Context: an optimization exercise on an open-source flow, tuned for small area. The choices shown serve that exercise and are no tape-out recipe. In this exercise RTL edits were held to simulation tests only and were not proved equivalent to the original. Some runs may be left out. An edit can pass the tests and still lose a function that they never use. The clock cells of runs 12 and 13 come from the design's own scripts or RTL, not from TritonCTS. No driver is modelled on the clock port, so clock power and skew are understated where the tree is cut down; a real chip needs a root buffer or a tree. Power figures rest on the tool's default switching activity, not on a simulated workload.

## design/flow/run.sh

```bash
#!/bin/bash
# synth_recipe.tcl (not shown) runs the flow's synth.tcl, then flattens the netlist and writes it again
# the make line also repeats each setting of config.mk as NAME=value (left out here)
make -C /OpenROAD-flow-scripts/flow DESIGN_CONFIG=/design/flow/config.mk WORK_HOME=/design/flow/orfs CLKGATE_MAP_FILE= SYNTH_SCRIPT=/design/flow/synth_recipe.tcl finish
```

## design/flow/config.mk

```make
export PLATFORM = sky130hd
export DESIGN_NAME = top_wrapper
export DESIGN_NICKNAME = top_wrapper
export VERILOG_FILES = /design/flow/design.v
export SDC_FILE = /design/flow/constraint.sdc
export NUM_CORES = 4
export LEC_CHECK = 0
export CAP_MARGIN = 20
export CORE_MARGIN = 2
export CORE_UTILIZATION = 40
export SLEW_MARGIN = 20
```

## design/flow/constraint.sdc

```tcl
create_clock -name core_clock -period 10.0 [get_ports {clk}]
set_input_delay 2.0000 -clock core_clock [delete_from_list [all_inputs] [get_ports {clk}]]
set_output_delay 2.0000 -clock core_clock [all_outputs]
set_load 0.01 [all_outputs]
```

## design/flow/design.v

```verilog
`timescale 1ns / 1ps
module spi_dac(
    input  wire        sys_clk,        
    input  wire        rst_n,
    output wire        mosi1,
    output reg         sclk,
    output reg         cs_n,
    input  wire        start,
    output reg         done
    );
parameter clk_freq = 100000000;
parameter baud_rate = 115200;   
localparam clkcount = (clk_freq/baud_rate);  
integer count;
wire sclk_rise = !(count < clkcount/2) && !sclk;
always@(posedge sys_clk)
    begin
     if (!rst_n) begin
        count <= 0;
        sclk <= 0;
        end else if(count < clkcount/2)
        count <= count + 1;
        else begin
        count <= 0;
        sclk <= ~sclk;
      end 
end
reg  [3:0]  shiftCounter;
reg  [15:0] temp1, temp2;
reg enShiftCounter;
always @(posedge sys_clk) begin
    if (!rst_n) begin                
        temp1        <= 16'h0;          
        end
    else if (sclk_rise && start) begin
        temp1        <= {4'b0000, 12'hfff};  
  end
end
parameter IDLE       = 2'd0,
          SAMPLE     = 2'd1,
          SHIFT_DATA = 2'd2,
          DONE       = 2'd3;
reg [1:0] state, nstate;
assign mosi1 = (state == SHIFT_DATA) ? temp1[15-shiftCounter] : 1'b0;
always @(posedge sys_clk) begin
    if (!rst_n)
        state <= IDLE;
    else if (sclk_rise)
        state <= nstate;
end   
always @(*) begin
    case (state)
        IDLE: begin
            if (start)
                nstate = SAMPLE;
            else
                nstate = IDLE;
        end
        SAMPLE: begin
            nstate = SHIFT_DATA;
        end
        SHIFT_DATA: begin
            if (shiftCounter == 4'b1111)
                nstate = DONE;
            else
                nstate = SHIFT_DATA;
        end
        DONE: begin
            nstate = IDLE;
        end
        default: nstate = IDLE;
    endcase
end
always @(*) begin
    case (state)
        IDLE: begin
            done           = 0;
            cs_n           = 1;
            enShiftCounter = 0;
        end
        SAMPLE: begin
            done           = 0;
            cs_n           = 1;
            enShiftCounter = 0;
        end
        SHIFT_DATA: begin
            done           = 0;
            cs_n           = 0;
            enShiftCounter = 1;
        end
        DONE: begin
            done           = 1;
            cs_n           = 1;
            enShiftCounter = 0;
        end
        default: begin
            done           = 0;
            cs_n           = 1;
            enShiftCounter = 0;
        end
    endcase
end
always@(posedge sys_clk)
begin
if (sclk_rise)
case(state)
IDLE, SAMPLE, DONE : shiftCounter <= 0;
SHIFT_DATA : shiftCounter <= shiftCounter + 1;
default : shiftCounter <= 0;
endcase
end
endmodule
`timescale 1ns / 1ps
module spi_adc_with_fifo_wr(
    input  wire        clk,         
    input  wire        reset_n,     
    input  wire        sample,      
    input  wire        din1,        
    output reg         cs_n,        
    output reg         sclk,
    output reg         write_to_fifo,       
    output reg         ready,
    output reg         done,
    output wire [7:0] adc1_dout   
);
reg  [3:0]  bit_count;               
reg  [15:0] adc1_data, adc2_data;    
parameter IDLE             = 3'd0,
          SAMPLE           = 3'd1,
          READ_DONE        = 3'd3,
          SEND_FIRST_BYTE  = 3'd4,
          SEND_SECOND_BYTE = 3'd5,
          DONE             = 3'd6;
reg [2:0] state, nstate;            
assign adc1_dout = (state == SEND_FIRST_BYTE ) ? adc1_data[7:0] : (state == SEND_SECOND_BYTE)? {4'h0,adc1_data[11:8]} : 12'h0;
parameter clk_freq = 100000000;
parameter baud_rate = 115200;   
localparam clkcount = (clk_freq/baud_rate);  
integer count;
wire sclk_rise = !(count < clkcount/2) && !sclk;
always@(posedge clk)
    begin
     if (!reset_n) begin
        count <= 0;
        sclk <= 0;
        end else if(count < clkcount/2)
        count <= count + 1;
        else begin
        count <= 0;
        sclk <= ~sclk;
      end 
end
always @(posedge clk) begin
    if (!reset_n) begin
        bit_count  <= 0;
        adc1_data  <= 16'h0000;
        adc2_data  <= 16'h0000;
    end else if (!sclk_rise) begin
    end else if (state == SAMPLE && bit_count != 4'd15) begin
        bit_count  <= bit_count + 1;
        adc1_data  <= {adc1_data[14:0], din1};   
    end else begin
        bit_count <= 0;
    end
end
always @(posedge clk) begin
    if (!reset_n)
        state <= IDLE;
    else if (sclk_rise)
        state <= nstate;
end
always @(*) begin
    case (state)
        IDLE: begin
            if (sample)
                nstate = SAMPLE;
            else
                nstate = IDLE;
        end
        SAMPLE: begin
            if (bit_count == 4'd15)
                nstate = READ_DONE;
            else
                nstate = SAMPLE;
        end
        READ_DONE: begin
            nstate = SEND_FIRST_BYTE;
        end
        SEND_FIRST_BYTE:begin
            nstate = SEND_SECOND_BYTE;
        end
        SEND_SECOND_BYTE:begin
            nstate = DONE;
        end
        DONE:begin
            nstate = IDLE;
        end
        default: begin
            nstate = IDLE;
        end
    endcase
end
always @(*) begin
    case (state)
        IDLE: begin
            write_to_fifo = 0;
            cs_n  = 1;    
            ready = 1;    
            done  = 0;
        end
        SAMPLE: begin
            write_to_fifo = 0;
            cs_n  = 0;    
            ready = 0;    
            done  = 0;
        end
        READ_DONE: begin
            write_to_fifo = 0;
            cs_n  = 1;    
            ready = 0;    
            done  = 0;
        end
       SEND_FIRST_BYTE:begin
            write_to_fifo = 1;
            cs_n  = 1;    
            ready = 0;    
            done  = 0; 
       end
      SEND_SECOND_BYTE:begin
            write_to_fifo = 1;
            cs_n  = 1;    
            ready = 0;    
            done  = 0; 
       end
       DONE: begin
            write_to_fifo = 0;
            cs_n  = 1;    
            ready = 1;    
            done  = 1; 
       end
        default: begin
            write_to_fifo = 0;
            cs_n  = 1;
            ready = 1;
            done  = 0;
        end
    endcase
end
endmodule
`timescale 1ns / 1ps
module fifo_top(
    input  wire        rst_n,
    input  wire        clk,
    input  wire        en,
    input  wire        push_in,
    input  wire        pop_in,
    input  wire [7:0]  din,
    output wire [7:0]  dout,
    output wire        empty,
    output wire        full
);
parameter clk_freq = 100000000;
parameter baud_rate = 115200;   
localparam clkcount = (clk_freq/baud_rate);  
integer count;
reg sclk;
wire sclk_rise = !(count < clkcount/2) && !sclk;
always@(posedge clk)
    begin
     if (!rst_n) begin
        count <= 0;
        sclk <= 0;
        end else if(count < clkcount/2)
        count <= count + 1;
        else begin
        count <= 0;
        sclk <= ~sclk;
      end 
end
reg  [7:0] mem [15:0];
reg  [3:0] waddr;
wire       push, pop;
reg empty_t;
always @(posedge clk) begin
    if (rst_n == 1'b0)
        empty_t <= 1'b0;
    else if (sclk_rise) begin
        case ({push, pop})
            2'b01:   empty_t <= (~|(waddr) | ~en);
            2'b10:   empty_t <= 1'b0;
            default: empty_t <= (~|(waddr) | ~en);
        endcase
    end
end
reg full_t;
always @(posedge clk) begin
    if (rst_n == 1'b0)
        full_t <= 1'b0;
    else if (sclk_rise) begin
        case ({push, pop})
            2'b10: full_t <= (&(waddr) | ~en);
            2'b01: full_t <= 1'b0;
            default: full_t <= (&(waddr) | ~en)  ;
        endcase
    end
end
assign push = push_in & ~full_t;
assign pop  = pop_in  & ~empty_t;
assign dout = mem[0];
always @(posedge clk) begin
    if (rst_n == 1'b0)
        waddr <= 4'h0;
    else if (sclk_rise) begin
        case ({push, pop})
            2'b10: if (waddr != 4'hf && !full_t) waddr <= waddr + 1;
            2'b01: if (waddr != 0 && !empty_t)   waddr <= waddr - 1;
            default: ;
        endcase
    end
end
integer i;
always @(posedge clk) begin
    if (rst_n == 1'b0) begin
        for (i = 0; i < 16; i = i + 1)
            mem[i] <= 8'h00;
    end
    else if (sclk_rise) begin
        case ({push, pop})
            2'b00: ;  
            2'b01: begin  
                for (i = 0; i < 15; i = i + 1)
                    mem[i] <= mem[i+1];
                mem[15] <= 8'h00;
            end
            2'b10: begin  
                mem[waddr] <= din;
            end
            2'b11: begin  
                for (i = 0; i < 15; i = i + 1)
                    mem[i] <= mem[i+1];
                mem[15] <= 8'h00;
                mem[waddr - 1] <= din;
            end
        endcase
    end
end
assign empty = empty_t;
assign full  = full_t;
endmodule
module uarttx
(
input clk,rst_n,
input newd,
input fifo_empty,
input [7:0] fifo_in,
output reg pop_data,
output reg tx,
output reg donetx
);
parameter clk_freq = 100000000;
parameter baud_rate = 115200;   
localparam clkcount = (clk_freq/baud_rate);  
integer count;
reg uclk;
  always@(posedge clk)
    begin
      if(rst_n == 1'b0) begin
        count <= 0;
        uclk <= 0;
      end
      else if(count < clkcount/2)
        count <= count + 1;
      else begin
        count <= 0;
        uclk <= ~uclk;
      end 
end
wire uclk_rise = !(count < clkcount/2) && !uclk;
integer counts;
parameter idle = 0,
          start = 1,
          transfer = 2,
          get_data_from_fifo = 3,
          done     = 4;
reg [2:0] state;
  reg [7:0] din;
  always@(posedge clk)
    begin
      if(rst_n == 1'b0) 
      begin
        state <= idle;
        counts <= 0;
        tx     <= 1'b1;
        donetx <= 1'b0;
        pop_data <= 0;
      end
     else if (uclk_rise)
     begin
     case(state)
       idle:
         begin
           counts <= 0;
           tx     <= 1'b1;
           donetx <= 1'b0;
           pop_data <= 0; 
           if(start== 1'b1 & fifo_empty == 1'b0)
             state <= get_data_from_fifo;
           else
             state <= idle;
         end
         get_data_from_fifo: begin
             din       <= fifo_in;
             pop_data <= 1;  
             state     <= transfer; 
         end
      transfer: begin
         pop_data <= 0; 
        if(counts <= 7) begin
           counts <= counts + 1;
           tx <= din[counts];
           state <= transfer;
        end
        else 
        begin
           counts <= 0;
           tx <= 1'b1;
           state <= idle;
          donetx <= 1'b1;
        end
      end
      default : state <= idle;
    endcase
  end
end
endmodule
module top_wrapper (
    input  wire       clk,
    input  wire       rst_n,
    input  wire       start_sample,    
    input  wire       din1,            
    output wire       cs_n,
    output wire       sclk,
    output wire       dac_sclk,
    output wire       dac_cs,
    output wire       dac_mosi,
    output wire       tx             
);
  wire        write_to_fifo;
  wire [7:0]  adc_data;
  wire        pop_data;       
  wire [7:0]  fifo_in;        
  wire        new_data;       
  wire fifo_empty;
  wire dac_done;
  wire ready;
  wire adc_done;
  wire fifo_full;
  wire donetx;
spi_dac u_spi_dac (
    .sys_clk   (clk),
    .rst_n     (rst_n),
    .mosi1     (dac_mosi),
    .sclk      (dac_sclk),
    .cs_n      (dac_cs),
    .start     (start_sample),
    .done      (dac_done)
);
  spi_adc_with_fifo_wr u_spi_adc (
    .clk(clk),
    .reset_n(rst_n),
    .sample(start_sample),
    .din1(din1),
    .cs_n(cs_n),
    .sclk(sclk),
    .write_to_fifo(write_to_fifo),
    .ready(ready),
    .done(adc_done),
    .adc1_dout(adc_data)
  );
  fifo_top u_fifo (
    .rst_n(rst_n),
    .clk(clk),
    .en(start_sample),                   
    .push_in(write_to_fifo),     
    .pop_in(pop_data),           
    .din(adc_data),              
    .dout(fifo_in),              
    .empty(fifo_empty),
    .full(fifo_full)
  );
  uarttx u_uarttx_inst (
    .clk       (clk),
    .rst_n     (rst_n),
    .fifo_empty(fifo_empty),
    .newd      (start_sample),     
    .fifo_in   (fifo_in),      
    .pop_data  (pop_data),     
    .tx        (tx),           
    .donetx    (donetx)        
  );
endmodule
```

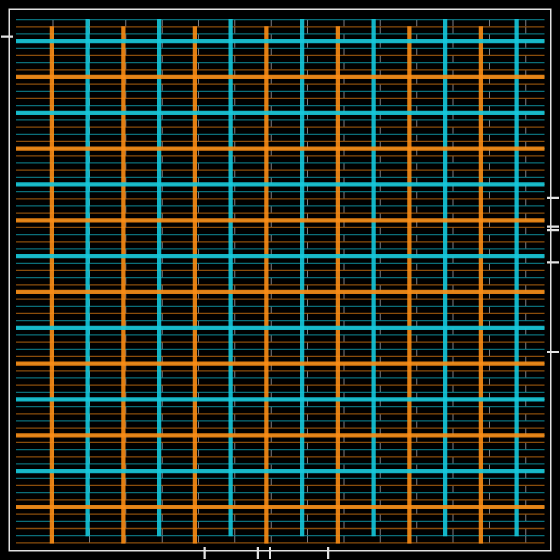
Fig. 1. PDN straps and rails (run 1).
Pins as bars on the die edge. Tap cells in gray.
- cyan: VDD
- orange: VSS
- tap cells: 525
- met5 straps: 14
Peak VDD IR: 0.109 mV
chip height: 205 um
Die W: 205 um
core area: 39800 um^2

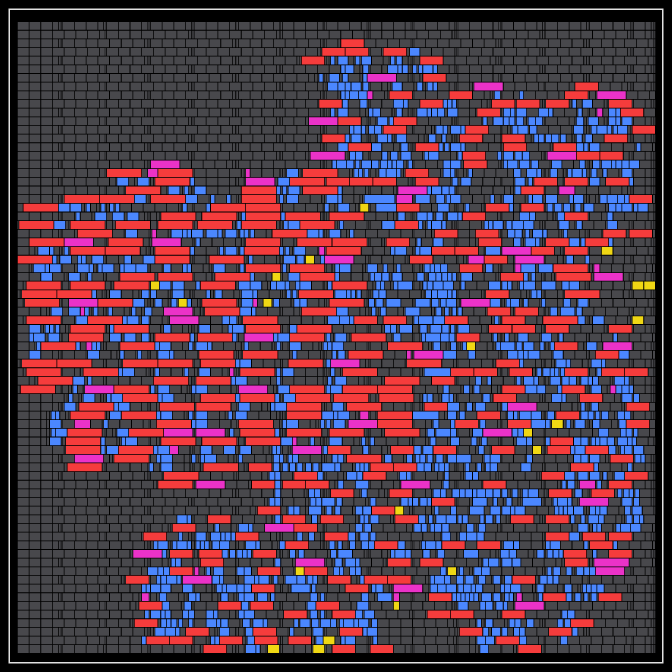
Fig. 2. Placed cells, one color a class (run 1).
Fill, decap, tap and diode cells in gray.
- blue: all other logic (cells 1223; share of their area 44%)
- magenta: clock drivers and dummy loads (cells 69; share of their area 7.4%)
- red: flip-flops (cells 336; share of their area 48%)
- yellow: other buffers and delay cells (cells 21; share of their area 1.0%)

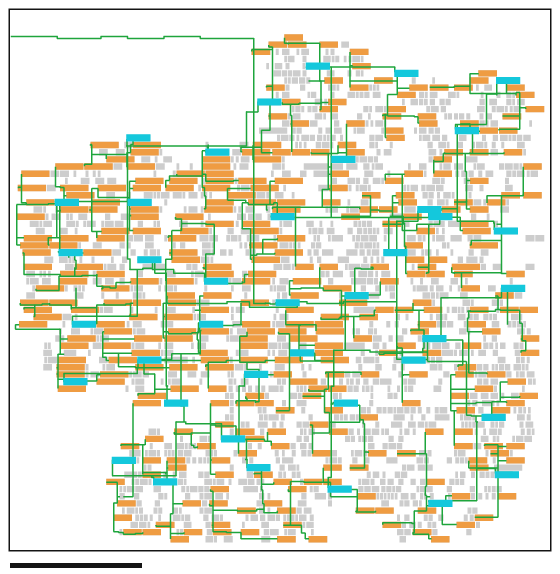
Fig. 3. Clock network drawn from the DEF (run 1).
Bar = 50 um.
- orange: flip-flops (count 336)
- cyan: cells driving clock nets (count 39)
- green: clock wires (length 4500 um)
- routed clock nets: 40

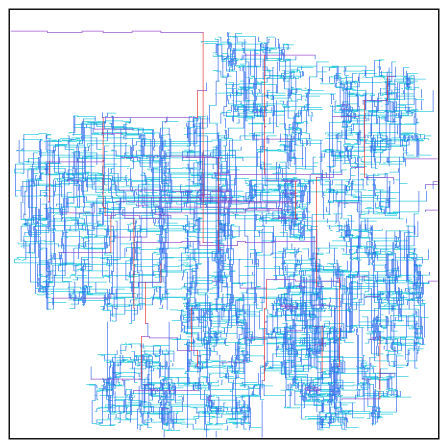
Fig. 4. Wiring by layer (run 1).
- purple: met3 (wire length 1490 um)
- red: met4 (wire length 681 um)
- blue: met2 (wire length 15000 um)
- cyan: met1 (wire length 15600 um)

## run 1: per-stage QoR
step           cell area, um^2  std cells
3_3_place_gp             16500       2105
6_report                 17700       2174
2_1_floorplan            16100       1663
3_5_place_dp             16500       2105
5_1_grt                  17700       2174
4_1_cts                  17700       2174
## run 1: critical path: stages, from the launching register on
cell	delay (ns)
dfxtp_1	0.51
nor2b_1	0.31
nand2b_1	0.13
clkdlybuf4s50_1	0.50
## run 1: cells in the final DEF (no fill, tap or decap), types with 8 or more instances in the layout
cell type        netlist  layout
edfxtp_1             140     140
or3_1                 28      28
nand3_1               69      69
and4_1                30      30
nand4_1               35      35
clkinv_2               0       8
clkbuf_16              0      41
buf_4                 10      12
nor4_1                51      51
nand2_1              233     233
xor2_1                43      43
and3_1                22      22
o21ai_0               41      40
inv_1                 40      40
nand2b_1              16      16
nor3_1                49      49
nor2_1               170     170
dfxtp_1              196     196
o22ai_1               10      10
clkdlybuf4s50_1        0       8
a31oi_1                8       8
a21oi_1               55      55
mux2i_1              127     127
ha_1                  16      16
xnor2_1               77      77
or4_1                  8       8
and2_1                12      12
## run 1: synth_stat cells, drive strengths merged (10+ instances only)
master,n
a21oi,55
and2,13
and3,22
and4,30
buf,46
clkbuf,58
dfxtp,196
edfxtp,140
ha,16
inv,40
mux2i,127
nand2,234
nand2b,16
nand3,69
nand4,37
nor2,171
nor3,49
nor4,53
o21ai,41
o22ai,10
or3,28
xnor2,77
xor2,43
## run 1: registers in the layout, summed over array words and instances (netlist names), 2 cells and up
name,cells
u_uarttx_inst.din,8
u_spi_adc.bit_count,4
u_fifo.mem,128
u_fifo.waddr,4
u_uarttx_inst.counts,32
u_spi_adc.adc1_data,12
u_spi_adc.state,3
u_uarttx_inst.state,2
u_spi_dac.state,2
u_spi_dac.shiftCounter,4
u_uarttx_inst.count,32
u_spi_adc.count,32
u_fifo.count,32
u_spi_dac.count,32
## run 1: worst paths after layout
kind                                                       from                        endpoint  slack (ns)  cells past startpoint
worst max-delay path            u_spi_adc.state[0]$_SDFFE_PN0P_                            cs_n        6.01                      3
worst min-delay path                 u_fifo.mem[0][6]$_DFFE_PP_  u_uarttx_inst.din[6]$_DFFE_PP_        0.42                      0
worst max register to register  u_spi_adc.state[2]$_SDFFE_PN0P_      u_fifo.mem[9][2]$_DFFE_PP_        6.07                      9
worst min register to register       u_fifo.mem[0][6]$_DFFE_PP_  u_uarttx_inst.din[6]$_DFFE_PP_        0.42                      0
## run 1: layout make-up
class | instances | area (um^2) | area share
clock inverter | 14 | 123 | 0.00691
tap | 525 | 657 | 0.0370
inverter | 40 | 150 | 0.00846
timing repair buffer | 21 | 175 | 0.00987
clock buffer | 55 | 1140 | 0.0641
sequential | 336 | 8130 | 0.458
multi-input combinational | 1183 | 7380 | 0.416
## run 1: report_power, final
part	internal, mW	total [mW]	switching, mW
Sequential	1.46	1.47	0.0127
Combinational	0.0119	0.0482	0.0363
Clock	0.843	1.39	0.546
Total	2.31	2.91	0.595
## run 1: kinds of logic (layout without fill, tap and decap cells)
logic type / after synthesis / in the layout / synth area share
mux: 133 / 133 / 0.0843
fa+ha+maj: 16 / 16 / 0.0124
buf+inv: 144 / 130 / 0.0407
xor+xnor: 120 / 120 / 0.0651
flops: 336 / 336 / 0.503
compound gates: 170 / 170 / 0.0692
simple gates: 744 / 744 / 0.225
## run 1: routing by layer
metal | vias to the layer above | track usage | share of wire
met3 | 50 | 0.0323 | 0.046
met4 | 0 | 0.0483 | 0.021
li1 | 5847 | - | -
met2 | 197 | 0.257 | 0.46
met1 | 5516 | 0.214 | 0.48
met5 | - | 0 | 0
==> summary.md, run 1 <==
| Metric | Value |
|---|---|
| Post-synth EDFFs | `140` |
| Total number of clock tree sinks | `approximately 340` |
| Slew margin rel. | `0.314` |
| Post-synth ARST share | `0` |
| Syn Area/Cell | `9.71 um^2` |
| Worst hold slack | `0.417 ns` |
| CP required | `~8.0 ns` |
| Initial DRC count | `790` |
| Least-Margin Pin Slew | `1.03 ns` |
| # diodes | `0` |
| Crit Path Max Fanout | `9` |
| Status | `timing/DRC/antenna clean` |
| Clock slew at reported path FFs | `approximately 0.060 ns` |
| CTS Buffer Depth | `3` |
| CP Launch Type | `register` |
| Port bufs | `9` |
| Initial antenna violation count | `0` |
| Leakage | `6.23 nW` |
| CTS root buf | `clkbuf_16` |
| Final nets | `roughly 1600` |
| Setup-failing EPs final | `0` |
| First-pass GRT wire length | `55400 um` |
| Utilization after layout | `0.446` |
| Post-synth top area share | `0.260` |
| Pin count of the biggest net entering global routing | `81` |
| Mapped Area | `16100 um^2` |
| Unrepaired setup endpoints after global routing | `false` |
| Final clock skew | `0.0214 ns` |
| DRT Wirelength | `approximately 33000 um` |
| Synth Net Count | `around 1700` |
| Vias/cell | `~5.3` |
| Post-synthesis cell type count | `72` |
Fig. 5: run 1, top view of the die
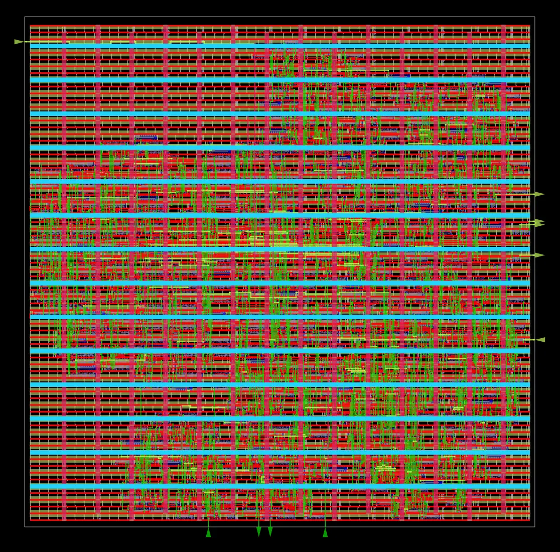

## Run 2: what changed since run 1
==> design/flow/design.v (replaced) <==
module top_wrapper (
    input  wire       clk,
    input  wire       rst_n,
    input  wire       start_sample,
    input  wire       din1,
    output wire       cs_n,
    output wire       sclk,
    output wire       dac_sclk,
    output wire       dac_cs,
    output wire       dac_mosi,
    output wire       tx
);
  wire rst = !rst_n;
  reg  [8:0] lf;
  reg        sc;
  wire       term = (lf == 9'd364);
  wire       E    = term & !sc;
  always @(posedge clk) begin
    if (rst | term) lf <= 9'd0;
    else            lf <= {lf[7:0], ~(lf[8] ^ lf[4])};
    if (rst)        sc <= 1'b0;
    else if (term)  sc <= ~sc;
  end
  assign sclk     = sc;
  assign dac_sclk = sc;
  reg  [4:0]  as;
  reg  [11:0] adc;
  wire adc_w1 = (as == 5'd17);
  wire adc_w2 = (as == 5'd18);
  always @(posedge clk) begin
    if (rst) as <= 5'd31;
    else if (E) begin
      if (as == 5'd19 || (as == 5'd31 && !start_sample)) as <= 5'd31;
      else as <= as + 5'd1;
    end
    if (E && !as[4] && as[3:0] != 4'd15) adc <= {adc[10:0], din1};
  end
  assign cs_n = as[4];
  reg [4:0] ds;
  always @(posedge clk) begin
    if (rst) ds <= 5'd17;
    else if (E) begin
      if (ds == 5'd17) ds <= start_sample ? 5'd31 : 5'd17;
      else ds <= ds + 5'd1;
    end
  end
  assign dac_cs   = ds[4];
  assign dac_mosi = !ds[4] & (ds[3] | ds[2]);
  reg       ug, ux;       
  reg [8:0] sr;           
  reg       txr;
  reg  [3:0] w;
  reg        e, f;
  wire push = (adc_w1 | adc_w2) & !f;
  wire pop  = ux & sr[8] & !e;
  wire w0   = (w == 4'd0);
  wire w15  = (w == 4'd15);
  always @(posedge clk) begin
    if (rst) begin
      w <= 4'd0; e <= 1'b0; f <= 1'b0;
    end else if (E) begin
      case ({push, pop})
        2'b10: begin
          if (!w15) w <= w + 4'd1;
          e <= 1'b0;
          f <= w15 | !start_sample;
        end
        2'b01: begin
          if (!w0) w <= w - 4'd1;
          e <= w0 | !start_sample;
          f <= 1'b0;
        end
        default: begin
          e <= w0 | !start_sample;
          f <= w15 | !start_sample;
        end
      endcase
    end
  end
  reg [6:0] ph;
  reg       pend, act;
  wire      ph_last = &ph;
  always @(posedge clk) begin
    if (rst) begin
      ph <= 7'd0; pend <= 1'b1; act <= 1'b0;
    end else begin
      ph <= ph + 7'd1;
      if (ph_last) act <= pend;
      if (E) pend <= 1'b1;
      else if (ph_last) pend <= 1'b0;
    end
  end
  reg  [127:0] R;
  wire [3:0]   j    = ph[6:3];
  wire [2:0]   bi   = ph[2:0];
  wire [3:0]   tgt  = pop ? w - 4'd1 : w;
  wire         clr  = !ug & !ux & w0 & !e;    
  wire         dbit = adc_w1 ? adc[bi] : (!bi[2] & adc[{2'b10, bi[1:0]}]);
  wire         rin  = !act                ? R[127] :
                      clr                 ? 1'b0 :
                      (push && j == tgt)  ? dbit :
                      pop                 ? ((j == 4'd15) ? 1'b0 : R[119]) :
                                            R[127];
  always @(posedge clk) R <= {R[126:0], rin};
  wire cap   = act & ug & (ph[6:4] == 3'd0) & (!ph[3] | ph[2:0] == 3'd0);
  wire sr_in = cap & (ph[3] | R[127]);
  always @(posedge clk) begin
    if (cap | (E & ux)) sr <= {sr_in, sr[8:1]};
    if (rst) begin
      ug <= 1'b0; ux <= 1'b0; txr <= 1'b1;
    end else if (E) begin
      if (ug) begin
        ug <= 1'b0; ux <= 1'b1;
      end else if (ux) begin
        if (sr[8:1] == 8'd0) begin ux <= 1'b0; txr <= 1'b1; end
        else txr <= sr[0];
      end else if (!e) begin
        ug <= 1'b1;
      end
    end
  end
  assign tx = txr;
endmodule
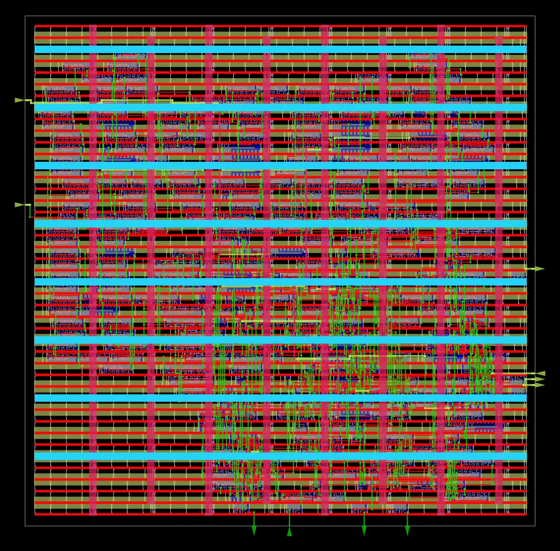
Fig. 6. Top view of the die (run 2).
utilization after layout: 0.470
total I/O pin count: 10
Final Instance Area: 6170 um^2
Die Area: 14200 um^2
DRT Wirelength: 7220 um

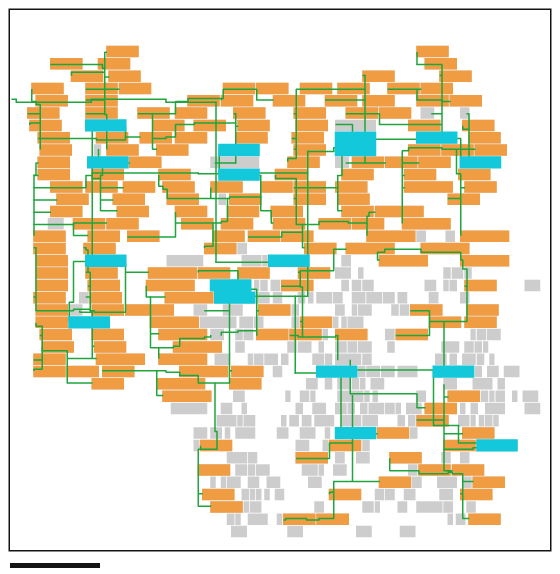
Fig. 7. Clock network drawn from the DEF (run 2).
Bar = 20 um.
- green: clock wires (length 1690 um)
- orange: flip-flops (count 187)
- cyan: cells driving clock nets (count 17)
- routed clock nets: 18
- flops lie: widely spread

==> run 2 against run 1 <==
Compared with the run above: still clean; first-iteration DRC count shrank 86%; die area shrank 66%; sequential cell count shrank 149; power shrank 51%; core utilization grew 2.4 points; sequential power shrank 48%; critical path depth is the same; setup slack gained 0.49 ns; sequential share of layout area grew 18 points; worst hold slack lost 0.091 ns; global-route usage shrank 4.7 points; largest power group unchanged; highest routed layer unchanged.
==> summary.md, run 2 <==
| Metric | Value |
|---|---|
| Initial DRC count | `107 (-86%)` |
| CP required | `8.00 ns (about the same)` |
| # hold bufs at CTS | `0` |
| Vias/cell | `4.52 (-15%)` |
| CTS root buf | `clkbuf_16` |
| Worst hold path type | `reg -> reg` |
| H-tree Lvls | `4` |
| PD cells | `231 nW/um^2` |
| Commonest non-fill, non-tap cells in the layout | `dfxtp_1, nand2_1, edfxtp_1` |
| Fin Setup TNS | `0 ns` |
| F_max | `285 MHz` |
| Reg with most FFs | `R` |
| Final worst slack | `6.50 ns` |
| Setup-failing EPs final | `0 (unchanged)` |
| Top-count cell post-synth | `dfxtp_1` |
| Total number of clock tree sinks | `187 (-44%)` |
| Mapped Area | `5320 um^2 (-67%)` |
| Post-synth ARST share | `0 (unchanged)` |
| Syn Area/Cell | `13.6 um^2 (+40%)` |
| Core area | `13100 um^2 (-67%)` |
| Die W | `119 um (-42%)` |
| Port bufs | `9 (unchanged)` |
| Element type at the critical path end | `primary output` |
| Peak VDD IR | `0.137 mV (+26%)` |
| Crit Path Max Fanout | `5 (-4)` |
| Post-synthesis cell type count | `55 (-24%)` |
| Max FFs per register | `128 (unchanged)` |
| Initial antenna violation count | `0 (unchanged)` |
| Status | `timing/DRC/antenna clean` |
| # rows | `between 40 and 50` |
| Initial Util | `0.405` |
| Commonest cells post-synth | `dfxtp_1, nand2_1, edfxtp_1` |
| Most common cell after layout, fill and taps aside | `dfxtp_1` |
| Pin count of the biggest net entering global routing | `36 (-56%)` |
| Clock slew at reported path FFs | `0.07 ns (about the same)` |
| Synth Net Count | `406 (-76%)` |
| CP Launch Type | `register` |
| Post-synth top area share | `0.625 (+0.364)` |
| Final nets | `422 (-74%)` |
| CTS Buffer Depth | `2 (-1)` |
| Least-Margin Pin Slew | `1.01 ns (-0.0195 ns)` |
| # diodes | `0 (unchanged)` |
| Post-Syn Instances | `around 400` |
| Leakage | `2.40 nW (-61%)` |
| Crit path time final | `3.50 ns` |
| Slew margin rel. | `0.327 (+0.0125)` |
| GR Overflow Total | `0` |
| DPL Wire Length | `4400 um` |
| Seq/Total Area, Yosys | `0.743` |
| Final clock skew | `0.00582 ns (-0.0155 ns)` |
| Chip height | `119 um (-42%)` |
| Area Overhead vs Synth | `16.0%` |
| Unrepaired setup endpoints after global routing | `false` |
| First-pass GRT wire length | `12300 um (-78%)` |
| Post-synth EDFFs | `21 (-85%)` |
| Biggest regs | `R x128, adc x12` |
| Ys Warns | `1` |
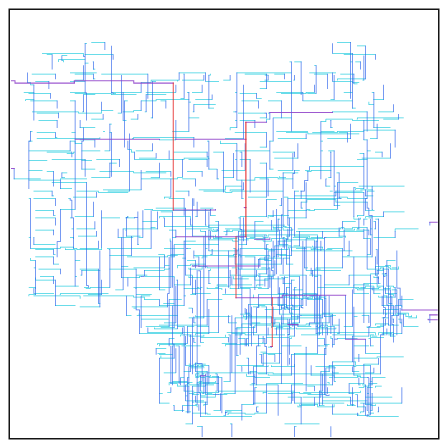
Fig. 8. Wiring by layer (run 2).
- purple: met3 (wire length 226 um)
- cyan: met1 (wire length 3700 um)
- blue: met2 (wire length 3200 um)
- red: met4 (wire length 97.9 um)
Routed wire per std cell: 12.1 um
Vias: 2701
GRT Total Usage: 0.112

run 2: cell count changes after synthesis, moves of 31 or more:
cell / delta
nor4_1: -48
nor2_1: -160
clkbuf_1: -50
inv_1: -31
nor3_1: -46
xor2_1: -36
nand2_1: -208
xnor2_1: -69
a21oi_1: -47
nand3_1: -56
mux2i_1: -120
edfxtp_1: -119
o21ai_0: -32
run 2: metrics by stage:
step | cells | cell area [um^2] | hold slack [ns] | power (mW) | utilization
floorplan | 392 | 5320 | 0.310 | 0.786 | -
global placement | 565 | 5570 | 0.312 | 0.790 | 0.424
detailed placement | 565 | 5570 | 0.312 | 0.791 | 0.424
CTS | 597 | 6170 | 0.329 | 1.44 | 0.470
global route | 597 | 6170 | 0.331 | 1.48 | 0.470
finish | 597 | 6170 | 0.326 | 1.42 | 0.470
run 2: final timing paths:
kind                      start              end  slack [ns]  cells after the start
min reg2reg      R[111]$_DFF_P_   R[112]$_DFF_P_        0.33                      0
max reg2reg    lf[2]$_SDFF_PP0_  sr[4]$_DFFE_PP_        7.70                      4
max          ds[2]$_SDFFE_PN0P_         dac_mosi        6.50                      3
min              R[111]$_DFF_P_   R[112]$_DFF_P_        0.33                      0
run 2: critical path: stages (launching register included):
cell and delay, ns:
dfxtp_1 0.38, nor2_1 0.09, nor2_1 0.09, clkdlybuf4s50_1 0.53
run 2: where the power goes:
group | switching [mW] | leakage (nW) | internal, mW
Sequential | 0.00318 | 1.53 | 0.759
Combinational | 0.00524 | 0.573 | 0.00586
Clock | 0.284 | 0.299 | 0.368
Total | 0.292 | 2.40 | 1.13
run 2: cells by family after synthesis:
logic type | count (synthesis) | synth area share
compound gates | 42 | 0.0531
xor+xnor | 15 | 0.0247
fa+ha+maj | 10 | 0.0235
buf+inv | 22 | 0.0186
flops | 187 | 0.743
mux | 10 | 0.0259
simple gates | 106 | 0.111
run 2: area by class of cell:
type	count	area, um^2
Clock buffer	18	450
Inverter	9	33.8
Tap cell	176	220
Multi-Input combinational cell	183	1270
Fill cell	1198	6960
Clock inverter	14	149
Timing Repair Buffer	10	97.6
Sequential cell	187	3950
run 2: per-layer routing:
| layer | vias up | part of all wire | GRT usage |
|---|---|---|---|
| met5 | - | 0 | 0 |
| met4 | 0 | 0.013 | 0.0493 |
| met3 | 10 | 0.031 | 0.0479 |
| met2 | 27 | 0.44 | 0.162 |
| met1 | 1296 | 0.51 | 0.146 |
| li1 | 1368 | - | - |
Fig. 9: run 2, placed cells, one color a class
Fill, decap, tap and diode cells in gray.
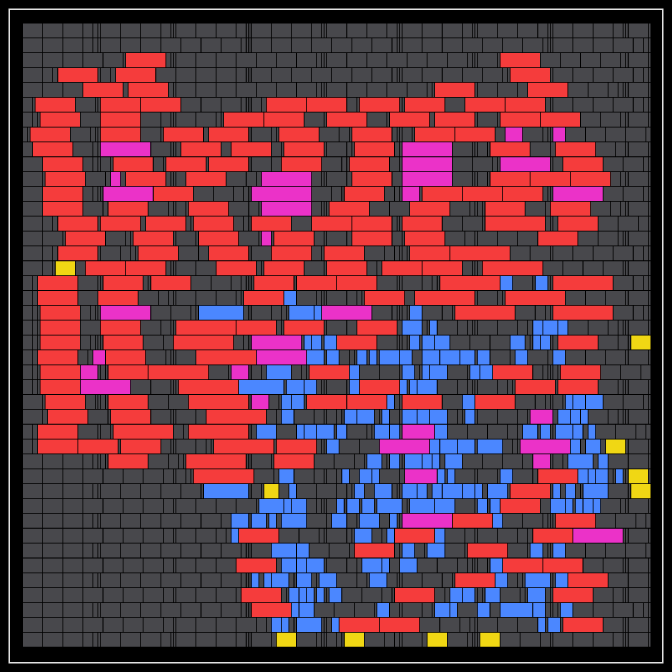

## Run 3: what changed since run 2
--- a/design/flow/design.v
+++ b/design/flow/design.v
@@ -24,8 +24,10 @@
   assign sclk     = sc;
   assign dac_sclk = sc;
-  reg  [4:0]  as;
-  reg  [11:0] adc;
+  reg  [4:0] as;
+  reg        db;                  
+  reg  [3:0] hn;                  
   wire adc_w1 = (as == 5'd17);
   wire adc_w2 = (as == 5'd18);
+  wire adc_sh = (as[4:3] == 2'b00 && as[3:0] != 4'd0) || as[4:3] == 2'b01;  
   always @(posedge clk) begin
     if (rst) as <= 5'd31;
@@ -34,5 +36,5 @@
       else as <= as + 5'd1;
     end
-    if (E && !as[4] && as[3:0] != 4'd15) adc <= {adc[10:0], din1};
+    if (E) db <= din1;
   end
   assign cs_n = as[4];
@@ -85,5 +87,5 @@
       ph <= 7'd0; pend <= 1'b1; act <= 1'b0;
     end else begin
-      ph <= ph + 7'd1;
+      ph <= ph + ((E & pop) ? 7'h79 : 7'h01);
       if (ph_last) act <= pend;
       if (E) pend <= 1'b1;
@@ -92,19 +94,20 @@
   end
   reg  [127:0] R;
-  wire [3:0]   j    = ph[6:3];
+  reg          dly;
   wire [2:0]   bi   = ph[2:0];
-  wire [3:0]   tgt  = pop ? w - 4'd1 : w;
-  wire         clr  = !ug & !ux & w0 & !e;    
-  wire         dbit = adc_w1 ? adc[bi] : (!bi[2] & adc[{2'b10, bi[1:0]}]);
-  wire         rin  = !act                ? R[127] :
-                      clr                 ? 1'b0 :
-                      (push && j == tgt)  ? dbit :
-                      pop                 ? ((j == 4'd15) ? 1'b0 : R[119]) :
-                                            R[127];
-  always @(posedge clk) R <= {R[126:0], rin};
-  wire cap   = act & ug & (ph[6:4] == 3'd0) & (!ph[3] | ph[2:0] == 3'd0);
-  wire sr_in = cap & (ph[3] | R[127]);
+  wire         atw  = act & (ph[6:3] == w);
+  wire         rin  = (atw & adc_sh) ? ((bi == 3'd0) ? db : dly) :
+                      (atw & adc_w2) ? (!bi[2] & hn[bi[1:0]]) :
+                                       R[127];
   always @(posedge clk) begin
-    if (cap | (E & ux)) sr <= {sr_in, sr[8:1]};
+    R   <= {R[126:0], rin};
+    dly <= R[127];
+    if (atw & adc_sh & (bi == 3'd7)) hn <= {hn[2:0], R[127]};
+  end
+  wire cap  = act & ug & (ph[6:3] == 4'd0);
+  always @(posedge clk) begin
+    if (cap | (E & ux)) sr[7:0] <= {cap ? (!w0 & R[127]) : sr[8], sr[7:1]};
+    if (cap) sr[8] <= 1'b1;
+    else if (E & ux) sr[8] <= 1'b0;
     if (rst) begin
       ug <= 1'b0; ux <= 1'b0; txr <= 1'b1;
--- a/design/flow/config.mk
+++ b/design/flow/config.mk
@@ -9,3 +9,6 @@
 export CORE_MARGIN = 2
 export CORE_UTILIZATION = 40
+export CTS_BUF_LIST = sky130_fd_sc_hd__clkbuf_8
+export CTS_CLUSTER_DIAMETER = 150
+export CTS_CLUSTER_SIZE = 50
 export SLEW_MARGIN = 20
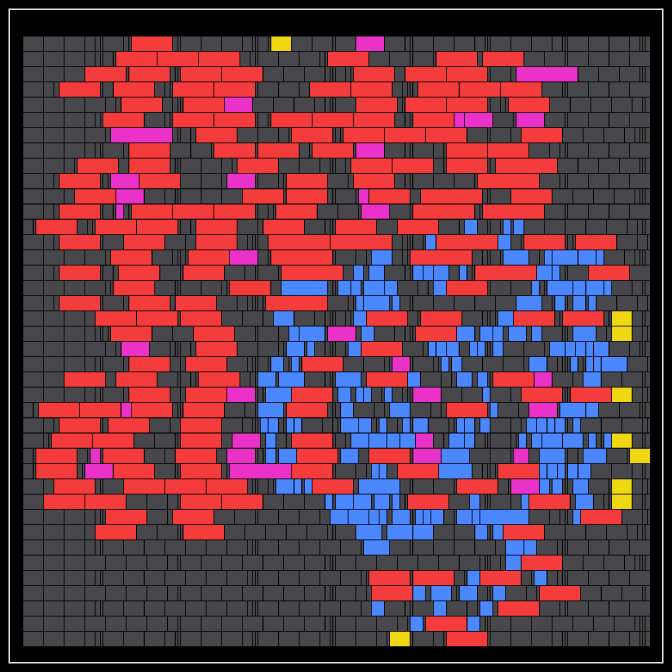
Fig. 10. Placed cells, one color a class (run 3).
Fill, decap, tap and diode cells in gray.
- blue: all other logic (cells 182; share of their area 23%)
- yellow: other buffers and delay cells (cells 9; share of their area 1.6%)
- red: flip-flops (cells 181; share of their area 68%)
- magenta: clock drivers and dummy loads (cells 32; share of their area 7.7%)
register share of the cell area: 0.655
Final Instance Area: 5730 um^2
utilization after layout: 0.471
# rows: 40

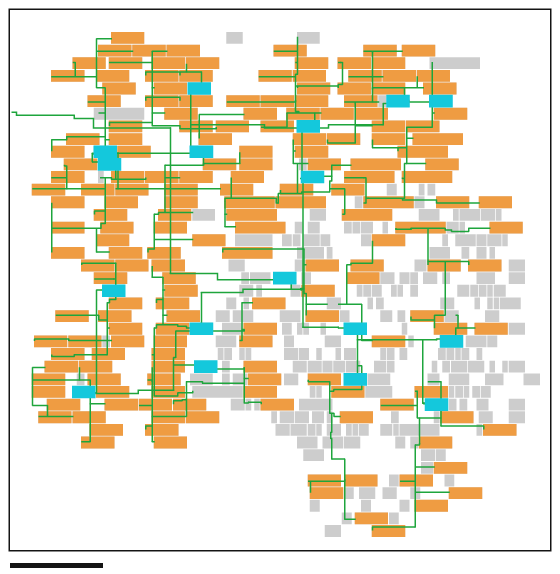
Fig. 11. Clock network drawn from the DEF (run 3).
Bar = 20 um.
- green: clock wires (length 1650 um)
- orange: flip-flops (count 181)
- cyan: cells driving clock nets (count 17)
- flops lie: widely spread
- routed clock nets: 18
worst skew pair latency: 0.43 ns
Clk power: 0.502 mW
Clock power frac: 0.404

==> run 3 against run 2 <==
Compared with the run above: still clean on timing, DRC and antenna; via count shrank 5.9%; count of clock-buffer cells in the layout grew 2; largest cell class unchanged; sequential cell count shrank 6; cell area shrank 7.2%.
==> summary.md, run 3 <==
| Metric | Value |
|---|---|
| Top-count cell post-synth | `dfxtp_1` |
| Slew margin rel. | `0.578 (+0.251)` |
| Internal power | `1.00 mW (-12%)` |
| Synth Net Count | `389 (-4.2%)` |
| Initial DRC count | `104 (-2.8%)` |
| Peak VDD IR | `0.131 mV (-4.3%)` |
| Initial antenna violation count | `0 (unchanged)` |
| CP cell instances | `nor2_1, nor2_1, clkdlybuf4s50_1` |
| Total number of clock tree sinks | `181 (-3.2%)` |
| Status | `timing/DRC/antenna clean` |
| XOR/XNOR Fraction of Synth Area | `0.0296 (+0.00490)` |
| First-pass GRT wire length | `11500 um (-6.9%)` |
| Area occupied by registers | `3750 um^2 (-5.1%)` |
| CTS Buffer Depth | `2 (unchanged)` |
| F_max | `282 MHz (-1.1%)` |
| Synth Area in Simple Gates | `0.102 (-0.00952)` |
| Fill cells | `1082 (-9.7%)` |
| Critical path's largest stage delay | `0.53 ns (about the same)` |
| PD cells | `217 nW/um^2 (-5.9%)` |
| CP Launch Type | `register` |
| Switching Share | `0.195 (-0.00984)` |
| Least-Margin Pin Slew | `0.631 ns (-0.376 ns)` |
| Most common cell after layout, fill and taps aside | `dfxtp_1` |
| Final nets | `411 (-2.6%)` |
| Post-synth EDFFs | `13 (-38%)` |
| Die Area | `13500 um^2 (-5.2%)` |
| Post-Syn Instances | `369 (-5.9%)` |
| Post-DP Area | `5310 um^2 (-4.8%)` |
| GRT Total Usage | `0.114 (+0.00210)` |
| CP required | `8.00 ns (about the same)` |
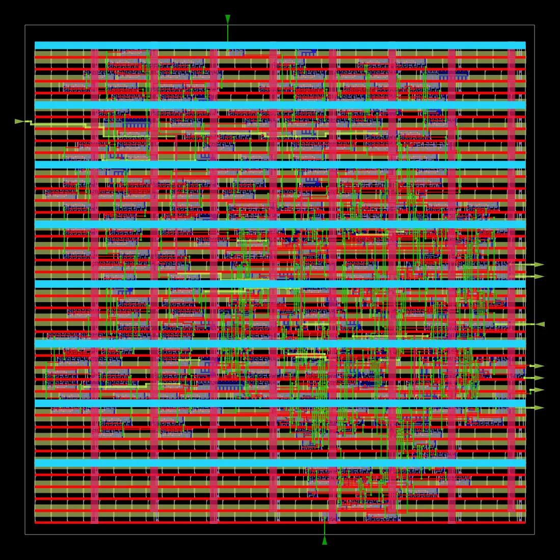
Fig. 12. Top view of the die (run 3).
Layout Cells excl Fill: 572
DRT Wirelength: 6730 um
Die W: 116 um

## run 3: cell count changes in the layout (fill, tap and decap cells not counted), sizes merged, moves of 3 or more
cell / before / now
nor2: 11 / 17
nor2b: 10 / 3
ha: 10 / 15
nand2: 25 / 21
a21boi: 5 / 0
nand3: 13 / 7
xor2: 7 / 10
a21oi: 8 / 18
and2: 13 / 6
edfxtp: 21 / 13
## run 3: path summary, 6_finish.rpt
check / start / end / slack [ns] / cells after the start
worst max register to register: lf[2]$_SDFF_PP0_ / ph[5]$_SDFF_PN0_ / 7.18 / 8
worst min-delay path: R[76]$_DFF_P_ / R[77]$_DFF_P_ / 0.32 / 0
worst max-delay path: ds[2]$_SDFFE_PN0N_ / dac_mosi / 6.46 / 3
worst min register to register: R[76]$_DFF_P_ / R[77]$_DFF_P_ / 0.32 / 0
## run 3: power groups by stage
stage | logic, mW | registers [mW] | clock network (mW)
CTS | 0.0105 | 0.731 | 0.518
detailed placement | 0.0104 | 0.749 | 0
global route | 0.0117 | 0.732 | 0.548
floorplan | 0.00747 | 0.748 | 0
global placement | 0.0104 | 0.749 | 0
finish | 0.0103 | 0.731 | 0.502
## run 3: layout make-up
type,instances,area share
Clock buffer,20,0.0481
Clock inverter,12,0.0258
Inverter,12,0.00786
Multi-Input combinational cell,170,0.211
Sequential cell,181,0.655
Tap cell,168,0.0367
Timing Repair Buffer,9,0.0157
## run 3: logic make-up (layout without fill, tap and decap cells)
family	Yosys count	in the layout
mux	6	6
xor+xnor	17	17
flops	181	181
simple gates	90	90
buf+inv	18	53
compound gates	41	41
fa+ha+maj	16	16
## run 3: metrics by stage
stage,setup WS [ns],std cells,power (mW)
5_1_grt,6.33,572,1.29
6_report,6.46,572,1.24
3_3_place_gp,6.20,540,0.759
2_1_floorplan,7.17,369,0.755
3_5_place_dp,6.05,540,0.759
4_1_cts,6.42,572,1.26
## run 3: worst reg2reg max path, delay by kind of cell (launching register included)
kind            cells  cell delay [ns]
simple gates        4             1.37
compound gates      2             0.42
fa+ha+maj           1             0.38
flops               1             0.35
xor+xnor            1             0.17
## run 3: metal layers
layer  vias to the layer above  share of wire  global-route usage
met4                         0          0.011              0.0500
met2                        40           0.42               0.156
met3                         7          0.041              0.0529
li1                       1296              -                   -
met1                      1199           0.52               0.155
met5                         -              0                   0
## Run 4: what changed since run 3
--- a/design/flow/config.mk
+++ b/design/flow/config.mk
@@ -10,5 +10,5 @@
 export CORE_UTILIZATION = 40
 export CTS_BUF_LIST = sky130_fd_sc_hd__clkbuf_8
-export CTS_CLUSTER_DIAMETER = 150
-export CTS_CLUSTER_SIZE = 50
+export CTS_CLUSTER_DIAMETER = 100
+export CTS_CLUSTER_SIZE = 30
 export SLEW_MARGIN = 20
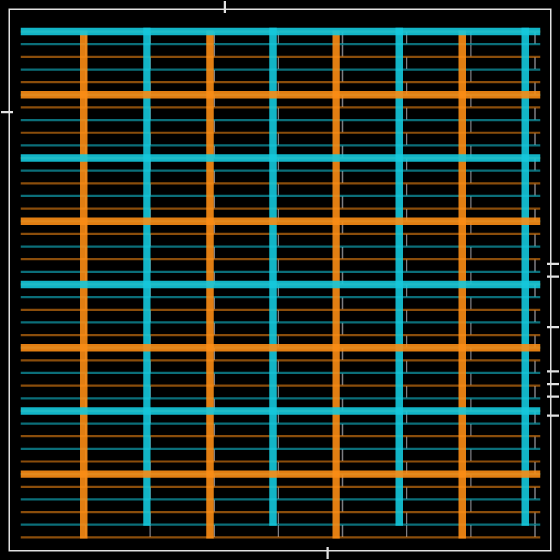
Fig. 13. PDN straps and rails (run 4).
Pins as bars on the die edge. Tap cells in gray.
- orange: VSS
- cyan: VDD
- met5 straps: 8
- signal pins: 10

==> run 4 against run 3 <==
Compared with the run above: critical endpoint unchanged; power did not move; wire length did not move; synthesized cell count did not move; largest cell class unchanged.
==> summary.md, run 4 <==
| Metric | Value |
|---|---|
| Peak VDD IR | `0.131 mV (unchanged)` |
| Area occupied by registers | `3750 um^2 (unchanged)` |
| CP Launch Type | `register` |
| Die W | `116 um (unchanged)` |
| Status | `timing/DRC/antenna clean` |
| CTS Buffer Depth | `2 (unchanged)` |
| Utilization after layout | `0.471 (unchanged)` |
| Post-synth EDFFs | `13 (unchanged)` |
| Post-layout power | `1.24 mW (unchanged)` |
| F_max | `282 MHz (unchanged)` |
| First-pass GRT wire length | `11500 um (unchanged)` |
| Met3 usage | `0.0529 (unchanged)` |
| Initial DRC count | `104 (unchanged)` |
| Slew margin rel. | `0.578 (unchanged)` |
| Die Area | `13500 um^2 (unchanged)` |
| Most common cell after layout, fill and taps aside | `dfxtp_1` |
| Global Route met2 Usage | `0.156 (unchanged)` |
| Worst skew pair latency | `0.43 ns (about the same)` |
| Critical path's largest stage delay | `0.53 ns (about the same)` |
| CP cell instances | `nor2_1, nor2_1, clkdlybuf4s50_1` |
| GR Util met1 | `0.155 (unchanged)` |
| DRT Wirelength | `6730 um (unchanged)` |
| Post-DP Area | `5310 um^2 (unchanged)` |
| Least-Margin Pin Slew | `0.631 ns (unchanged)` |
| GRT busiest layer | `met2` |
| Fill cells | `1082 (unchanged)` |
| PD cells | `217 nW/um^2 (unchanged)` |
| Initial antenna violation count | `0 (unchanged)` |
| Crit path time final | `3.54 ns` |
| Top-count cell post-synth | `dfxtp_1` |
| Post-Syn Instances | `369 (unchanged)` |
| DR DRC count | `0` |
| GRT Total Usage | `0.114 (unchanged)` |
| CP required | `8.00 ns (about the same)` |
| # rows | `40 (unchanged)` |
| Final Instance Area | `5730 um^2 (unchanged)` |
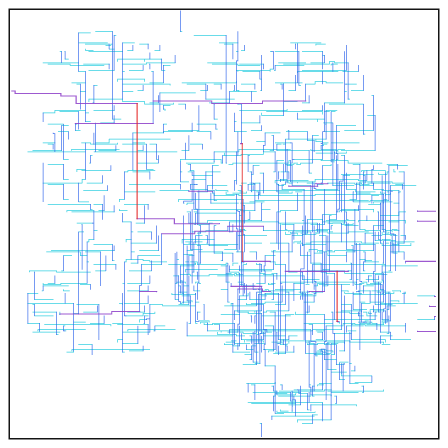
Fig. 14. Wiring by layer (run 4).
- blue: met2 (wire length 2850 um)
- red: met4 (wire length 76.8 um)
- purple: met3 (wire length 273 um)
- cyan: met1 (wire length 3520 um)

## run 4: cell counts after synthesis
Identical to the previous run, type by type.
## run 4: worst paths after layout
| path | from | to | slack (ns) | cells after the start |
|---|---|---|---|---|
| worst max-delay path | ds[2]$_SDFFE_PN0N_ | dac_mosi | 6.46 | 3 |
| worst min-delay path | R[76]$_DFF_P_ | R[77]$_DFF_P_ | 0.32 | 0 |
| worst max register to register | lf[2]$_SDFF_PP0_ | ph[5]$_SDFF_PN0_ | 7.18 | 8 |
| worst min register to register | R[76]$_DFF_P_ | R[77]$_DFF_P_ | 0.32 | 0 |
## run 4: logic make-up (layout without fill, tap and decap cells)
| logic type | Yosys count | after routing | synth area share |
|---|---|---|---|
| flip-flops | 181 | 181 | 0.746 |
| AND/OR/NAND/NOR | 90 | 90 | 0.102 |
| AO/OA/AOI/OAI | 41 | 41 | 0.0527 |
| buffers and inverters | 18 | 53 | 0.0144 |
| XOR/XNOR | 17 | 17 | 0.0296 |
| adder cells (fa/ha/maj) | 16 | 16 | 0.0413 |
| multiplexers | 6 | 6 | 0.0144 |
## run 4: per-layer routing
layer / up-vias / wire length [um]
met3: 7 / 273
met5: - / 0
met1: 1199 / 3520
met2: 40 / 2850
li1: 1296 / -
met4: 0 / 76
## run 4: worst reg2reg max path, cell delays in order (launching register included)
cell,delay [ns]
dfxtp_1,0.35
nor3b_1,0.43
nand3_1,0.30
nor3b_1,0.59
ha_1,0.38
a41o_1,0.23
a21oi_1,0.19
xor2_1,0.17
nor2_1,0.05
## run 4: where the power goes
part,switching [mW],leakage (nW),internal (mW),total (mW)
Sequential,0.00227,1.48,0.729,0.731
Combinational,0.00546,0.630,0.00489,0.0103
Clock,0.235,0.221,0.267,0.502
Total,0.243,2.33,1.00,1.24
## run 4: through the flow
step | setup WS (ns) | cells | hold slack, ns
final | 6.46 | 572 | 0.325
after global routing | 6.33 | 572 | 0.330
after CTS | 6.42 | 572 | 0.324
after detailed placement | 6.05 | 540 | 0.312
after global placement | 6.20 | 540 | 0.313
after floorplan | 7.17 | 369 | 0.310
## run 4: cell type report
| type | instances | share of cell area |
|---|---|---|
| flip-flops and latches | 181 | 0.655 |
| multi-input cells | 170 | 0.211 |
| clock buffers | 20 | 0.0481 |
| well taps | 168 | 0.0367 |
| clock inverters | 12 | 0.0258 |
| repair buffers | 9 | 0.0157 |
| inverters | 12 | 0.00786 |
## Run 5: what changed since run 4
--- a/design/flow/config.mk
+++ b/design/flow/config.mk
@@ -9,6 +9,3 @@
 export CORE_MARGIN = 2
 export CORE_UTILIZATION = 40
-export CTS_BUF_LIST = sky130_fd_sc_hd__clkbuf_8
-export CTS_CLUSTER_DIAMETER = 100
-export CTS_CLUSTER_SIZE = 30
 export SLEW_MARGIN = 20
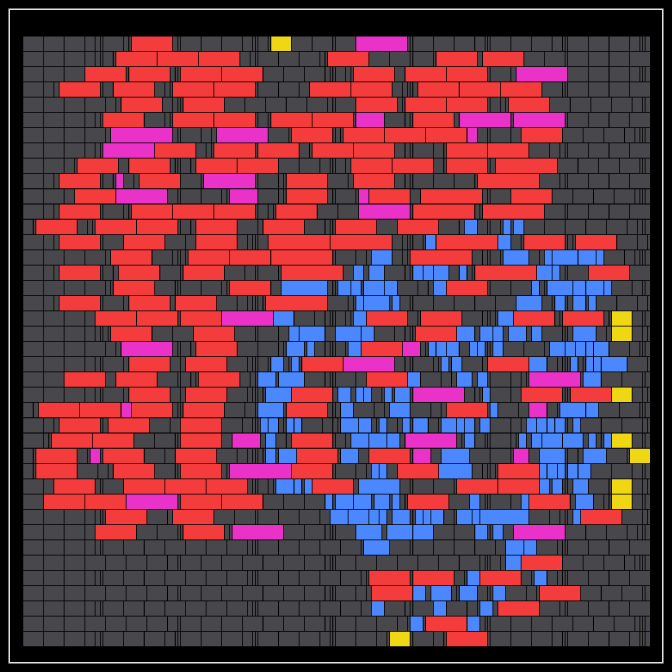
Fig. 15. Placed cells, one color a class (run 5).
Fill, decap, tap and diode cells in gray.
- red: flip-flops (cells 181; share of their area 66%)
- blue: all other logic (cells 182; share of their area 22%)
- magenta: clock drivers and dummy loads (cells 32; share of their area 11%)
- yellow: other buffers and delay cells (cells 9; share of their area 1.6%)

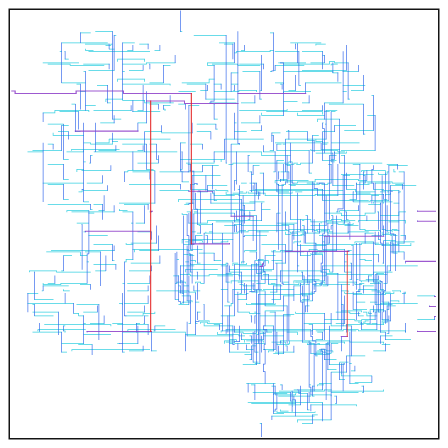
Fig. 16. Wiring by layer (run 5).
- purple: met3 (wire length 231 um)
- red: met4 (wire length 127 um)
- cyan: met1 (wire length 3540 um)
- blue: met2 (wire length 2940 um)
Vias: 2538
GRT Total Usage: 0.117
Routed wire per std cell: 12.0 um
DRT Wirelength: 6840 um

==> run 5 against run 4 <==
Compared with the run above: count of clock-buffer cells in the layout up 2; critical path depth did not move; synthesized cell count unchanged; sequential share of layout area down 2.1 points; core utilization increased by 1.5 points; maximum frequency shrank 0.14%; die area unchanged; sequential cell count did not move; clock skew grew 0.0078 ns; clock power grew 32%.
==> summary.md, run 5 <==
| Metric | Value |
|---|---|
| # diodes | `0` |
| F_max | `282 MHz (-0.14%)` |
| Crit path launch | `rst_n` |
| Most common cell after layout, fill and taps aside | `dfxtp_1` |
| Post-Syn Instances | `369 (unchanged)` |
| Reg2reg end | `ph[5]$_SDFF_PN0_` |
| PD cells | `237 nW/um^2 (+9.3%)` |
| Crit path time final | `3.55 ns (+0.00510 ns)` |
| Commonest cells post-synth | `dfxtp_1, nand2_1, a21oi_1, nor2_1, ha_1` |
| Post-layout power | `1.40 mW (+13%)` |
| Least-Margin Pin Slew | `0.630 ns (-0.00103 ns)` |
| Biggest regs | `R x128, lf x9, sr x9` |
| Setup crit end | `w[1]$_SDFFE_PN0P_` |
| Die W | `116 um (unchanged)` |
| Reg2reg start | `lf[2]$_SDFF_PP0_` |
| Fill cells | `1069 (-1.2%)` |
| CTS Buffer Depth | `2 (unchanged)` |
| Vias in the first global route | `~2400` |
| Post-synth EDFFs | `13 (unchanged)` |
| CP Launch Type | `input port` |
| Initial antenna violation count | `0 (unchanged)` |
| Fin Setup TNS | `0 ns` |
| Final nets | `411` |
| FF-to-FF setup slack | `7.19 ns (about the same)` |
| Post-synth top area share | `0.668` |
| Post-synth ARST share | `0` |
| Peak VDD IR | `0.145 mV (+11%)` |
| Status | `timing/DRC/antenna clean` |
| Top-count cell post-synth | `dfxtp_1` |
| Worst EP arrival | `3.86 ns` |
| Initial DRC count | `85 (-18%)` |
| CP required | `10.31 ns (+2.31 ns)` |
| Die Area | `13500 um^2 (unchanged)` |
| First-pass GRT wire length | `11600 um (+1.4%)` |
| CTS root buf | `clkbuf_16` |
| Vias/cell | `4.44` |
| Share of cells above drive strength 1 | `0.0965` |
| # rows | `40 (unchanged)` |
| Worst reg2reg path depth | `8 (unchanged)` |
| Slew margin rel. | `0.579 (+0.000691)` |
| DR DRC count | `0 (unchanged)` |
| Worst skew pair latency | `0.42 ns (about the same)` |
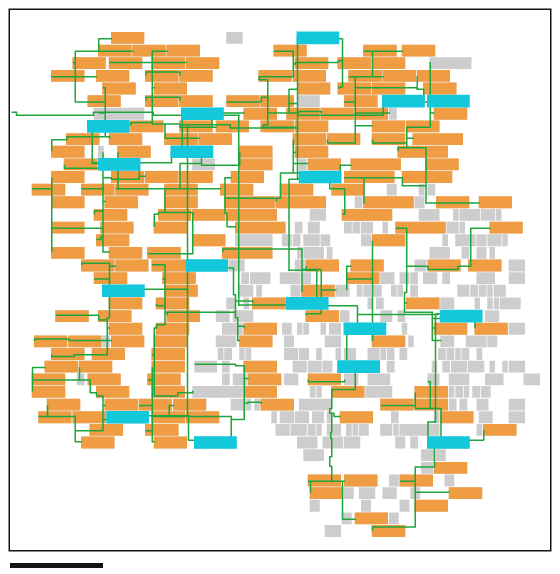
Fig. 17. Clock network drawn from the DEF (run 5).
Bar = 20 um.
- orange: flip-flops (count 181)
- cyan: cells driving clock nets (count 17)
- green: clock wires (length 1730 um)
- routed clock nets: 18
- flops lie: widely spread
Clk power: 0.662 mW
Clock power frac: 0.471
final clock skew: 0.0145 ns

==> run 5: cell count changes in the layout (fill, tap and decap cells not counted) <==
cell | before | now
clkbuf_16 | 0 | 18
clkbuf_8 | 20 | 3
inv_1 | 11 | 10
bufinv_16 | 3 | 2
clkbuf_1 | 0 | 1
==> run 5: final cells by class <==
class	instances	area [um^2]	area share
inverters	12	45.0	0.00762
repair buffers	9	90.1	0.0152
clock inverters	10	114	0.0193
well taps	168	210	0.0355
clock buffers	22	495	0.0838
multi-input cells	170	1210	0.204
flip-flops and latches	181	3750	0.635
==> run 5: through the flow <==
stage	cells	setup slack (ns)	util	hold slack, ns	instance area, um^2
2_1_floorplan	369	7.17	-	0.310	5030
3_3_place_gp	540	6.20	0.436	0.313	5310
3_5_place_dp	540	6.05	0.436	0.312	5310
4_1_cts	572	6.46	0.486	0.323	5910
5_1_grt	572	6.30	0.486	0.330	5910
6_report	572	6.45	0.486	0.324	5910
==> run 5: where the power goes <==
group / switching (mW) / internal (mW)
combinational: 0.00546 / 0.00488
sequential: 0.00224 / 0.730
clock: 0.258 / 0.404
==> run 5: kinds of logic (layout without fill, tap and decap cells) <==
family / after synthesis / after routing / share of synthesized area
flops: 181 / 181 / 0.746
xor+xnor: 17 / 17 / 0.0296
simple gates: 90 / 90 / 0.102
compound gates: 41 / 41 / 0.0527
buf+inv: 18 / 53 / 0.0144
mux: 6 / 6 / 0.0144
fa+ha+maj: 16 / 16 / 0.0413
==> run 5: worst max-delay path: stages <==
cell	delay [ns]
clkdlybuf4s50_1	0.87
clkinv_1	0.65
a211oi_2	0.33
==> run 5: routing by layer <==
| layer | global-route usage | vias to the layer above | share of wire |
|---|---|---|---|
| li1 | - | 1301 | - |
| met1 | 0.155 | 1200 | 0.52 |
| met2 | 0.159 | 29 | 0.43 |
| met3 | 0.0446 | 8 | 0.034 |
| met4 | 0.0746 | 0 | 0.018 |
| met5 | 0 | - | 0 |
==> run 5: worst min-delay path by stage <==
stage	startpoint	end	slack [ns]	depth (start not counted)
6_report	R[91]$_DFF_P_	R[92]$_DFF_P_	0.32	0
2_1_floorplan	R[99]$_DFF_P_	R[100]$_DFF_P_	0.31	0
3_5_place_dp	R[28]$_DFF_P_	R[29]$_DFF_P_	0.31	0
5_1_grt	R[76]$_DFF_P_	R[77]$_DFF_P_	0.33	0
3_3_place_gp	R[45]$_DFF_P_	R[46]$_DFF_P_	0.31	0
4_1_cts	R[73]$_DFF_P_	R[74]$_DFF_P_	0.32	0
Fig. 18: run 5, top view of the die
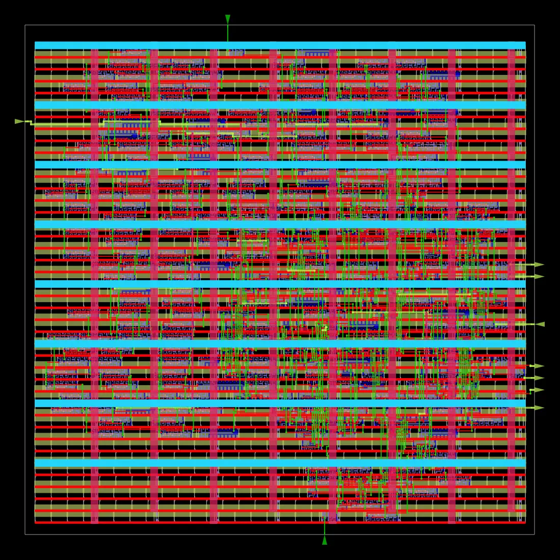

## Run 6: what changed since run 5
--- a/design/flow/config.mk
+++ b/design/flow/config.mk
@@ -9,3 +9,6 @@
 export CORE_MARGIN = 2
 export CORE_UTILIZATION = 40
+export CTS_BUF_LIST = sky130_fd_sc_hd__clkbuf_16
+export CTS_CLUSTER_DIAMETER = 200
+export CTS_CLUSTER_SIZE = 60
 export SLEW_MARGIN = 20
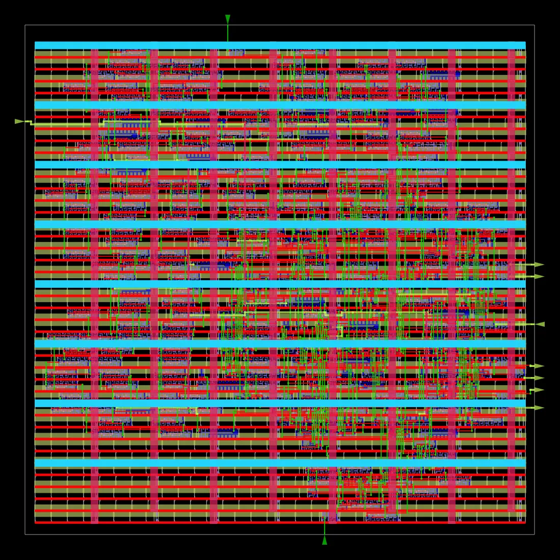
Fig. 19. Top view of the die (run 6).
utilization after layout: 0.484
DRT Wirelength: 6830 um
chip height: 116 um
Die Area: 13500 um^2

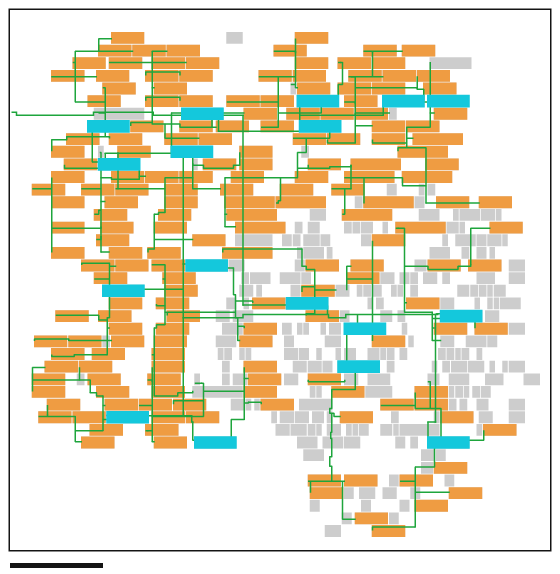
Fig. 20. Clock network drawn from the DEF (run 6).
Bar = 20 um.
- orange: flip-flops (count 181)
- cyan: cells driving clock nets (count 17)
- green: clock wires (length 1690 um)
- routed clock nets: 18
- flops lie: widely spread

==> run 6 against run 5 <==
Compared with the run above: register-to-register slack barely moved; still clean; largest power group unchanged; count of clock-buffer cells in the layout decreased by 4; highest routed layer unchanged; wire length shrank 0.16%; largest cell class unchanged.
==> summary.md, run 6 <==
| Metric | Value |
|---|---|
| Top-count cell post-synth | `dfxtp_1` |
| CTS Buffer Depth | `2 (unchanged)` |
| Most common cell after layout, fill and taps aside | `dfxtp_1` |
| Fill cells | `1080 (+1.0%)` |
| Mux cell area share after synthesis | `0.0144 (unchanged)` |
| F_max | `282 MHz (+0.16%)` |
| CTS root buf | `clkbuf_16` |
| Biggest regs | `R x128, lf x9, sr x9` |
| Share of cells above drive strength 1 | `0.0891 (-0.00743)` |
| Initial antenna violation count | `0 (unchanged)` |
| GRT Total Usage | `0.115 (-0.00122)` |
| CP Buf/Inv Count | `2 (unchanged)` |
| # rows | `40 (unchanged)` |
| First-pass GRT wire length | `11600 um (-0.12%)` |
| Top delay family on crit path | `buffers and inverters` |
| Post-synthesis adder-cell area fraction | `0.0413 (unchanged)` |
| Critical path's largest stage delay | `0.87 ns (about the same)` |
| NetSw | `0.263 mW (-0.94%)` |
| Post-synth top area share | `0.668 (unchanged)` |
| Commonest cells post-synth | `dfxtp_1, nand2_1, a21oi_1, nor2_1, ha_1` |
| Worst EP arrival | `3.85 ns (about the same)` |
| Post-Syn Instances | `369 (unchanged)` |
| Vias/cell | `4.44 (unchanged)` |
| Die W | `116 um (unchanged)` |
| CP cell instances | `clkdlybuf4s50_1, clkinv_1, a211oi_2` |
| Status | `timing/DRC/antenna clean` |
| Final clock skew | `0.00878 ns (-0.00573 ns)` |
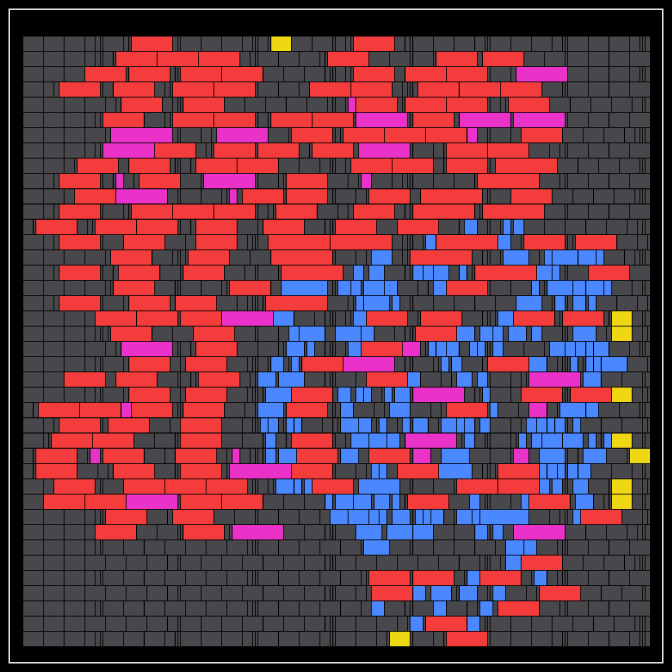
Fig. 21. Placed cells, one color a class (run 6).
Fill, decap, tap and diode cells in gray.
- magenta: clock drivers and dummy loads (cells 32; share of their area 10%)
- yellow: other buffers and delay cells (cells 9; share of their area 1.6%)
- blue: all other logic (cells 182; share of their area 22%)
- red: flip-flops (cells 181; share of their area 66%)

==> run 6: changes by cell type in the layout (fill, tap and decap cells not counted) <==
cell	delta
clkbuf_1	-1
inv_1	+1
clkbuf_8	-3
clkinv_1	+3
==> run 6: per-layer routing <==
| layer | up-vias | global-route usage |
|---|---|---|
| met1 | 1199 | 0.155 |
| met2 | 28 | 0.159 |
| li1 | 1302 | - |
| met4 | 0 | 0.0556 |
| met3 | 9 | 0.0509 |
| met5 | - | 0 |
==> run 6: area by class of cell <==
cell class | instances | share of cell area
multi-input cells | 170 | 0.205
inverters | 12 | 0.00765
clock buffers | 18 | 0.0765
flip-flops and latches | 181 | 0.638
repair buffers | 9 | 0.0153
clock inverters | 14 | 0.0219
well taps | 168 | 0.0357
==> run 6: power groups by stage <==
| stage | clock, mW | combinational [mW] | sequential, mW |
|---|---|---|---|
| floorplan | 0 | 0.00747 | 0.748 |
| finish | 0.635 | 0.0103 | 0.732 |
| global placement | 0 | 0.0104 | 0.749 |
| detailed placement | 0 | 0.0104 | 0.749 |
| CTS | 0.653 | 0.0105 | 0.732 |
| global route | 0.683 | 0.0116 | 0.732 |
==> run 6: worst register-to-register path, cell delays in order, from the launching register on <==
cell and delay [ns]:
dfxtp_1 0.34, nor3b_1 0.42, nand3_1 0.30, nor3b_1 0.59
ha_1 0.38, a41o_1 0.23, a21oi_1 0.19, xor2_1 0.17
nor2_1 0.05
==> run 6: through the flow <==
stage               instance area (um^2)  utilization  power (mW)  cells  hold WS [ns]
floorplan                           5030            -       0.755    369         0.310
global placement                    5310        0.436       0.759    540         0.313
detailed placement                  5310        0.436       0.759    540         0.312
CTS                                 5880        0.484        1.40    572         0.323
global route                        5880        0.484        1.43    572         0.329
finish                              5880        0.484        1.38    572         0.322
==> run 6: worst paths after layout <==
kind	startpoint	to	slack, ns	cells past startpoint
max	rst_n	w[1]$_SDFFE_PN0P_	6.46	3
min	R[107]$_DFF_P_	R[108]$_DFF_P_	0.32	0
max reg2reg	lf[2]$_SDFF_PP0_	ph[5]$_SDFF_PN0_	7.20	8
min reg2reg	R[107]$_DFF_P_	R[108]$_DFF_P_	0.32	0
==> run 6: cells by family after synthesis <==
group | Yosys count
adders and majority gates | 16
AOI/OAI and AO/OA | 41
xor gates and xnor gates | 17
buffers and inverters | 18
and+or+nand+nor | 90
DFF | 181
muxes | 6
Fig. 22: run 6, wiring by layer
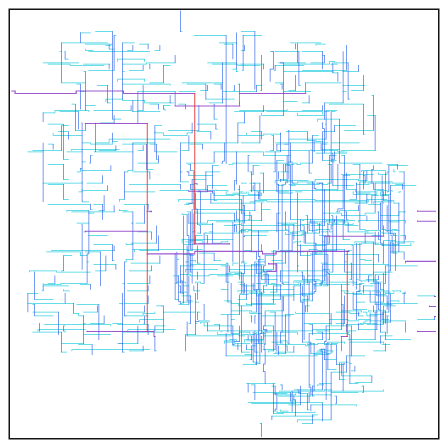

## Run 7: what changed since run 6
==> design/flow/flow/run.sh (new file) <==
#!/bin/bash
# Standard layout, with clock tree synthesis options of our own.
set -euo pipefail
export CTS_ARGS="-sink_clustering_enable -repair_clock_nets -dont_use_dummy_load -buf_list sky130_fd_sc_hd__clkbuf_8 -sink_clustering_size 60 -sink_clustering_max_diameter 200 -sink_buffer_max_cap_derate 0.1"
bash standard.sh > standard.log 2>&1
==> design/flow/standard.sh (new file) <==
#!/bin/bash
# synth_recipe.tcl (not shown) runs the flow's synth.tcl, then flattens the netlist and writes it again
# the make line also repeats each setting of config.mk as NAME=value (left out here)
make -C /OpenROAD-flow-scripts/flow DESIGN_CONFIG=/design/flow/config.mk WORK_HOME=/design/flow/orfs CLKGATE_MAP_FILE= SYNTH_SCRIPT=/design/flow/synth_recipe.tcl "${@:-finish}"
--- a/design/flow/config.mk
+++ b/design/flow/config.mk
@@ -9,6 +9,3 @@
 export CORE_MARGIN = 2
 export CORE_UTILIZATION = 40
-export CTS_BUF_LIST = sky130_fd_sc_hd__clkbuf_16
-export CTS_CLUSTER_DIAMETER = 200
-export CTS_CLUSTER_SIZE = 60
 export SLEW_MARGIN = 20
removed: design/flow/run.sh
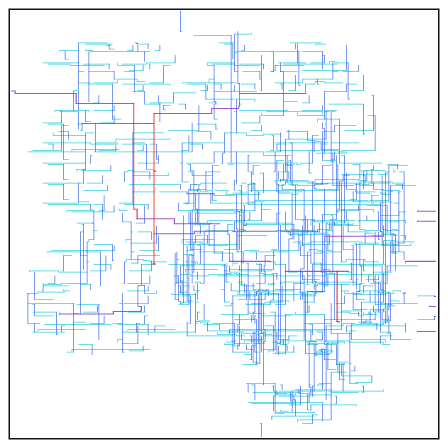
Fig. 23. Wiring by layer (run 7).
- blue: met2 (wire length 2760 um)
- cyan: met1 (wire length 3560 um)
- red: met4 (wire length 86.6 um)
- purple: met3 (wire length 274 um)
Vias: 2507
GRT Total Usage: 0.114
Routed wire per std cell: 12.0 um
DRT Wirelength: 6680 um

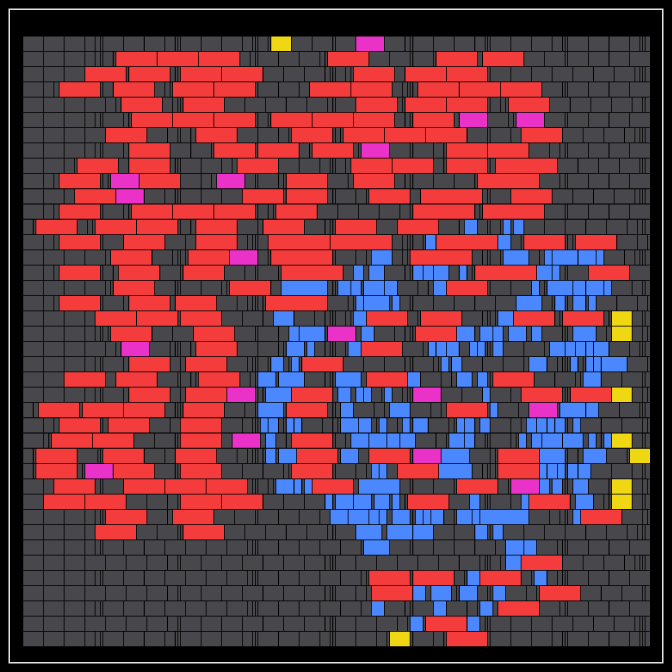
Fig. 24. Placed cells, one color a class (run 7).
Fill, decap, tap and diode cells in gray.
- blue: all other logic (cells 182; share of their area 23%)
- magenta: cells driving clock nets (cells 17; share of their area 4.4%)
- yellow: other buffers and delay cells (cells 9; share of their area 1.7%)
- red: flip-flops (cells 181; share of their area 70%)

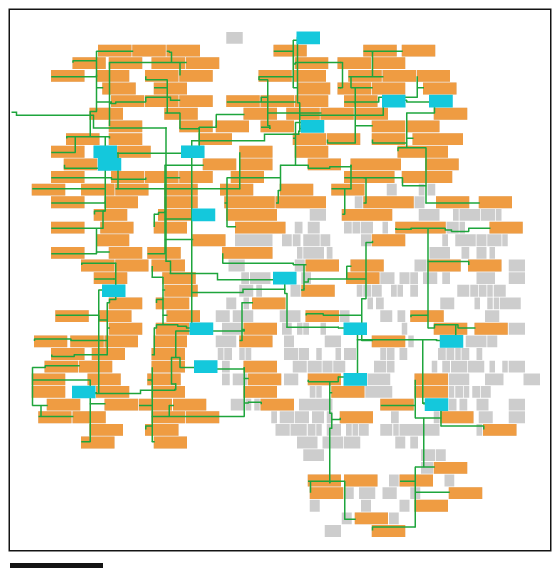
Fig. 25. Clock network drawn from the DEF (run 7).
Bar = 20 um.
- cyan: cells driving clock nets (count 17)
- orange: flip-flops (count 181)
- green: clock wires (length 1670 um)
- routed clock nets: 18
worst skew pair latency: 0.42 ns
Clock power frac: 0.321
Clk power: 0.350 mW

==> run 7 against run 6 <==
Compared with the run above: power down 21%; clock skew is 0.0092 ns higher; wire length down 2.1%; sequential share of layout area up 4.0 points; cell count shrank 2.6%; largest cell class unchanged; largest power group unchanged; highest routed layer unchanged.
==> summary.md, run 7 <==
| Metric | Value |
|---|---|
| First-pass GRT wire length | `11400 um (-2.3%)` |
| Least-Margin Pin Slew | `0.637 ns` |
| # rows | `40 (unchanged)` |
| Top-count cell post-synth | `dfxtp_1` |
| Status | `timing/DRC/antenna clean` |
| CP cell instances | `clkdlybuf4s50_1, clkinv_1, a211oi_2` |
| Critical path's largest stage delay | `0.88 ns (about the same)` |
| Most common cell after layout, fill and taps aside | `dfxtp_1` |
| Commonest cells post-synth | `dfxtp_1, nand2_1, a21oi_1, nor2_1, ha_1` |
| CTS root buf | `clkbuf_8` |
| Worst setup path class | `in -> reg` |
| CP Buf/Inv Count | `2 (unchanged)` |
| Post-synth ARST share | `0` |
| F_max | `282 MHz (-0.25%)` |
| Share of cells above drive strength 1 | `0.0643 (-0.0248)` |
| Initial antenna violation count | `0 (unchanged)` |
| Layout Cells excl Fill | `557 (-2.6%)` |
| Pin count of the biggest net entering global routing | `20` |
| Fill cells | `1102 (+2.0%)` |
| CTS Buffer Depth | `2 (unchanged)` |
| Syn Area/Cell | `13.6 um^2` |
| Post-Syn Instances | `369 (unchanged)` |
| Die Area | `13500 um^2 (unchanged)` |
| Top delay family on crit path | `buffers and inverters` |
| Post-synth top area share | `0.668 (unchanged)` |
| DP Cell Count | `540 (unchanged)` |
| Vias/cell | `4.50 (+1.4%)` |
| Final clock skew | `0.0180 ns (+0.00923 ns)` |
| Slew margin rel. | `0.574` |
## run 7: cell counts after synthesis
Identical to the previous run, type by type.
## run 7: worst reg2reg max path: stages (launching register included)
cell and delay, ns:
dfxtp_1 0.34, nor3b_1 0.43, nand3_1 0.30, nor3b_1 0.59, ha_1 0.38, a41o_1 0.23, a21oi_1 0.19, xor2_1 0.17
nor2_1 0.05
## run 7: final cells by class
class | count | area [um^2] | area share
Tap cell | 168 | 210 | 0.0379
Multi-Input combinational cell | 170 | 1210 | 0.218
Sequential cell | 181 | 3750 | 0.678
Clock buffer | 17 | 234 | 0.0422
Timing Repair Buffer | 9 | 90.1 | 0.0163
Inverter | 12 | 45.0 | 0.00813
## run 7: path summary, 6_finish.rpt
kind,startpoint,to,slack (ns),cells after the start
min,R[65]$_DFF_P_,R[66]$_DFF_P_,0.31,0
max,rst_n,w[1]$_SDFFE_PN0P_,6.45,3
max reg2reg,lf[2]$_SDFF_PP0_,ph[5]$_SDFF_PN0_,7.19,8
min reg2reg,R[65]$_DFF_P_,R[66]$_DFF_P_,0.31,0
## run 7: kinds of logic after synthesis
family                   count (synthesis)  share of synthesized area
flip-flops                             181                      0.746
AND/OR/NAND/NOR                         90                      0.102
AO/OA/AOI/OAI                           41                     0.0527
buffers and inverters                   18                     0.0144
XOR/XNOR                                17                     0.0296
adder cells (fa/ha/maj)                 16                     0.0413
multiplexers                             6                     0.0144
## run 7: stage by stage
stage          hold slack [ns]  area (um^2)  power, mW   util
2_1_floorplan            0.310         5030      0.755      -
3_3_place_gp             0.313         5310      0.759  0.436
3_5_place_dp             0.312         5310      0.759  0.436
4_1_cts                  0.313         5540       1.11  0.455
5_1_grt                  0.319         5540       1.14  0.455
6_report                 0.313         5540       1.09  0.455
## run 7: where the power goes
group	internal (mW)	switching (mW)	total (mW)
Clock	0.150	0.200	0.350
Sequential	0.730	0.00226	0.732
Combinational	0.00488	0.00547	0.0104
Total	0.885	0.207	1.09
## run 7: metal layers
| metal | wire length (um) | global-route usage |
|---|---|---|
| met5 | 0 | 0 |
| met4 | 86 | 0.0460 |
| met3 | 274 | 0.0602 |
| met2 | 2760 | 0.152 |
| met1 | 3560 | 0.154 |
Fig. 26: run 7, top view of the die
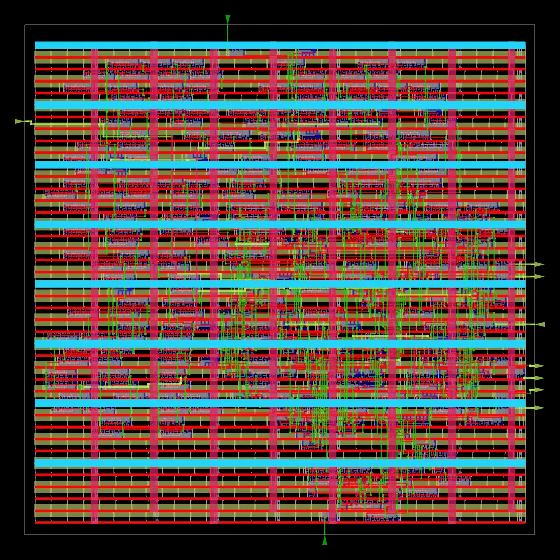

## Run 8: what changed since run 7
==> design/flow/flow/run.sh (replaced) <==
#!/bin/bash
# Standard layout, with clock tree synthesis options of our own.
set -euo pipefail
export CTS_ARGS="-sink_clustering_enable -repair_clock_nets -dont_use_dummy_load -buf_list sky130_fd_sc_hd__clkbuf_16 -sink_clustering_size 100 -sink_clustering_max_diameter 500 -sink_buffer_max_cap_derate 0.5"
bash standard.sh > standard.log 2>&1
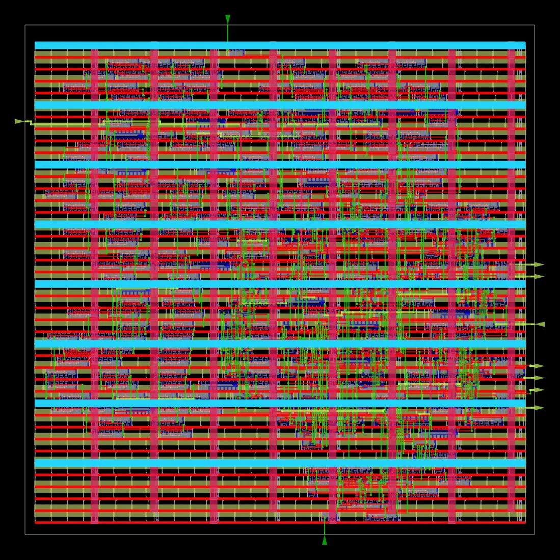
Fig. 27. Top view of the die (run 8).
utilization after layout: 0.471
Final Instance Area: 5730 um^2
DRT Wirelength: 6650 um
Layout Cells excl Fill: 557

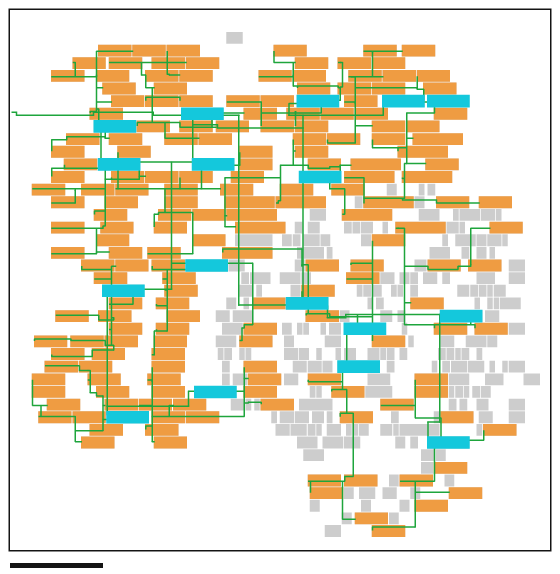
Fig. 28. Clock network drawn from the DEF (run 8).
Bar = 20 um.
- orange: flip-flops (count 181)
- cyan: cells driving clock nets (count 17)
- green: clock wires (length 1620 um)
- flops lie: widely spread

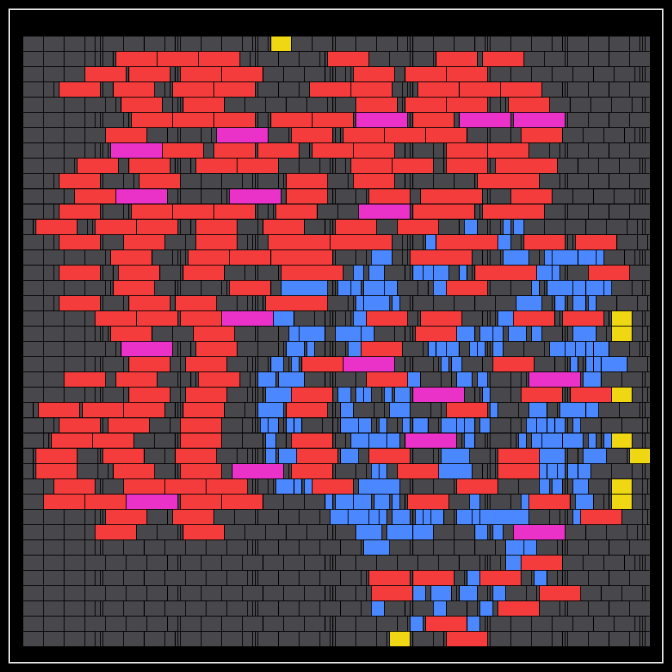
Fig. 29. Placed cells, one color a class (run 8).
Fill, decap, tap and diode cells in gray.
- blue: all other logic (cells 182; share of their area 23%)
- yellow: other buffers and delay cells (cells 9; share of their area 1.6%)
- magenta: cells driving clock nets (cells 17; share of their area 7.7%)
- red: flip-flops (cells 181; share of their area 68%)
core area: 12200 um^2
register share of the cell area: 0.655

==> run 8 against run 7 <==
Compared with the run above: setup slack got worse by 0.0023 ns; maximum frequency about the same; cell count is the same; synthesized area is the same; critical endpoint unchanged; largest power group unchanged.
==> summary.md, run 8 <==
| Metric | Value |
|---|---|
| NetSw | `0.226 mW (+8.8%)` |
| Hold Crit Depth | `0 (unchanged)` |
| Vias | `2507 (unchanged)` |
| Top-count cell post-synth | `dfxtp_1` |
| Commonest cells post-synth | `dfxtp_1, nand2_1, a21oi_1, nor2_1, ha_1` |
| Met1 wire length | `3520 um (-1.3%)` |
| Hold_sp | `R[73]$_DFF_P_` |
| CP cell instances | `clkdlybuf4s50_1, clkinv_1, a211oi_2` |
| Share of cells above drive strength 1 | `0.0643 (unchanged)` |
| Worst skew pair latency | `0.41 ns (about the same)` |
| Post-synth ARST share | `0 (unchanged)` |
| Slew margin rel. | `0.574 (-0.000595)` |
| Worst Hold End | `R[74]$_DFF_P_` |
| Vias/cell | `4.50 (unchanged)` |
| Routed wire per std cell | `11.9 um (-0.55%)` |
| Worst setup path class | `in -> reg` |
| Initial antenna violation count | `0 (unchanged)` |
| Status | `timing/DRC/antenna clean` |
| Internal power | `1.03 mW (+16%)` |
| Critical path's largest stage delay | `0.88 ns (about the same)` |
| Post-layout power | `1.26 mW (+15%)` |
| Reg2reg start | `lf[2]$_SDFF_PP0_` |
| Pin count of the biggest net entering global routing | `20 (unchanged)` |
| Final clock skew | `0.0142 ns (-0.00378 ns)` |
| Power share of the combinational group | `0.008 (about the same)` |
| Most common cell after layout, fill and taps aside | `dfxtp_1` |
| First-pass GRT wire length | `11400 um (unchanged)` |
| CTS Buffer Depth | `2 (unchanged)` |
| Top delay family on crit path | `buffers and inverters` |
| Reg2reg end | `ph[5]$_SDFF_PN0_` |
| # rows | `40 (unchanged)` |
| Metal2 WL | `2770 um (+0.47%)` |
run 8: cell count changes in the layout (fill, tap and decap cells not counted):
cell / delta
clkbuf_8: -17
clkbuf_16: +17
run 8: per-stage QoR:
| step | area, um^2 | hold WS, ns | setup WS [ns] | cells |
|---|---|---|---|---|
| 2_1_floorplan | 5030 | 0.310 | 7.17 | 369 |
| 3_3_place_gp | 5310 | 0.313 | 6.20 | 540 |
| 3_5_place_dp | 5310 | 0.312 | 6.05 | 540 |
| 4_1_cts | 5730 | 0.316 | 6.47 | 557 |
| 5_1_grt | 5730 | 0.321 | 6.29 | 557 |
| 6_report | 5730 | 0.318 | 6.45 | 557 |
run 8: worst max-delay path by stage:
stage	from	slack, ns	to	cells after the start
floorplan	rst_n	7.17	act$_SDFFE_PN0P_	4
global placement	rst_n	6.20	w[1]$_SDFFE_PN0P_	3
detailed placement	rst_n	6.05	w[1]$_SDFFE_PN0P_	3
CTS	ds[2]$_SDFFE_PN0N_	6.47	dac_mosi	3
global route	rst_n	6.29	w[1]$_SDFFE_PN0P_	3
finish	rst_n	6.45	w[1]$_SDFFE_PN0P_	3
run 8: cells by family after synthesis:
group                    count (synthesis)  synth area share
flip-flops                             181             0.746
adder cells (fa/ha/maj)                 16            0.0413
AND/OR/NAND/NOR                         90             0.102
XOR/XNOR                                17            0.0296
buffers and inverters                   18            0.0144
multiplexers                             6            0.0144
AO/OA/AOI/OAI                           41            0.0527
run 8: area by class of cell:
type,instances,area [um^2]
fill,1081,6430
inverter,12,45.0
timing repair buffer,9,90.1
sequential,181,3750
multi-input combinational,170,1210
clock buffer,17,425
tap,168,210
run 8: power groups by stage:
stage / combinational, mW / clock [mW] / sequential, mW
3_5_place_dp: 0.0104 / 0 / 0.749
4_1_cts: 0.0105 / 0.530 / 0.733
2_1_floorplan: 0.00747 / 0 / 0.748
6_report: 0.0103 / 0.513 / 0.733
3_3_place_gp: 0.0104 / 0 / 0.749
5_1_grt: 0.0116 / 0.557 / 0.733
run 8: per-layer routing:
layer	vias up	track usage
li1	1288	-
met3	8	0.0446
met1	1181	0.153
met4	0	0.0675
met5	-	0
met2	30	0.153
## Run 9: what changed since run 8
==> design/flow/flow/run.sh (replaced) <==
#!/bin/bash
# Standard layout, with clock tree synthesis options of our own.
set -euo pipefail
export CTS_ARGS="-sink_clustering_enable -repair_clock_nets -dont_use_dummy_load -buf_list sky130_fd_sc_hd__clkbuf_8 -sink_buffer_max_cap_derate 0.3"
bash standard.sh > standard.log 2>&1
==> run 9 against run 8 <==
Compared with the run above: still clean on timing, DRC and antenna; wire length grew 0.56%; synthesized area is the same; non-clock buffer count unchanged; clock power shrank 32%; clock skew is 0.0038 ns higher; register-to-register slack is essentially flat; largest cell class unchanged.
==> summary.md, run 9 <==
| Metric | Value |
|---|---|
| Post-layout power | `1.09 mW (-13%)` |
| CTS Buffer Depth | `2 (unchanged)` |
| Post-synthesis adder-cell area fraction | `0.0413 (unchanged)` |
| Worst skew pair latency | `0.42 ns (about the same)` |
| GRT busiest layer | `met1` |
| Most common cell after layout, fill and taps aside | `dfxtp_1` |
| Switching Share | `0.190` |
| # rows | `40 (unchanged)` |
| Power share of the combinational group | `0.009 (about the same)` |
| Post-synth EDFFs | `13` |
| Utilization after layout | `0.455 (-0.0157)` |
| Worst setup path class | `in -> reg` |
| Share of cells above drive strength 1 | `0.0643 (unchanged)` |
| Worst hold slack | `0.313 ns (-0.00528 ns)` |
| Met3 usage | `0.0602 (+0.0156)` |
| XOR/XNOR Fraction of Synth Area | `0.0296 (unchanged)` |
| Final nets | `about 410` |
| Core area | `12200 um^2 (unchanged)` |
| Vias | `2507 (unchanged)` |
| H-tree Lvls | `4` |
| Status | `timing/DRC/antenna clean` |
| NetSw | `0.207 mW (-8.0%)` |
| GR Util met1 | `0.154 (+0.000488)` |
| Pin count of the biggest net entering global routing | `20 (unchanged)` |
| Final clock skew | `0.0180 ns (+0.00378 ns)` |
| First-pass GRT wire length | `11400 um (unchanged)` |
| Initial antenna violation count | `0 (unchanged)` |
| Top-count cell post-synth | `dfxtp_1` |
| Main combinational cell family by area after synthesis | `simple AND/OR/NAND/NOR gates` |
| Commonest cells post-synth | `dfxtp_1, nand2_1, a21oi_1, nor2_1, ha_1` |
| Slew margin rel. | `0.574 (+0.000595)` |
| Internal power | `0.885 mW (-14%)` |
| Vias/cell | `4.50 (unchanged)` |
| Synth Area in Simple Gates | `0.102 (unchanged)` |
| Mux cell area share after synthesis | `0.0144 (unchanged)` |
==> run 9: path summary, 6_finish.rpt <==
path	from	to	slack, ns	cells past startpoint
worst min-delay path	R[65]$_DFF_P_	R[66]$_DFF_P_	0.31	0
worst max-delay path	rst_n	w[1]$_SDFFE_PN0P_	6.45	3
worst min register to register	R[65]$_DFF_P_	R[66]$_DFF_P_	0.31	0
worst max register to register	lf[2]$_SDFF_PP0_	ph[5]$_SDFF_PN0_	7.19	8
==> run 9: power by group through the flow <==
stage	registers (mW)	logic, mW	clock network, mW
after floorplan	0.748	0.00747	0
after global placement	0.749	0.0104	0
after detailed placement	0.749	0.0104	0
after CTS	0.732	0.0105	0.364
after global routing	0.732	0.0117	0.393
final	0.732	0.0104	0.350
==> run 9: logic make-up after synthesis <==
| logic type | after synthesis |
|---|---|
| multiplexers | 6 |
| XOR/XNOR | 17 |
| adder cells (fa/ha/maj) | 16 |
| AO/OA/AOI/OAI | 41 |
| AND/OR/NAND/NOR | 90 |
| flip-flops | 181 |
| buffers and inverters | 18 |
==> run 9: routing by layer <==
metal	share of wire	routed length [um]
met5	0	0
met1	0.53	3560
met4	0.013	86
met3	0.041	274
met2	0.41	2760
==> run 9: area by class of cell <==
| class | count | area, um^2 | area share |
|---|---|---|---|
| flip-flops and latches | 181 | 3750 | 0.678 |
| repair buffers | 9 | 90.1 | 0.0163 |
| inverters | 12 | 45.0 | 0.00813 |
| well taps | 168 | 210 | 0.0379 |
| clock buffers | 17 | 234 | 0.0422 |
| multi-input cells | 170 | 1210 | 0.218 |
==> run 9: critical path: stages <==
cell             delay [ns]
clkdlybuf4s50_1        0.88
clkinv_1               0.65
a211oi_2               0.33
==> run 9: stage by stage <==
| stage | std cells | area, um^2 | setup slack [ns] |
|---|---|---|---|
| final | 557 | 5540 | 6.45 |
| after global placement | 540 | 5310 | 6.20 |
| after floorplan | 369 | 5030 | 7.17 |
| after CTS | 557 | 5540 | 6.43 |
| after detailed placement | 540 | 5310 | 6.05 |
| after global routing | 557 | 5540 | 6.33 |
## Run 10: what changed since run 9
==> design/flow/flow/run.sh (replaced) <==
#!/bin/bash
# Standard layout, with clock tree synthesis options of our own.
set -euo pipefail
export CTS_ARGS="-sink_clustering_enable -repair_clock_nets -dont_use_dummy_load -buf_list sky130_fd_sc_hd__clkbuf_8 -sink_buffer_max_cap_derate 1.0"
bash standard.sh > standard.log 2>&1
==> run 10 against run 9 <==
Compared with the run above: core utilization unchanged; wire length is the same; setup slack unchanged; synthesized cell count unchanged; register-to-register slack barely moved; via count unchanged; sequential share of layout area unchanged; sequential power hardly changed; synthesized area unchanged; clock skew stayed put; power did not move; critical endpoint unchanged.
==> summary.md, run 10 <==
| Metric | Value |
|---|---|
| Status | `timing/DRC/antenna clean` |
| Worst skew pair latency | `0.42 ns (about the same)` |
| Slew margin rel. | `0.574 (unchanged)` |
| Share of cells above drive strength 1 | `0.0643 (unchanged)` |
| # rows | `40 (unchanged)` |
| NetSw | `0.207 mW (unchanged)` |
| Worst Hold End | `R[66]$_DFF_P_` |
| Hold Crit Depth | `0 (unchanged)` |
| Most common cell after layout, fill and taps aside | `dfxtp_1` |
| Worst reg2reg path depth | `8 (unchanged)` |
| Post-DP Area | `5310 um^2 (unchanged)` |
| Commonest cells post-synth | `dfxtp_1, nand2_1, a21oi_1, nor2_1, ha_1` |
| Post-synth EDFFs | `13 (unchanged)` |
| Internal power | `0.885 mW (unchanged)` |
| Post-layout power | `1.09 mW (unchanged)` |
| PostCTS Resize Cnt | `0` |
| CP cell instances | `clkdlybuf4s50_1, clkinv_1, a211oi_2` |
| Final clock skew | `0.0180 ns (unchanged)` |
| Routability cong. | `0.678` |
| Power share of the combinational group | `0.009 (about the same)` |
| Hold_sp | `R[65]$_DFF_P_` |
| Initial antenna violation count | `0 (unchanged)` |
| First-pass GRT wire length | `11400 um (unchanged)` |
| H-tree Lvls | `4 (unchanged)` |
| CP Launch Type | `input port` |
| Syn Area/Cell | `13.6 um^2` |
| Core area | `12200 um^2 (unchanged)` |
| Final nets | `411 (unchanged)` |
| Final Instance Area | `5540 um^2 (unchanged)` |
| Top-count cell post-synth | `dfxtp_1` |
| Post-synth ARST share | `0` |
| Reg with most FFs | `R` |
| FF-to-FF setup slack | `7.19 ns (about the same)` |
| Worst path slowest cell | `clkdlybuf4s50_1` |
| Worst setup path class | `in -> reg` |
| Reg2reg end | `ph[5]$_SDFF_PN0_` |
| Vias | `2507 (unchanged)` |
| CTS Buffer Depth | `2 (unchanged)` |
| Area Overhead vs Synth | `10.1%` |
| Critical path's largest stage delay | `0.88 ns (about the same)` |
| Reg2reg start | `lf[2]$_SDFF_PP0_` |
[run 10: cell counts in the layout (fill, tap and decap cells not counted)]
No cell type changed its count.
[run 10: area by class of cell]
| cell class | instances | area [um^2] | area share |
|---|---|---|---|
| timing repair buffer | 9 | 90.1 | 0.0163 |
| clock buffer | 17 | 234 | 0.0422 |
| inverter | 12 | 45.0 | 0.00813 |
| tap | 168 | 210 | 0.0379 |
| sequential | 181 | 3750 | 0.678 |
| multi-input combinational | 170 | 1210 | 0.218 |
[run 10: power by group through the flow]
stage	registers, mW	clock network [mW]	logic (mW)
2_1_floorplan	0.748	0	0.00747
3_3_place_gp	0.749	0	0.0104
3_5_place_dp	0.749	0	0.0104
4_1_cts	0.732	0.364	0.0105
5_1_grt	0.732	0.393	0.0117
6_report	0.732	0.350	0.0104
[run 10: worst max path at each step]
stage	startpoint	to	slack, ns
3_3_place_gp	rst_n	w[1]$_SDFFE_PN0P_	6.20
4_1_cts	ds[2]$_SDFFE_PN0N_	dac_mosi	6.43
6_report	rst_n	w[1]$_SDFFE_PN0P_	6.45
3_5_place_dp	rst_n	w[1]$_SDFFE_PN0P_	6.05
2_1_floorplan	rst_n	act$_SDFFE_PN0P_	7.17
5_1_grt	rst_n	w[1]$_SDFFE_PN0P_	6.33
[run 10: metrics by stage]
step,worst slack [ns],utilization,hold slack [ns],instances
floorplan,7.17,-,0.310,369
global placement,6.20,0.436,0.313,540
detailed placement,6.05,0.436,0.312,540
CTS,6.43,0.455,0.313,557
global route,6.33,0.455,0.319,557
finish,6.45,0.455,0.313,557
[run 10: worst max-delay path, delay by kind of cell]
kind                   cells  cell delay, ns
AOI/OAI and AO/OA          1            0.33
buffers and inverters      2            1.53
[run 10: per-layer routing]
metal  part of all wire  vias to the layer above  global-route usage  wire, um
li1                   -                     1279                   -         -
met1               0.53                     1183               0.154      3560
met2               0.41                       36               0.152      2760
met3              0.041                        9              0.0602       274
met4              0.013                        0              0.0460        86
met5                  0                        -                   0         0
[run 10: logic make-up (layout without fill, tap and decap cells)]
family | count (synthesis) | after routing | synth area share
flops | 181 | 181 | 0.746
simple gates | 90 | 90 | 0.102
fa+ha+maj | 16 | 16 | 0.0413
mux | 6 | 6 | 0.0144
xor+xnor | 17 | 17 | 0.0296
buf+inv | 18 | 38 | 0.0144
compound gates | 41 | 41 | 0.0527
## Run 11: what changed since run 10
==> design/flow/flow/run.sh (replaced) <==
#!/bin/bash
# Standard layout, with clock tree synthesis told not to add dummy loads.
set -euo pipefail
export CTS_ARGS="-sink_clustering_enable -repair_clock_nets -dont_use_dummy_load -buf_list sky130_fd_sc_hd__clkbuf_8 -sink_clustering_size 30 -sink_clustering_max_diameter 100"
bash standard.sh > standard.log 2>&1
==> run 11 against run 10 <==
Compared with the run above: still clean on timing, DRC and antenna; non-clock buffer count unchanged; synthesized area unchanged; sequential power about the same; wire length unchanged; clock skew unchanged; maximum frequency unchanged; first-iteration DRC count unchanged; synthesized cell count unchanged; die area unchanged; core utilization unchanged; power unchanged; critical path depth unchanged; critical path type unchanged; largest cell class unchanged; largest power group unchanged.
==> summary.md, run 11 <==
| Metric | Value |
|---|---|
| Syn Area/Cell | `13.6 um^2 (unchanged)` |
| H-tree Lvls | `4 (unchanged)` |
| CP Launch Type | `input port` |
| Element type at the critical path end | `register` |
| Reg with most FFs | `R` |
| Share of cells above drive strength 1 | `0.0643 (unchanged)` |
| CTS Buffer Depth | `2 (unchanged)` |
| Area Overhead vs Synth | `10.1% (unchanged)` |
| Initial antenna violation count | `0 (unchanged)` |
| Fin Setup TNS | `0 ns` |
| Worst reg2reg path depth | `8 (unchanged)` |
| Most common cell after layout, fill and taps aside | `dfxtp_1` |
| Core area | `12200 um^2 (unchanged)` |
| Top-count cell post-synth | `dfxtp_1` |
| PostCTS Resize Cnt | `0 (unchanged)` |
| Crit path launch | `rst_n` |
| Worst setup path class | `in -> reg` |
| Final clock skew | `0.0180 ns (unchanged)` |
| FF-to-FF setup slack | `7.19 ns (about the same)` |
| Worst skew pair latency | `0.42 ns (about the same)` |
| First-pass GRT wire length | `11400 um (unchanged)` |
| # rows | `40 (unchanged)` |
| Switching Share | `0.190` |
| Slew margin rel. | `0.574 (unchanged)` |
| Port bufs | `9` |
| Mapped Area | `5030 um^2` |
| Setup crit end | `w[1]$_SDFFE_PN0P_` |
| Status | `timing/DRC/antenna clean` |
| Final nets | `411 (unchanged)` |
| Reg2reg start | `lf[2]$_SDFF_PP0_` |
| Layout Cells excl Fill | `557 (unchanged)` |
| NetSw | `0.207 mW (unchanged)` |
| Reg2reg end | `ph[5]$_SDFF_PN0_` |
| Routability cong. | `0.678 (unchanged)` |
| Initial DRT Pass Iterations | `4` |
| Post-route ant nets | `0` |
| Vias | `2507 (unchanged)` |
| # diodes | `0` |
| FF+latch count, synth | `181` |
| Post-synth ARST share | `0 (unchanged)` |
| Power share of the combinational group | `0.009 (about the same)` |
| Commonest cells post-synth | `dfxtp_1, nand2_1, a21oi_1, nor2_1, ha_1` |
| Total number of clock tree sinks | `181` |
| Worst hold slack | `0.313 ns (unchanged)` |
| Internal power | `0.885 mW (unchanged)` |
| DP Cell Count | `540 (unchanged)` |
| Post-synth EDFFs | `13 (unchanged)` |
-- run 11: cell counts after synthesis --
No cell type changed its count.
-- run 11: logic make-up after synthesis --
group                    after synthesis  synth area share
AO/OA/AOI/OAI                         41            0.0527
XOR/XNOR                              17            0.0296
adder cells (fa/ha/maj)               16            0.0413
buffers and inverters                 18            0.0144
flip-flops                           181             0.746
multiplexers                           6            0.0144
AND/OR/NAND/NOR                       90             0.102
-- run 11: worst min path at each step --
stage | start | to | slack, ns | depth (start not counted)
after floorplan | R[99]$_DFF_P_ | R[100]$_DFF_P_ | 0.31 | 0
after global placement | R[45]$_DFF_P_ | R[46]$_DFF_P_ | 0.31 | 0
after detailed placement | R[28]$_DFF_P_ | R[29]$_DFF_P_ | 0.31 | 0
after CTS | R[73]$_DFF_P_ | R[74]$_DFF_P_ | 0.31 | 0
after global routing | R[65]$_DFF_P_ | R[66]$_DFF_P_ | 0.32 | 0
final | R[65]$_DFF_P_ | R[66]$_DFF_P_ | 0.31 | 0
-- run 11: critical path, cell delays in order --
cell	delay, ns
clkdlybuf4s50_1	0.88
clkinv_1	0.65
a211oi_2	0.33
-- run 11: stage by stage --
stage	power [mW]	instance area [um^2]	util	setup WS (ns)
after detailed placement	0.759	5310	0.436	6.05
after global placement	0.759	5310	0.436	6.20
after floorplan	0.755	5030	-	7.17
after global routing	1.14	5540	0.455	6.33
final	1.09	5540	0.455	6.45
after CTS	1.11	5540	0.455	6.43
-- run 11: final cells by class --
| cell class | instances | area, um^2 |
|---|---|---|
| inverter | 12 | 45.0 |
| sequential | 181 | 3750 |
| tap | 168 | 210 |
| multi-input combinational | 170 | 1210 |
| clock buffer | 17 | 234 |
| fill | 1102 | 6620 |
| timing repair buffer | 9 | 90.1 |
-- run 11: routing by layer --
layer	vias to the layer above	track usage	part of all wire	wire length, um
li1	1279	-	-	-
met1	1183	0.154	0.53	3560
met2	36	0.152	0.41	2760
met3	9	0.0602	0.041	274
met4	0	0.0460	0.013	86
met5	-	0	0	0
-- run 11: power groups by stage --
stage	combinational (mW)	clock (mW)	sequential, mW
after global routing	0.0117	0.393	0.732
after floorplan	0.00747	0	0.748
after global placement	0.0104	0	0.749
final	0.0104	0.350	0.732
after CTS	0.0105	0.364	0.732
after detailed placement	0.0104	0	0.749
## Run 12: what changed since run 11
==> design/flow/flow/run.sh (replaced) <==
#!/bin/bash
# Standard layout, except that the clock tree is built by flow/cts_tree.tcl:
# the clock port drives CTS_NLEAF buffers (through a root buffer if
# CTS_ROOT_CELL is set), each driving one group of flip-flops chosen by
# position; and the ports are buffered with the smallest buffer.
set -euo pipefail
export PRE_CTS_TCL="$PWD/flow/cts_tree.tcl"
export CTS_NLEAF=10
export CTS_LEAF_CELL=sky130_fd_sc_hd__clkbuf_8
export CTS_ROOT_CELL=sky130_fd_sc_hd__clkbuf_16
export BUFFER_PORTS_ARGS="-inputs -outputs -buffer_cell sky130_fd_sc_hd__buf_1"
bash standard.sh > standard.log 2>&1
==> design/flow/flow/cts_tree.tcl (new file) <==
# A small clock tree in place of TritonCTS: the clock flip-flops are split
# into NLEAF groups by position (k-means), each group is driven by one clock
# buffer placed at its centre, and the clock port drives the group buffers,
# directly or through one root buffer (CTS_ROOT_CELL).
proc clock_tree_synthesis {args} {
  set nleaf  $::env(CTS_NLEAF)
  set bufcell $::env(CTS_LEAF_CELL)
  set block [ord::get_db_block]
  set db [ord::get_db]
  set clknet [$block findNet clk]
  set master [$db findMaster $bufcell]
  # sinks and their positions
  set sinks {}
  foreach it [$clknet getITerms] {
    set inst [$it getInst]
    set bb [$inst getBBox]
    set x [expr {([$bb xMin] + [$bb xMax]) / 2.0}]
    set y [expr {([$bb yMin] + [$bb yMax]) / 2.0}]
    lappend sinks [list $it $x $y]
  }
  set n [llength $sinks]
  puts "custom cts: $n sinks, $nleaf groups of $bufcell"
  # k-means, seeded along the sorted x+y diagonal
  set sorted [lsort -real -index 1 [lmap s $sinks {list $s [expr {[lindex $s 1] + [lindex $s 2]}]}]]
  set cx {}; set cy {}
  for {set k 0} {$k < $nleaf} {incr k} {
    set s [lindex [lindex $sorted [expr {int(($k + 0.5) * $n / $nleaf)}]] 0]
    lappend cx [lindex $s 1]; lappend cy [lindex $s 2]
  }
  set cap [expr {int(ceil(1.0 * $n / $nleaf)) + 2}]
  for {set iter 0} {$iter < 30} {incr iter} {
    # balanced assignment: greedy by distance with a size cap
    set pairs {}
    set i 0
    foreach s $sinks {
      for {set k 0} {$k < $nleaf} {incr k} {
        set d [expr {abs([lindex $s 1] - [lindex $cx $k]) + abs([lindex $s 2] - [lindex $cy $k])}]
        lappend pairs [list $d $i $k]
      }
      incr i
    }
    set pairs [lsort -real -index 0 $pairs]
    set asg [lrepeat $n -1]
    set cnt [lrepeat $nleaf 0]
    foreach p $pairs {
      lassign $p d i k
      if {[lindex $asg $i] >= 0} continue
      if {[lindex $cnt $k] >= $cap} continue
      lset asg $i $k
      lset cnt $k [expr {[lindex $cnt $k] + 1}]
    }
    set sx [lrepeat $nleaf 0.0]; set sy [lrepeat $nleaf 0.0]
    for {set i 0} {$i < $n} {incr i} {
      set k [lindex $asg $i]
      lset sx $k [expr {[lindex $sx $k] + [lindex [lindex $sinks $i] 1]}]
      lset sy $k [expr {[lindex $sy $k] + [lindex [lindex $sinks $i] 2]}]
    }
    for {set k 0} {$k < $nleaf} {incr k} {
      if {[lindex $cnt $k] > 0} {
        lset cx $k [expr {[lindex $sx $k] / [lindex $cnt $k]}]
        lset cy $k [expr {[lindex $sy $k] / [lindex $cnt $k]}]
      }
    }
  }
  puts "custom cts: group sizes $cnt"
  # optional root buffer between the clock port and the group buffers
  set drvnet $clknet
  if {[info exists ::env(CTS_ROOT_CELL)] && $::env(CTS_ROOT_CELL) ne ""} {
    set rmaster [$db findMaster $::env(CTS_ROOT_CELL)]
    set root [odb::dbInst_create $block $rmaster "clkbuf_root"]
    set drvnet [odb::dbNet_create $block "clknet_root"]
    $drvnet setSigType CLOCK
    [$root findITerm A] connect $clknet
    [$root findITerm X] connect $drvnet
    set mx 0.0; set my 0.0
    for {set k 0} {$k < $nleaf} {incr k} {
      set mx [expr {$mx + [lindex $cx $k] / $nleaf}]
      set my [expr {$my + [lindex $cy $k] / $nleaf}]
    }
    $root setLocation [expr {int($mx)}] [expr {int($my)}]
    $root setPlacementStatus PLACED
  }
  # make the group buffers and nets
  for {set k 0} {$k < $nleaf} {incr k} {
    set buf [odb::dbInst_create $block $master "clkbuf_leaf_$k"]
    set net [odb::dbNet_create $block "clknet_leaf_$k"]
    $net setSigType CLOCK
    [$buf findITerm A] connect $drvnet
    [$buf findITerm X] connect $net
    set w [[$buf getMaster] getWidth]
    set h [[$buf getMaster] getHeight]
    $buf setLocation [expr {int([lindex $cx $k] - $w / 2)}] [expr {int([lindex $cy $k] - $h / 2)}]
    $buf setPlacementStatus PLACED
    for {set i 0} {$i < $n} {incr i} {
      if {[lindex $asg $i] == $k} {
        set it [lindex [lindex $sinks $i] 0]
        $it disconnect
        $it connect $net
      }
    }
  }
  $clknet setSigType CLOCK
  set_propagated_clock [all_clocks]
}
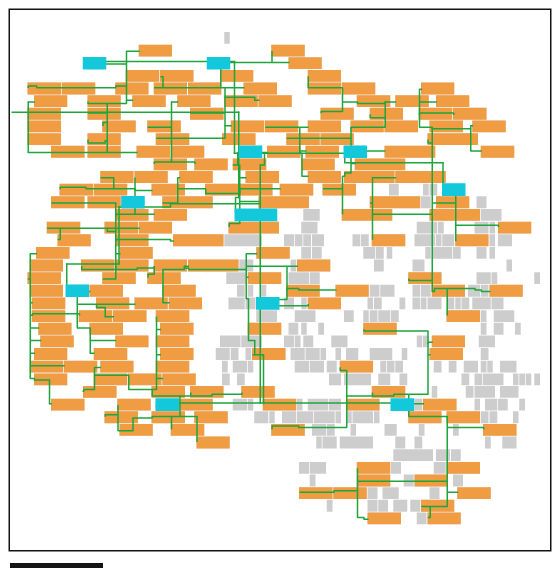
Fig. 30. Clock network drawn from the DEF (run 12).
Bar = 20 um.
- orange: flip-flops (count 181)
- cyan: cells driving clock nets (count 11)
- green: clock wires (length 1550 um)
- routed clock nets: 12

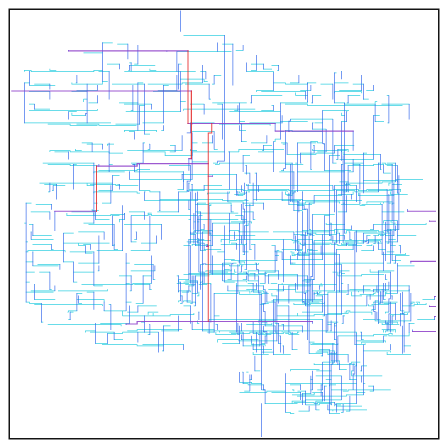
Fig. 31. Wiring by layer (run 12).
- purple: met3 (wire length 246 um)
- red: met4 (wire length 105 um)
- cyan: met1 (wire length 3600 um)
- blue: met2 (wire length 2620 um)
GRT Total Usage: 0.0996
Routed wire per std cell: 11.9 um
DRT Wirelength: 6570 um
Vias: 2443

==> run 12 against run 11 <==
Compared with the run above: still clean on timing, DRC and antenna; power shrank 4.9%; die area is the same; sequential cell count is the same; synthesized area is the same; sequential power is essentially flat; cell count shrank 1.1%; cell area shrank 2.3%; global-route usage shrank 1.4 points; clock power shrank 15%; critical path depth is the same; sequential share of layout area grew 1.6 points; synthesized cell count is the same; critical path type unchanged.
==> summary.md, run 12 <==
| Metric | Value |
|---|---|
| Status | `timing/DRC/antenna clean` |
| Top delay family on crit path | `buffers and inverters` |
| Initial DRT Pass Iterations | `4 (unchanged)` |
| CP Launch Type | `input port` |
| Area Overhead vs Synth | `7.53%` |
| PostCTS Resize Cnt | `0 (unchanged)` |
| Routability cong. | `0.721 (+6.3%)` |
| Fill cells | `1142 (+3.6%)` |
| Worst path slowest cell | `clkinv_1` |
| FF+latch count, synth | `181 (unchanged)` |
| Area occupied by multi-input gates | `1210 um^2 (unchanged)` |
| Mapped Area | `5030 um^2 (unchanged)` |
| Worst hold slack | `0.288 ns (-0.0249 ns)` |
| First-pass GRT wire length | `11200 um (-1.6%)` |
| Internal power | `0.843 mW (-4.7%)` |
| Area leader, netlist | `dfxtp_1` |
| # diodes | `0 (unchanged)` |
| Critical path depth | `3 (unchanged)` |
| Final clock skew | `0.0471 ns (+0.0291 ns)` |
| # rows | `40 (unchanged)` |
| Core area | `12200 um^2 (unchanged)` |
| Top-count cell post-synth | `dfxtp_1` |
| Port bufs | `9 (unchanged)` |
| FF-to-FF setup slack | `7.19 ns (about the same)` |
| Share of cells above drive strength 1 | `0.0496 (-0.0147)` |
| Worst setup path class | `in -> reg` |
| Syn Area/Cell | `13.6 um^2 (unchanged)` |
| Area occupied by registers | `3750 um^2 (unchanged)` |
| NetSw | `0.196 mW (-5.5%)` |
| Slew margin rel. | `0.494 (-0.0807)` |
| Commonest cells post-synth | `dfxtp_1, nand2_1, a21oi_1, nor2_1, ha_1` |
| Initial antenna violation count | `0 (unchanged)` |
| Worst reg2reg path depth | `8 (unchanged)` |
| Worst skew pair latency | `0.37 ns (-0.05 ns)` |
| Final nets | `405 (-1.5%)` |
| Reg with most FFs | `R` |
| Post-synth ARST share | `0 (unchanged)` |
| Post-route ant nets | `0 (unchanged)` |
| CP cell instances | `buf_1, clkinv_1, a211oi_2` |
| CP Buf/Inv Count | `2 (unchanged)` |
| Switching Share | `0.189 (-0.00117)` |
| Post-synth EDFFs | `13 (unchanged)` |
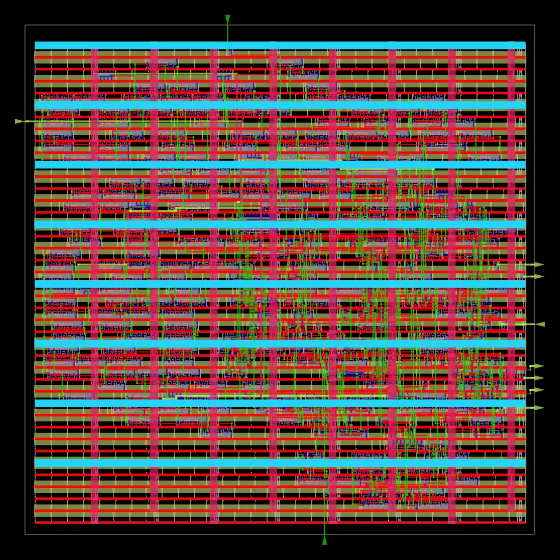
Fig. 32. Top view of the die (run 12).
utilization after layout: 0.445
Final Instance Area: 5410 um^2
Layout Cells excl Fill: 551

## run 12: cell types whose count changed in the layout (fill, tap and decap cells not counted)
cell,previous run,this run
buf_1,0,9
clkdlybuf4s50_1,9,0
clkbuf_8,17,10
clkbuf_16,0,1
## run 12: cell families (layout without fill, tap and decap cells)
| group | Yosys count | in the layout | share of synthesized area |
|---|---|---|---|
| flops | 181 | 181 | 0.746 |
| simple gates | 90 | 90 | 0.102 |
| compound gates | 41 | 41 | 0.0527 |
| buf+inv | 18 | 32 | 0.0144 |
| xor+xnor | 17 | 17 | 0.0296 |
| fa+ha+maj | 16 | 16 | 0.0413 |
| mux | 6 | 6 | 0.0144 |
## run 12: area by class of cell
class | instances | area share
tap | 168 | 0.0388
inverter | 12 | 0.00832
multi-input combinational | 170 | 0.223
buffer | 11 | 0.0301
timing repair buffer | 9 | 0.00624
sequential | 181 | 0.694
## run 12: path summary, 6_finish.rpt
kind,to,startpoint
min,R[125]$_DFF_P_,R[124]$_DFF_P_
max reg2reg,ph[5]$_SDFF_PN0_,lf[2]$_SDFF_PP0_
max,w[1]$_SDFFE_PN0P_,rst_n
min reg2reg,R[125]$_DFF_P_,R[124]$_DFF_P_
## run 12: power by group through the flow
stage / sequential (mW) / combinational, mW / clock (mW)
2_1_floorplan: 0.748 / 0.00747 / 0
3_3_place_gp: 0.749 / 0.00961 / 0
3_5_place_dp: 0.748 / 0.00976 / 0
4_1_cts: 0.732 / 0.00981 / 0.314
5_1_grt: 0.732 / 0.0110 / 0.339
6_report: 0.732 / 0.00965 / 0.298
## run 12: layer usage
metal / vias up / GRT usage / share of wire
met4: 0 / 0.0135 / 0.016
met3: 11 / 0.0161 / 0.037
met5: - / 0 / 0
li1: 1268 / - / -
met1: 1144 / 0.158 / 0.55
met2: 20 / 0.147 / 0.40
## run 12: stage by stage
stage / power, mW / cell area (um^2) / instances / setup WS (ns) / util
after floorplan: 0.755 / 5030 / 369 / 7.17 / -
final: 1.04 / 5410 / 551 / 6.76 / 0.445
after global routing: 1.08 / 5410 / 551 / 6.62 / 0.445
after global placement: 0.758 / 5250 / 540 / 6.45 / 0.432
after CTS: 1.06 / 5410 / 551 / 6.77 / 0.445
after detailed placement: 0.758 / 5250 / 540 / 6.39 / 0.432
Fig. 33: run 12, placed cells, one color a class
Fill, decap, tap and diode cells in gray.
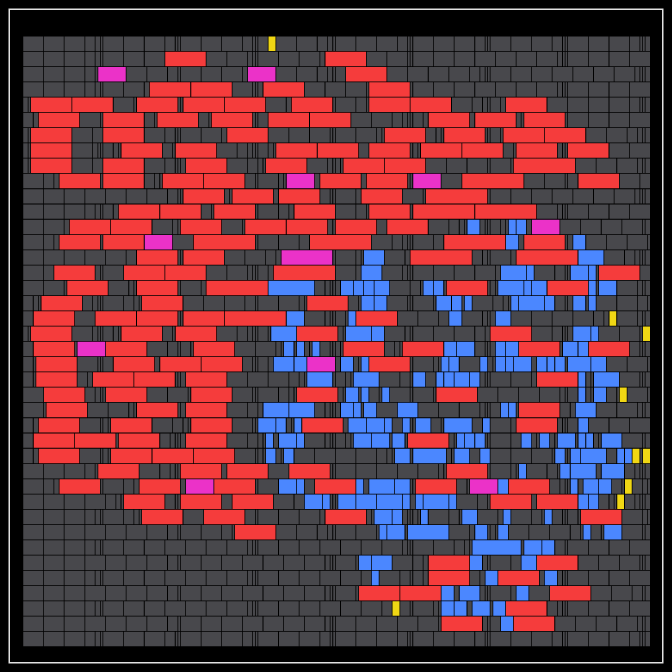

## Run 13: what changed since run 12
--- a/design/flow/flow/run.sh
+++ b/design/flow/flow/run.sh
@@ -6,5 +6,5 @@
 set -euo pipefail
 export PRE_CTS_TCL="$PWD/flow/cts_tree.tcl"
-export CTS_NLEAF=10
+export CTS_NLEAF=12
 export CTS_LEAF_CELL=sky130_fd_sc_hd__clkbuf_8
 export CTS_ROOT_CELL=sky130_fd_sc_hd__clkbuf_16
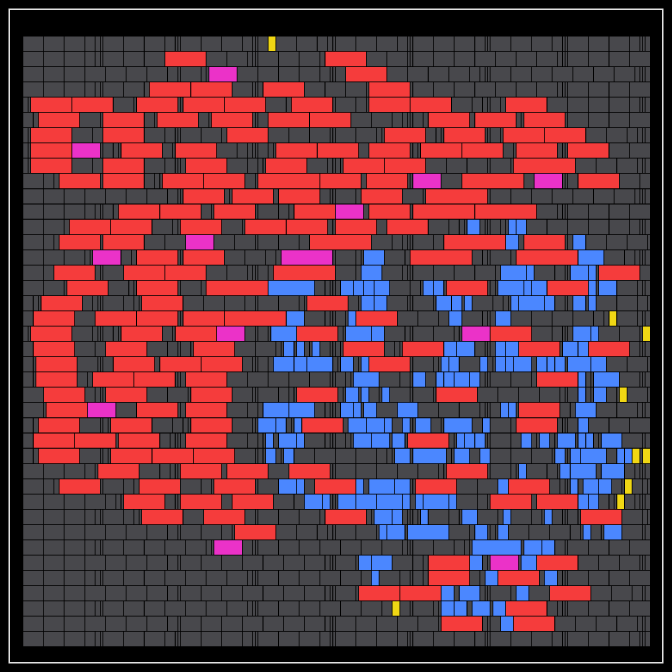
Fig. 34. Placed cells, one color a class (run 13).
Fill, decap, tap and diode cells in gray.
- red: flip-flops (cells 181; share of their area 72%)
- magenta: cells driving clock nets (cells 13; share of their area 3.6%)
- yellow: other buffers and delay cells (cells 9; share of their area 0.65%)
- blue: all other logic (cells 182; share of their area 24%)

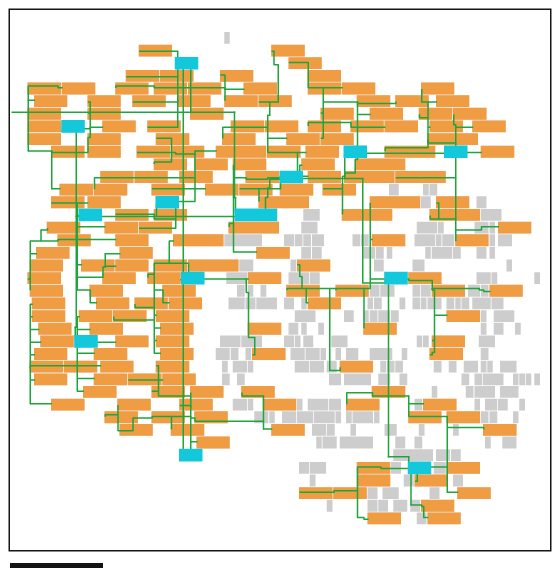
Fig. 35. Clock network drawn from the DEF (run 13).
Bar = 20 um.
- orange: flip-flops (count 181)
- cyan: cells driving clock nets (count 13)
- green: clock wires (length 1590 um)
- routed clock nets: 14

==> run 13 against run 12 <==
Compared with the run above: largest power group unchanged; sequential cell count stayed put; synthesized area stayed put; highest routed layer unchanged; wire length is 0.56% higher; critical endpoint unchanged; critical path depth stayed put; largest cell class unchanged; critical path type unchanged; die area stayed put; clock skew is 0.033 ns lower; synthesized cell count stayed put.
==> summary.md, run 13 <==
| Metric | Value |
|---|---|
| Status | `timing/DRC/antenna clean` |
| Syn Area/Cell | `13.6 um^2 (unchanged)` |
| FF+latch count, synth | `181 (unchanged)` |
| DRT Wirelength | `6610 um (+0.56%)` |
| Share of cells above drive strength 1 | `0.0545 (+0.00494)` |
| Layout Cells excl Fill | `553 (+0.36%)` |
| Core area | `12200 um^2 (unchanged)` |
| Initial DRT Pass Iterations | `4 (unchanged)` |
| Pre-CTS setup slack | `6.39 ns (unchanged)` |
| Worst hold slack | `0.312 ns (+0.0239 ns)` |
| Routed wire per std cell | `12.0 um (+0.20%)` |
| Final Instance Area | `5440 um^2 (+0.51%)` |
| CP Launch Type | `input port` |
| First-pass GRT wire length | `11300 um (+0.68%)` |
| Post-route ant nets | `0 (unchanged)` |
| CP cell instances | `buf_1, clkinv_1, a211oi_2` |
| Worst setup path class | `in -> reg` |
| Slew margin rel. | `0.501 (+0.00750)` |
| Post-DP Area | `5250 um^2 (unchanged)` |
| GRT Total Usage | `0.100 (+0.000789)` |
| GR Util met1 | `0.156 (-0.00230)` |
| Top-count cell post-synth | `dfxtp_1` |
| Mapped Area | `5030 um^2 (unchanged)` |
| # rows | `40 (unchanged)` |
| Met3 usage | `0.0119 (-0.00415)` |
| Final nets | `407 (+0.49%)` |
| Utilization after layout | `0.447 (+0.00226)` |
| GRT busiest layer | `met1` |
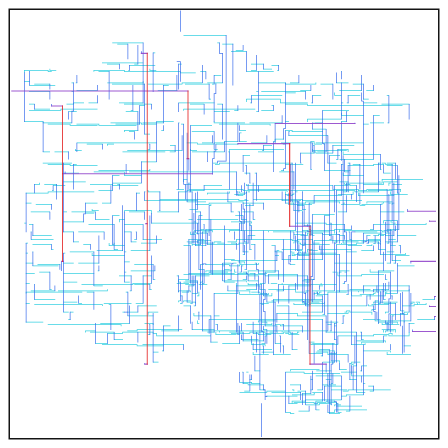
Fig. 36. Wiring by layer (run 13).
- cyan: met1 (wire length 3510 um)
- blue: met2 (wire length 2730 um)
- purple: met3 (wire length 164 um)
- red: met4 (wire length 205 um)

run 13: cell counts after synthesis:
No cell type changed its count.
run 13: cells by family after synthesis:
logic type,Yosys count,synth area share
flops,181,0.746
simple gates,90,0.102
compound gates,41,0.0527
buf+inv,18,0.0144
xor+xnor,17,0.0296
fa+ha+maj,16,0.0413
mux,6,0.0144
run 13: routing by layer:
| metal | share of wire | up-vias |
|---|---|---|
| met1 | 0.53 | 1159 |
| met5 | 0 | - |
| met3 | 0.025 | 13 |
| met4 | 0.031 | 0 |
| li1 | - | 1274 |
| met2 | 0.41 | 22 |
run 13: cell type report:
| type | count | area, um^2 | share of cell area |
|---|---|---|---|
| flip-flops and latches | 181 | 3750 | 0.690 |
| well taps | 168 | 210 | 0.0386 |
| multi-input cells | 170 | 1210 | 0.222 |
| inverters | 12 | 45.0 | 0.00828 |
| repair buffers | 9 | 33.8 | 0.00621 |
| plain buffers | 13 | 190 | 0.0350 |
run 13: final timing paths:
kind         slack [ns]              from                end  depth (start not counted)
max                6.77             rst_n  w[1]$_SDFFE_PN0P_                          3
min                0.31     R[58]$_DFF_P_      R[59]$_DFF_P_                          0
max reg2reg        7.20  lf[2]$_SDFF_PP0_   ph[6]$_SDFF_PN0_                          8
min reg2reg        0.31     R[58]$_DFF_P_      R[59]$_DFF_P_                          0
run 13: worst register-to-register path: stages (launching register included):
cell	delay (ns)
dfxtp_1	0.35
nor3b_1	0.40
nand3_1	0.29
nor3b_1	0.61
ha_1	0.39
a31oi_1	0.25
o21ai_0	0.17
xnor2_1	0.17
nor2_1	0.05
run 13: report_power, final:
part,switching [mW],internal (mW),leakage (nW)
registers,0.00224,0.729,1.48
logic,0.00550,0.00414,0.605
clock network,0.193,0.126,0.0986
total,0.201,0.860,2.18

-- what the ideal ports hide --
Ports are ideal in the flow. The routed layouts listed here were re-timed in OpenROAD. Step 1: set_driving_cell puts a clkbuf_16 on clk and a buf_2 on each other input, an assumption about the parent block. Step 2 moves the port delays by t, midway between the first and last clock arrival at a register: inputs arrive t later, outputs are due t later. That takes back most of the time a late clock gives input paths. Slacks: ideal ports / drivers / drivers and shift; pairs: ideal ports / drivers.
run | t, ns | setup slack, ns | worst register clock-pin slew, ns
run 1 | 0.575 | 6.008 / 5.956 / 5.717 | 0.06 / 0.06
run 2 | 0.447 | 6.496 / 6.460 / 6.288 | 0.07 / 0.07
run 3 | 0.456 | 6.459 / 6.428 / 6.026 | 0.09 / 0.09
run 4 | 0.456 | 6.459 / 6.428 / 6.026 | 0.09 / 0.09
run 5 | 0.449 | 6.453 / 6.453 / 6.022 | 0.06 / 0.06
run 6 | 0.447 | 6.459 / 6.451 / 6.029 | 0.06 / 0.06
run 7 | 0.448 | 6.450 / 6.447 / 6.012 | 0.08 / 0.08
run 8 | 0.439 | 6.448 / 6.465 / 6.026 | 0.06 / 0.06
run 9 | 0.448 | 6.450 / 6.447 / 6.012 | 0.08 / 0.08
run 10 | 0.448 | 6.450 / 6.447 / 6.012 | 0.08 / 0.08
run 11 | 0.448 | 6.450 / 6.447 / 6.012 | 0.08 / 0.08
run 12 | 0.376 | 6.761 / 6.766 / 6.391 | 0.12 / 0.12
run 13 | 0.384 | 6.773 / 6.777 / 6.394 | 0.09 / 0.09
After both steps setup and hold are still met in every run listed.
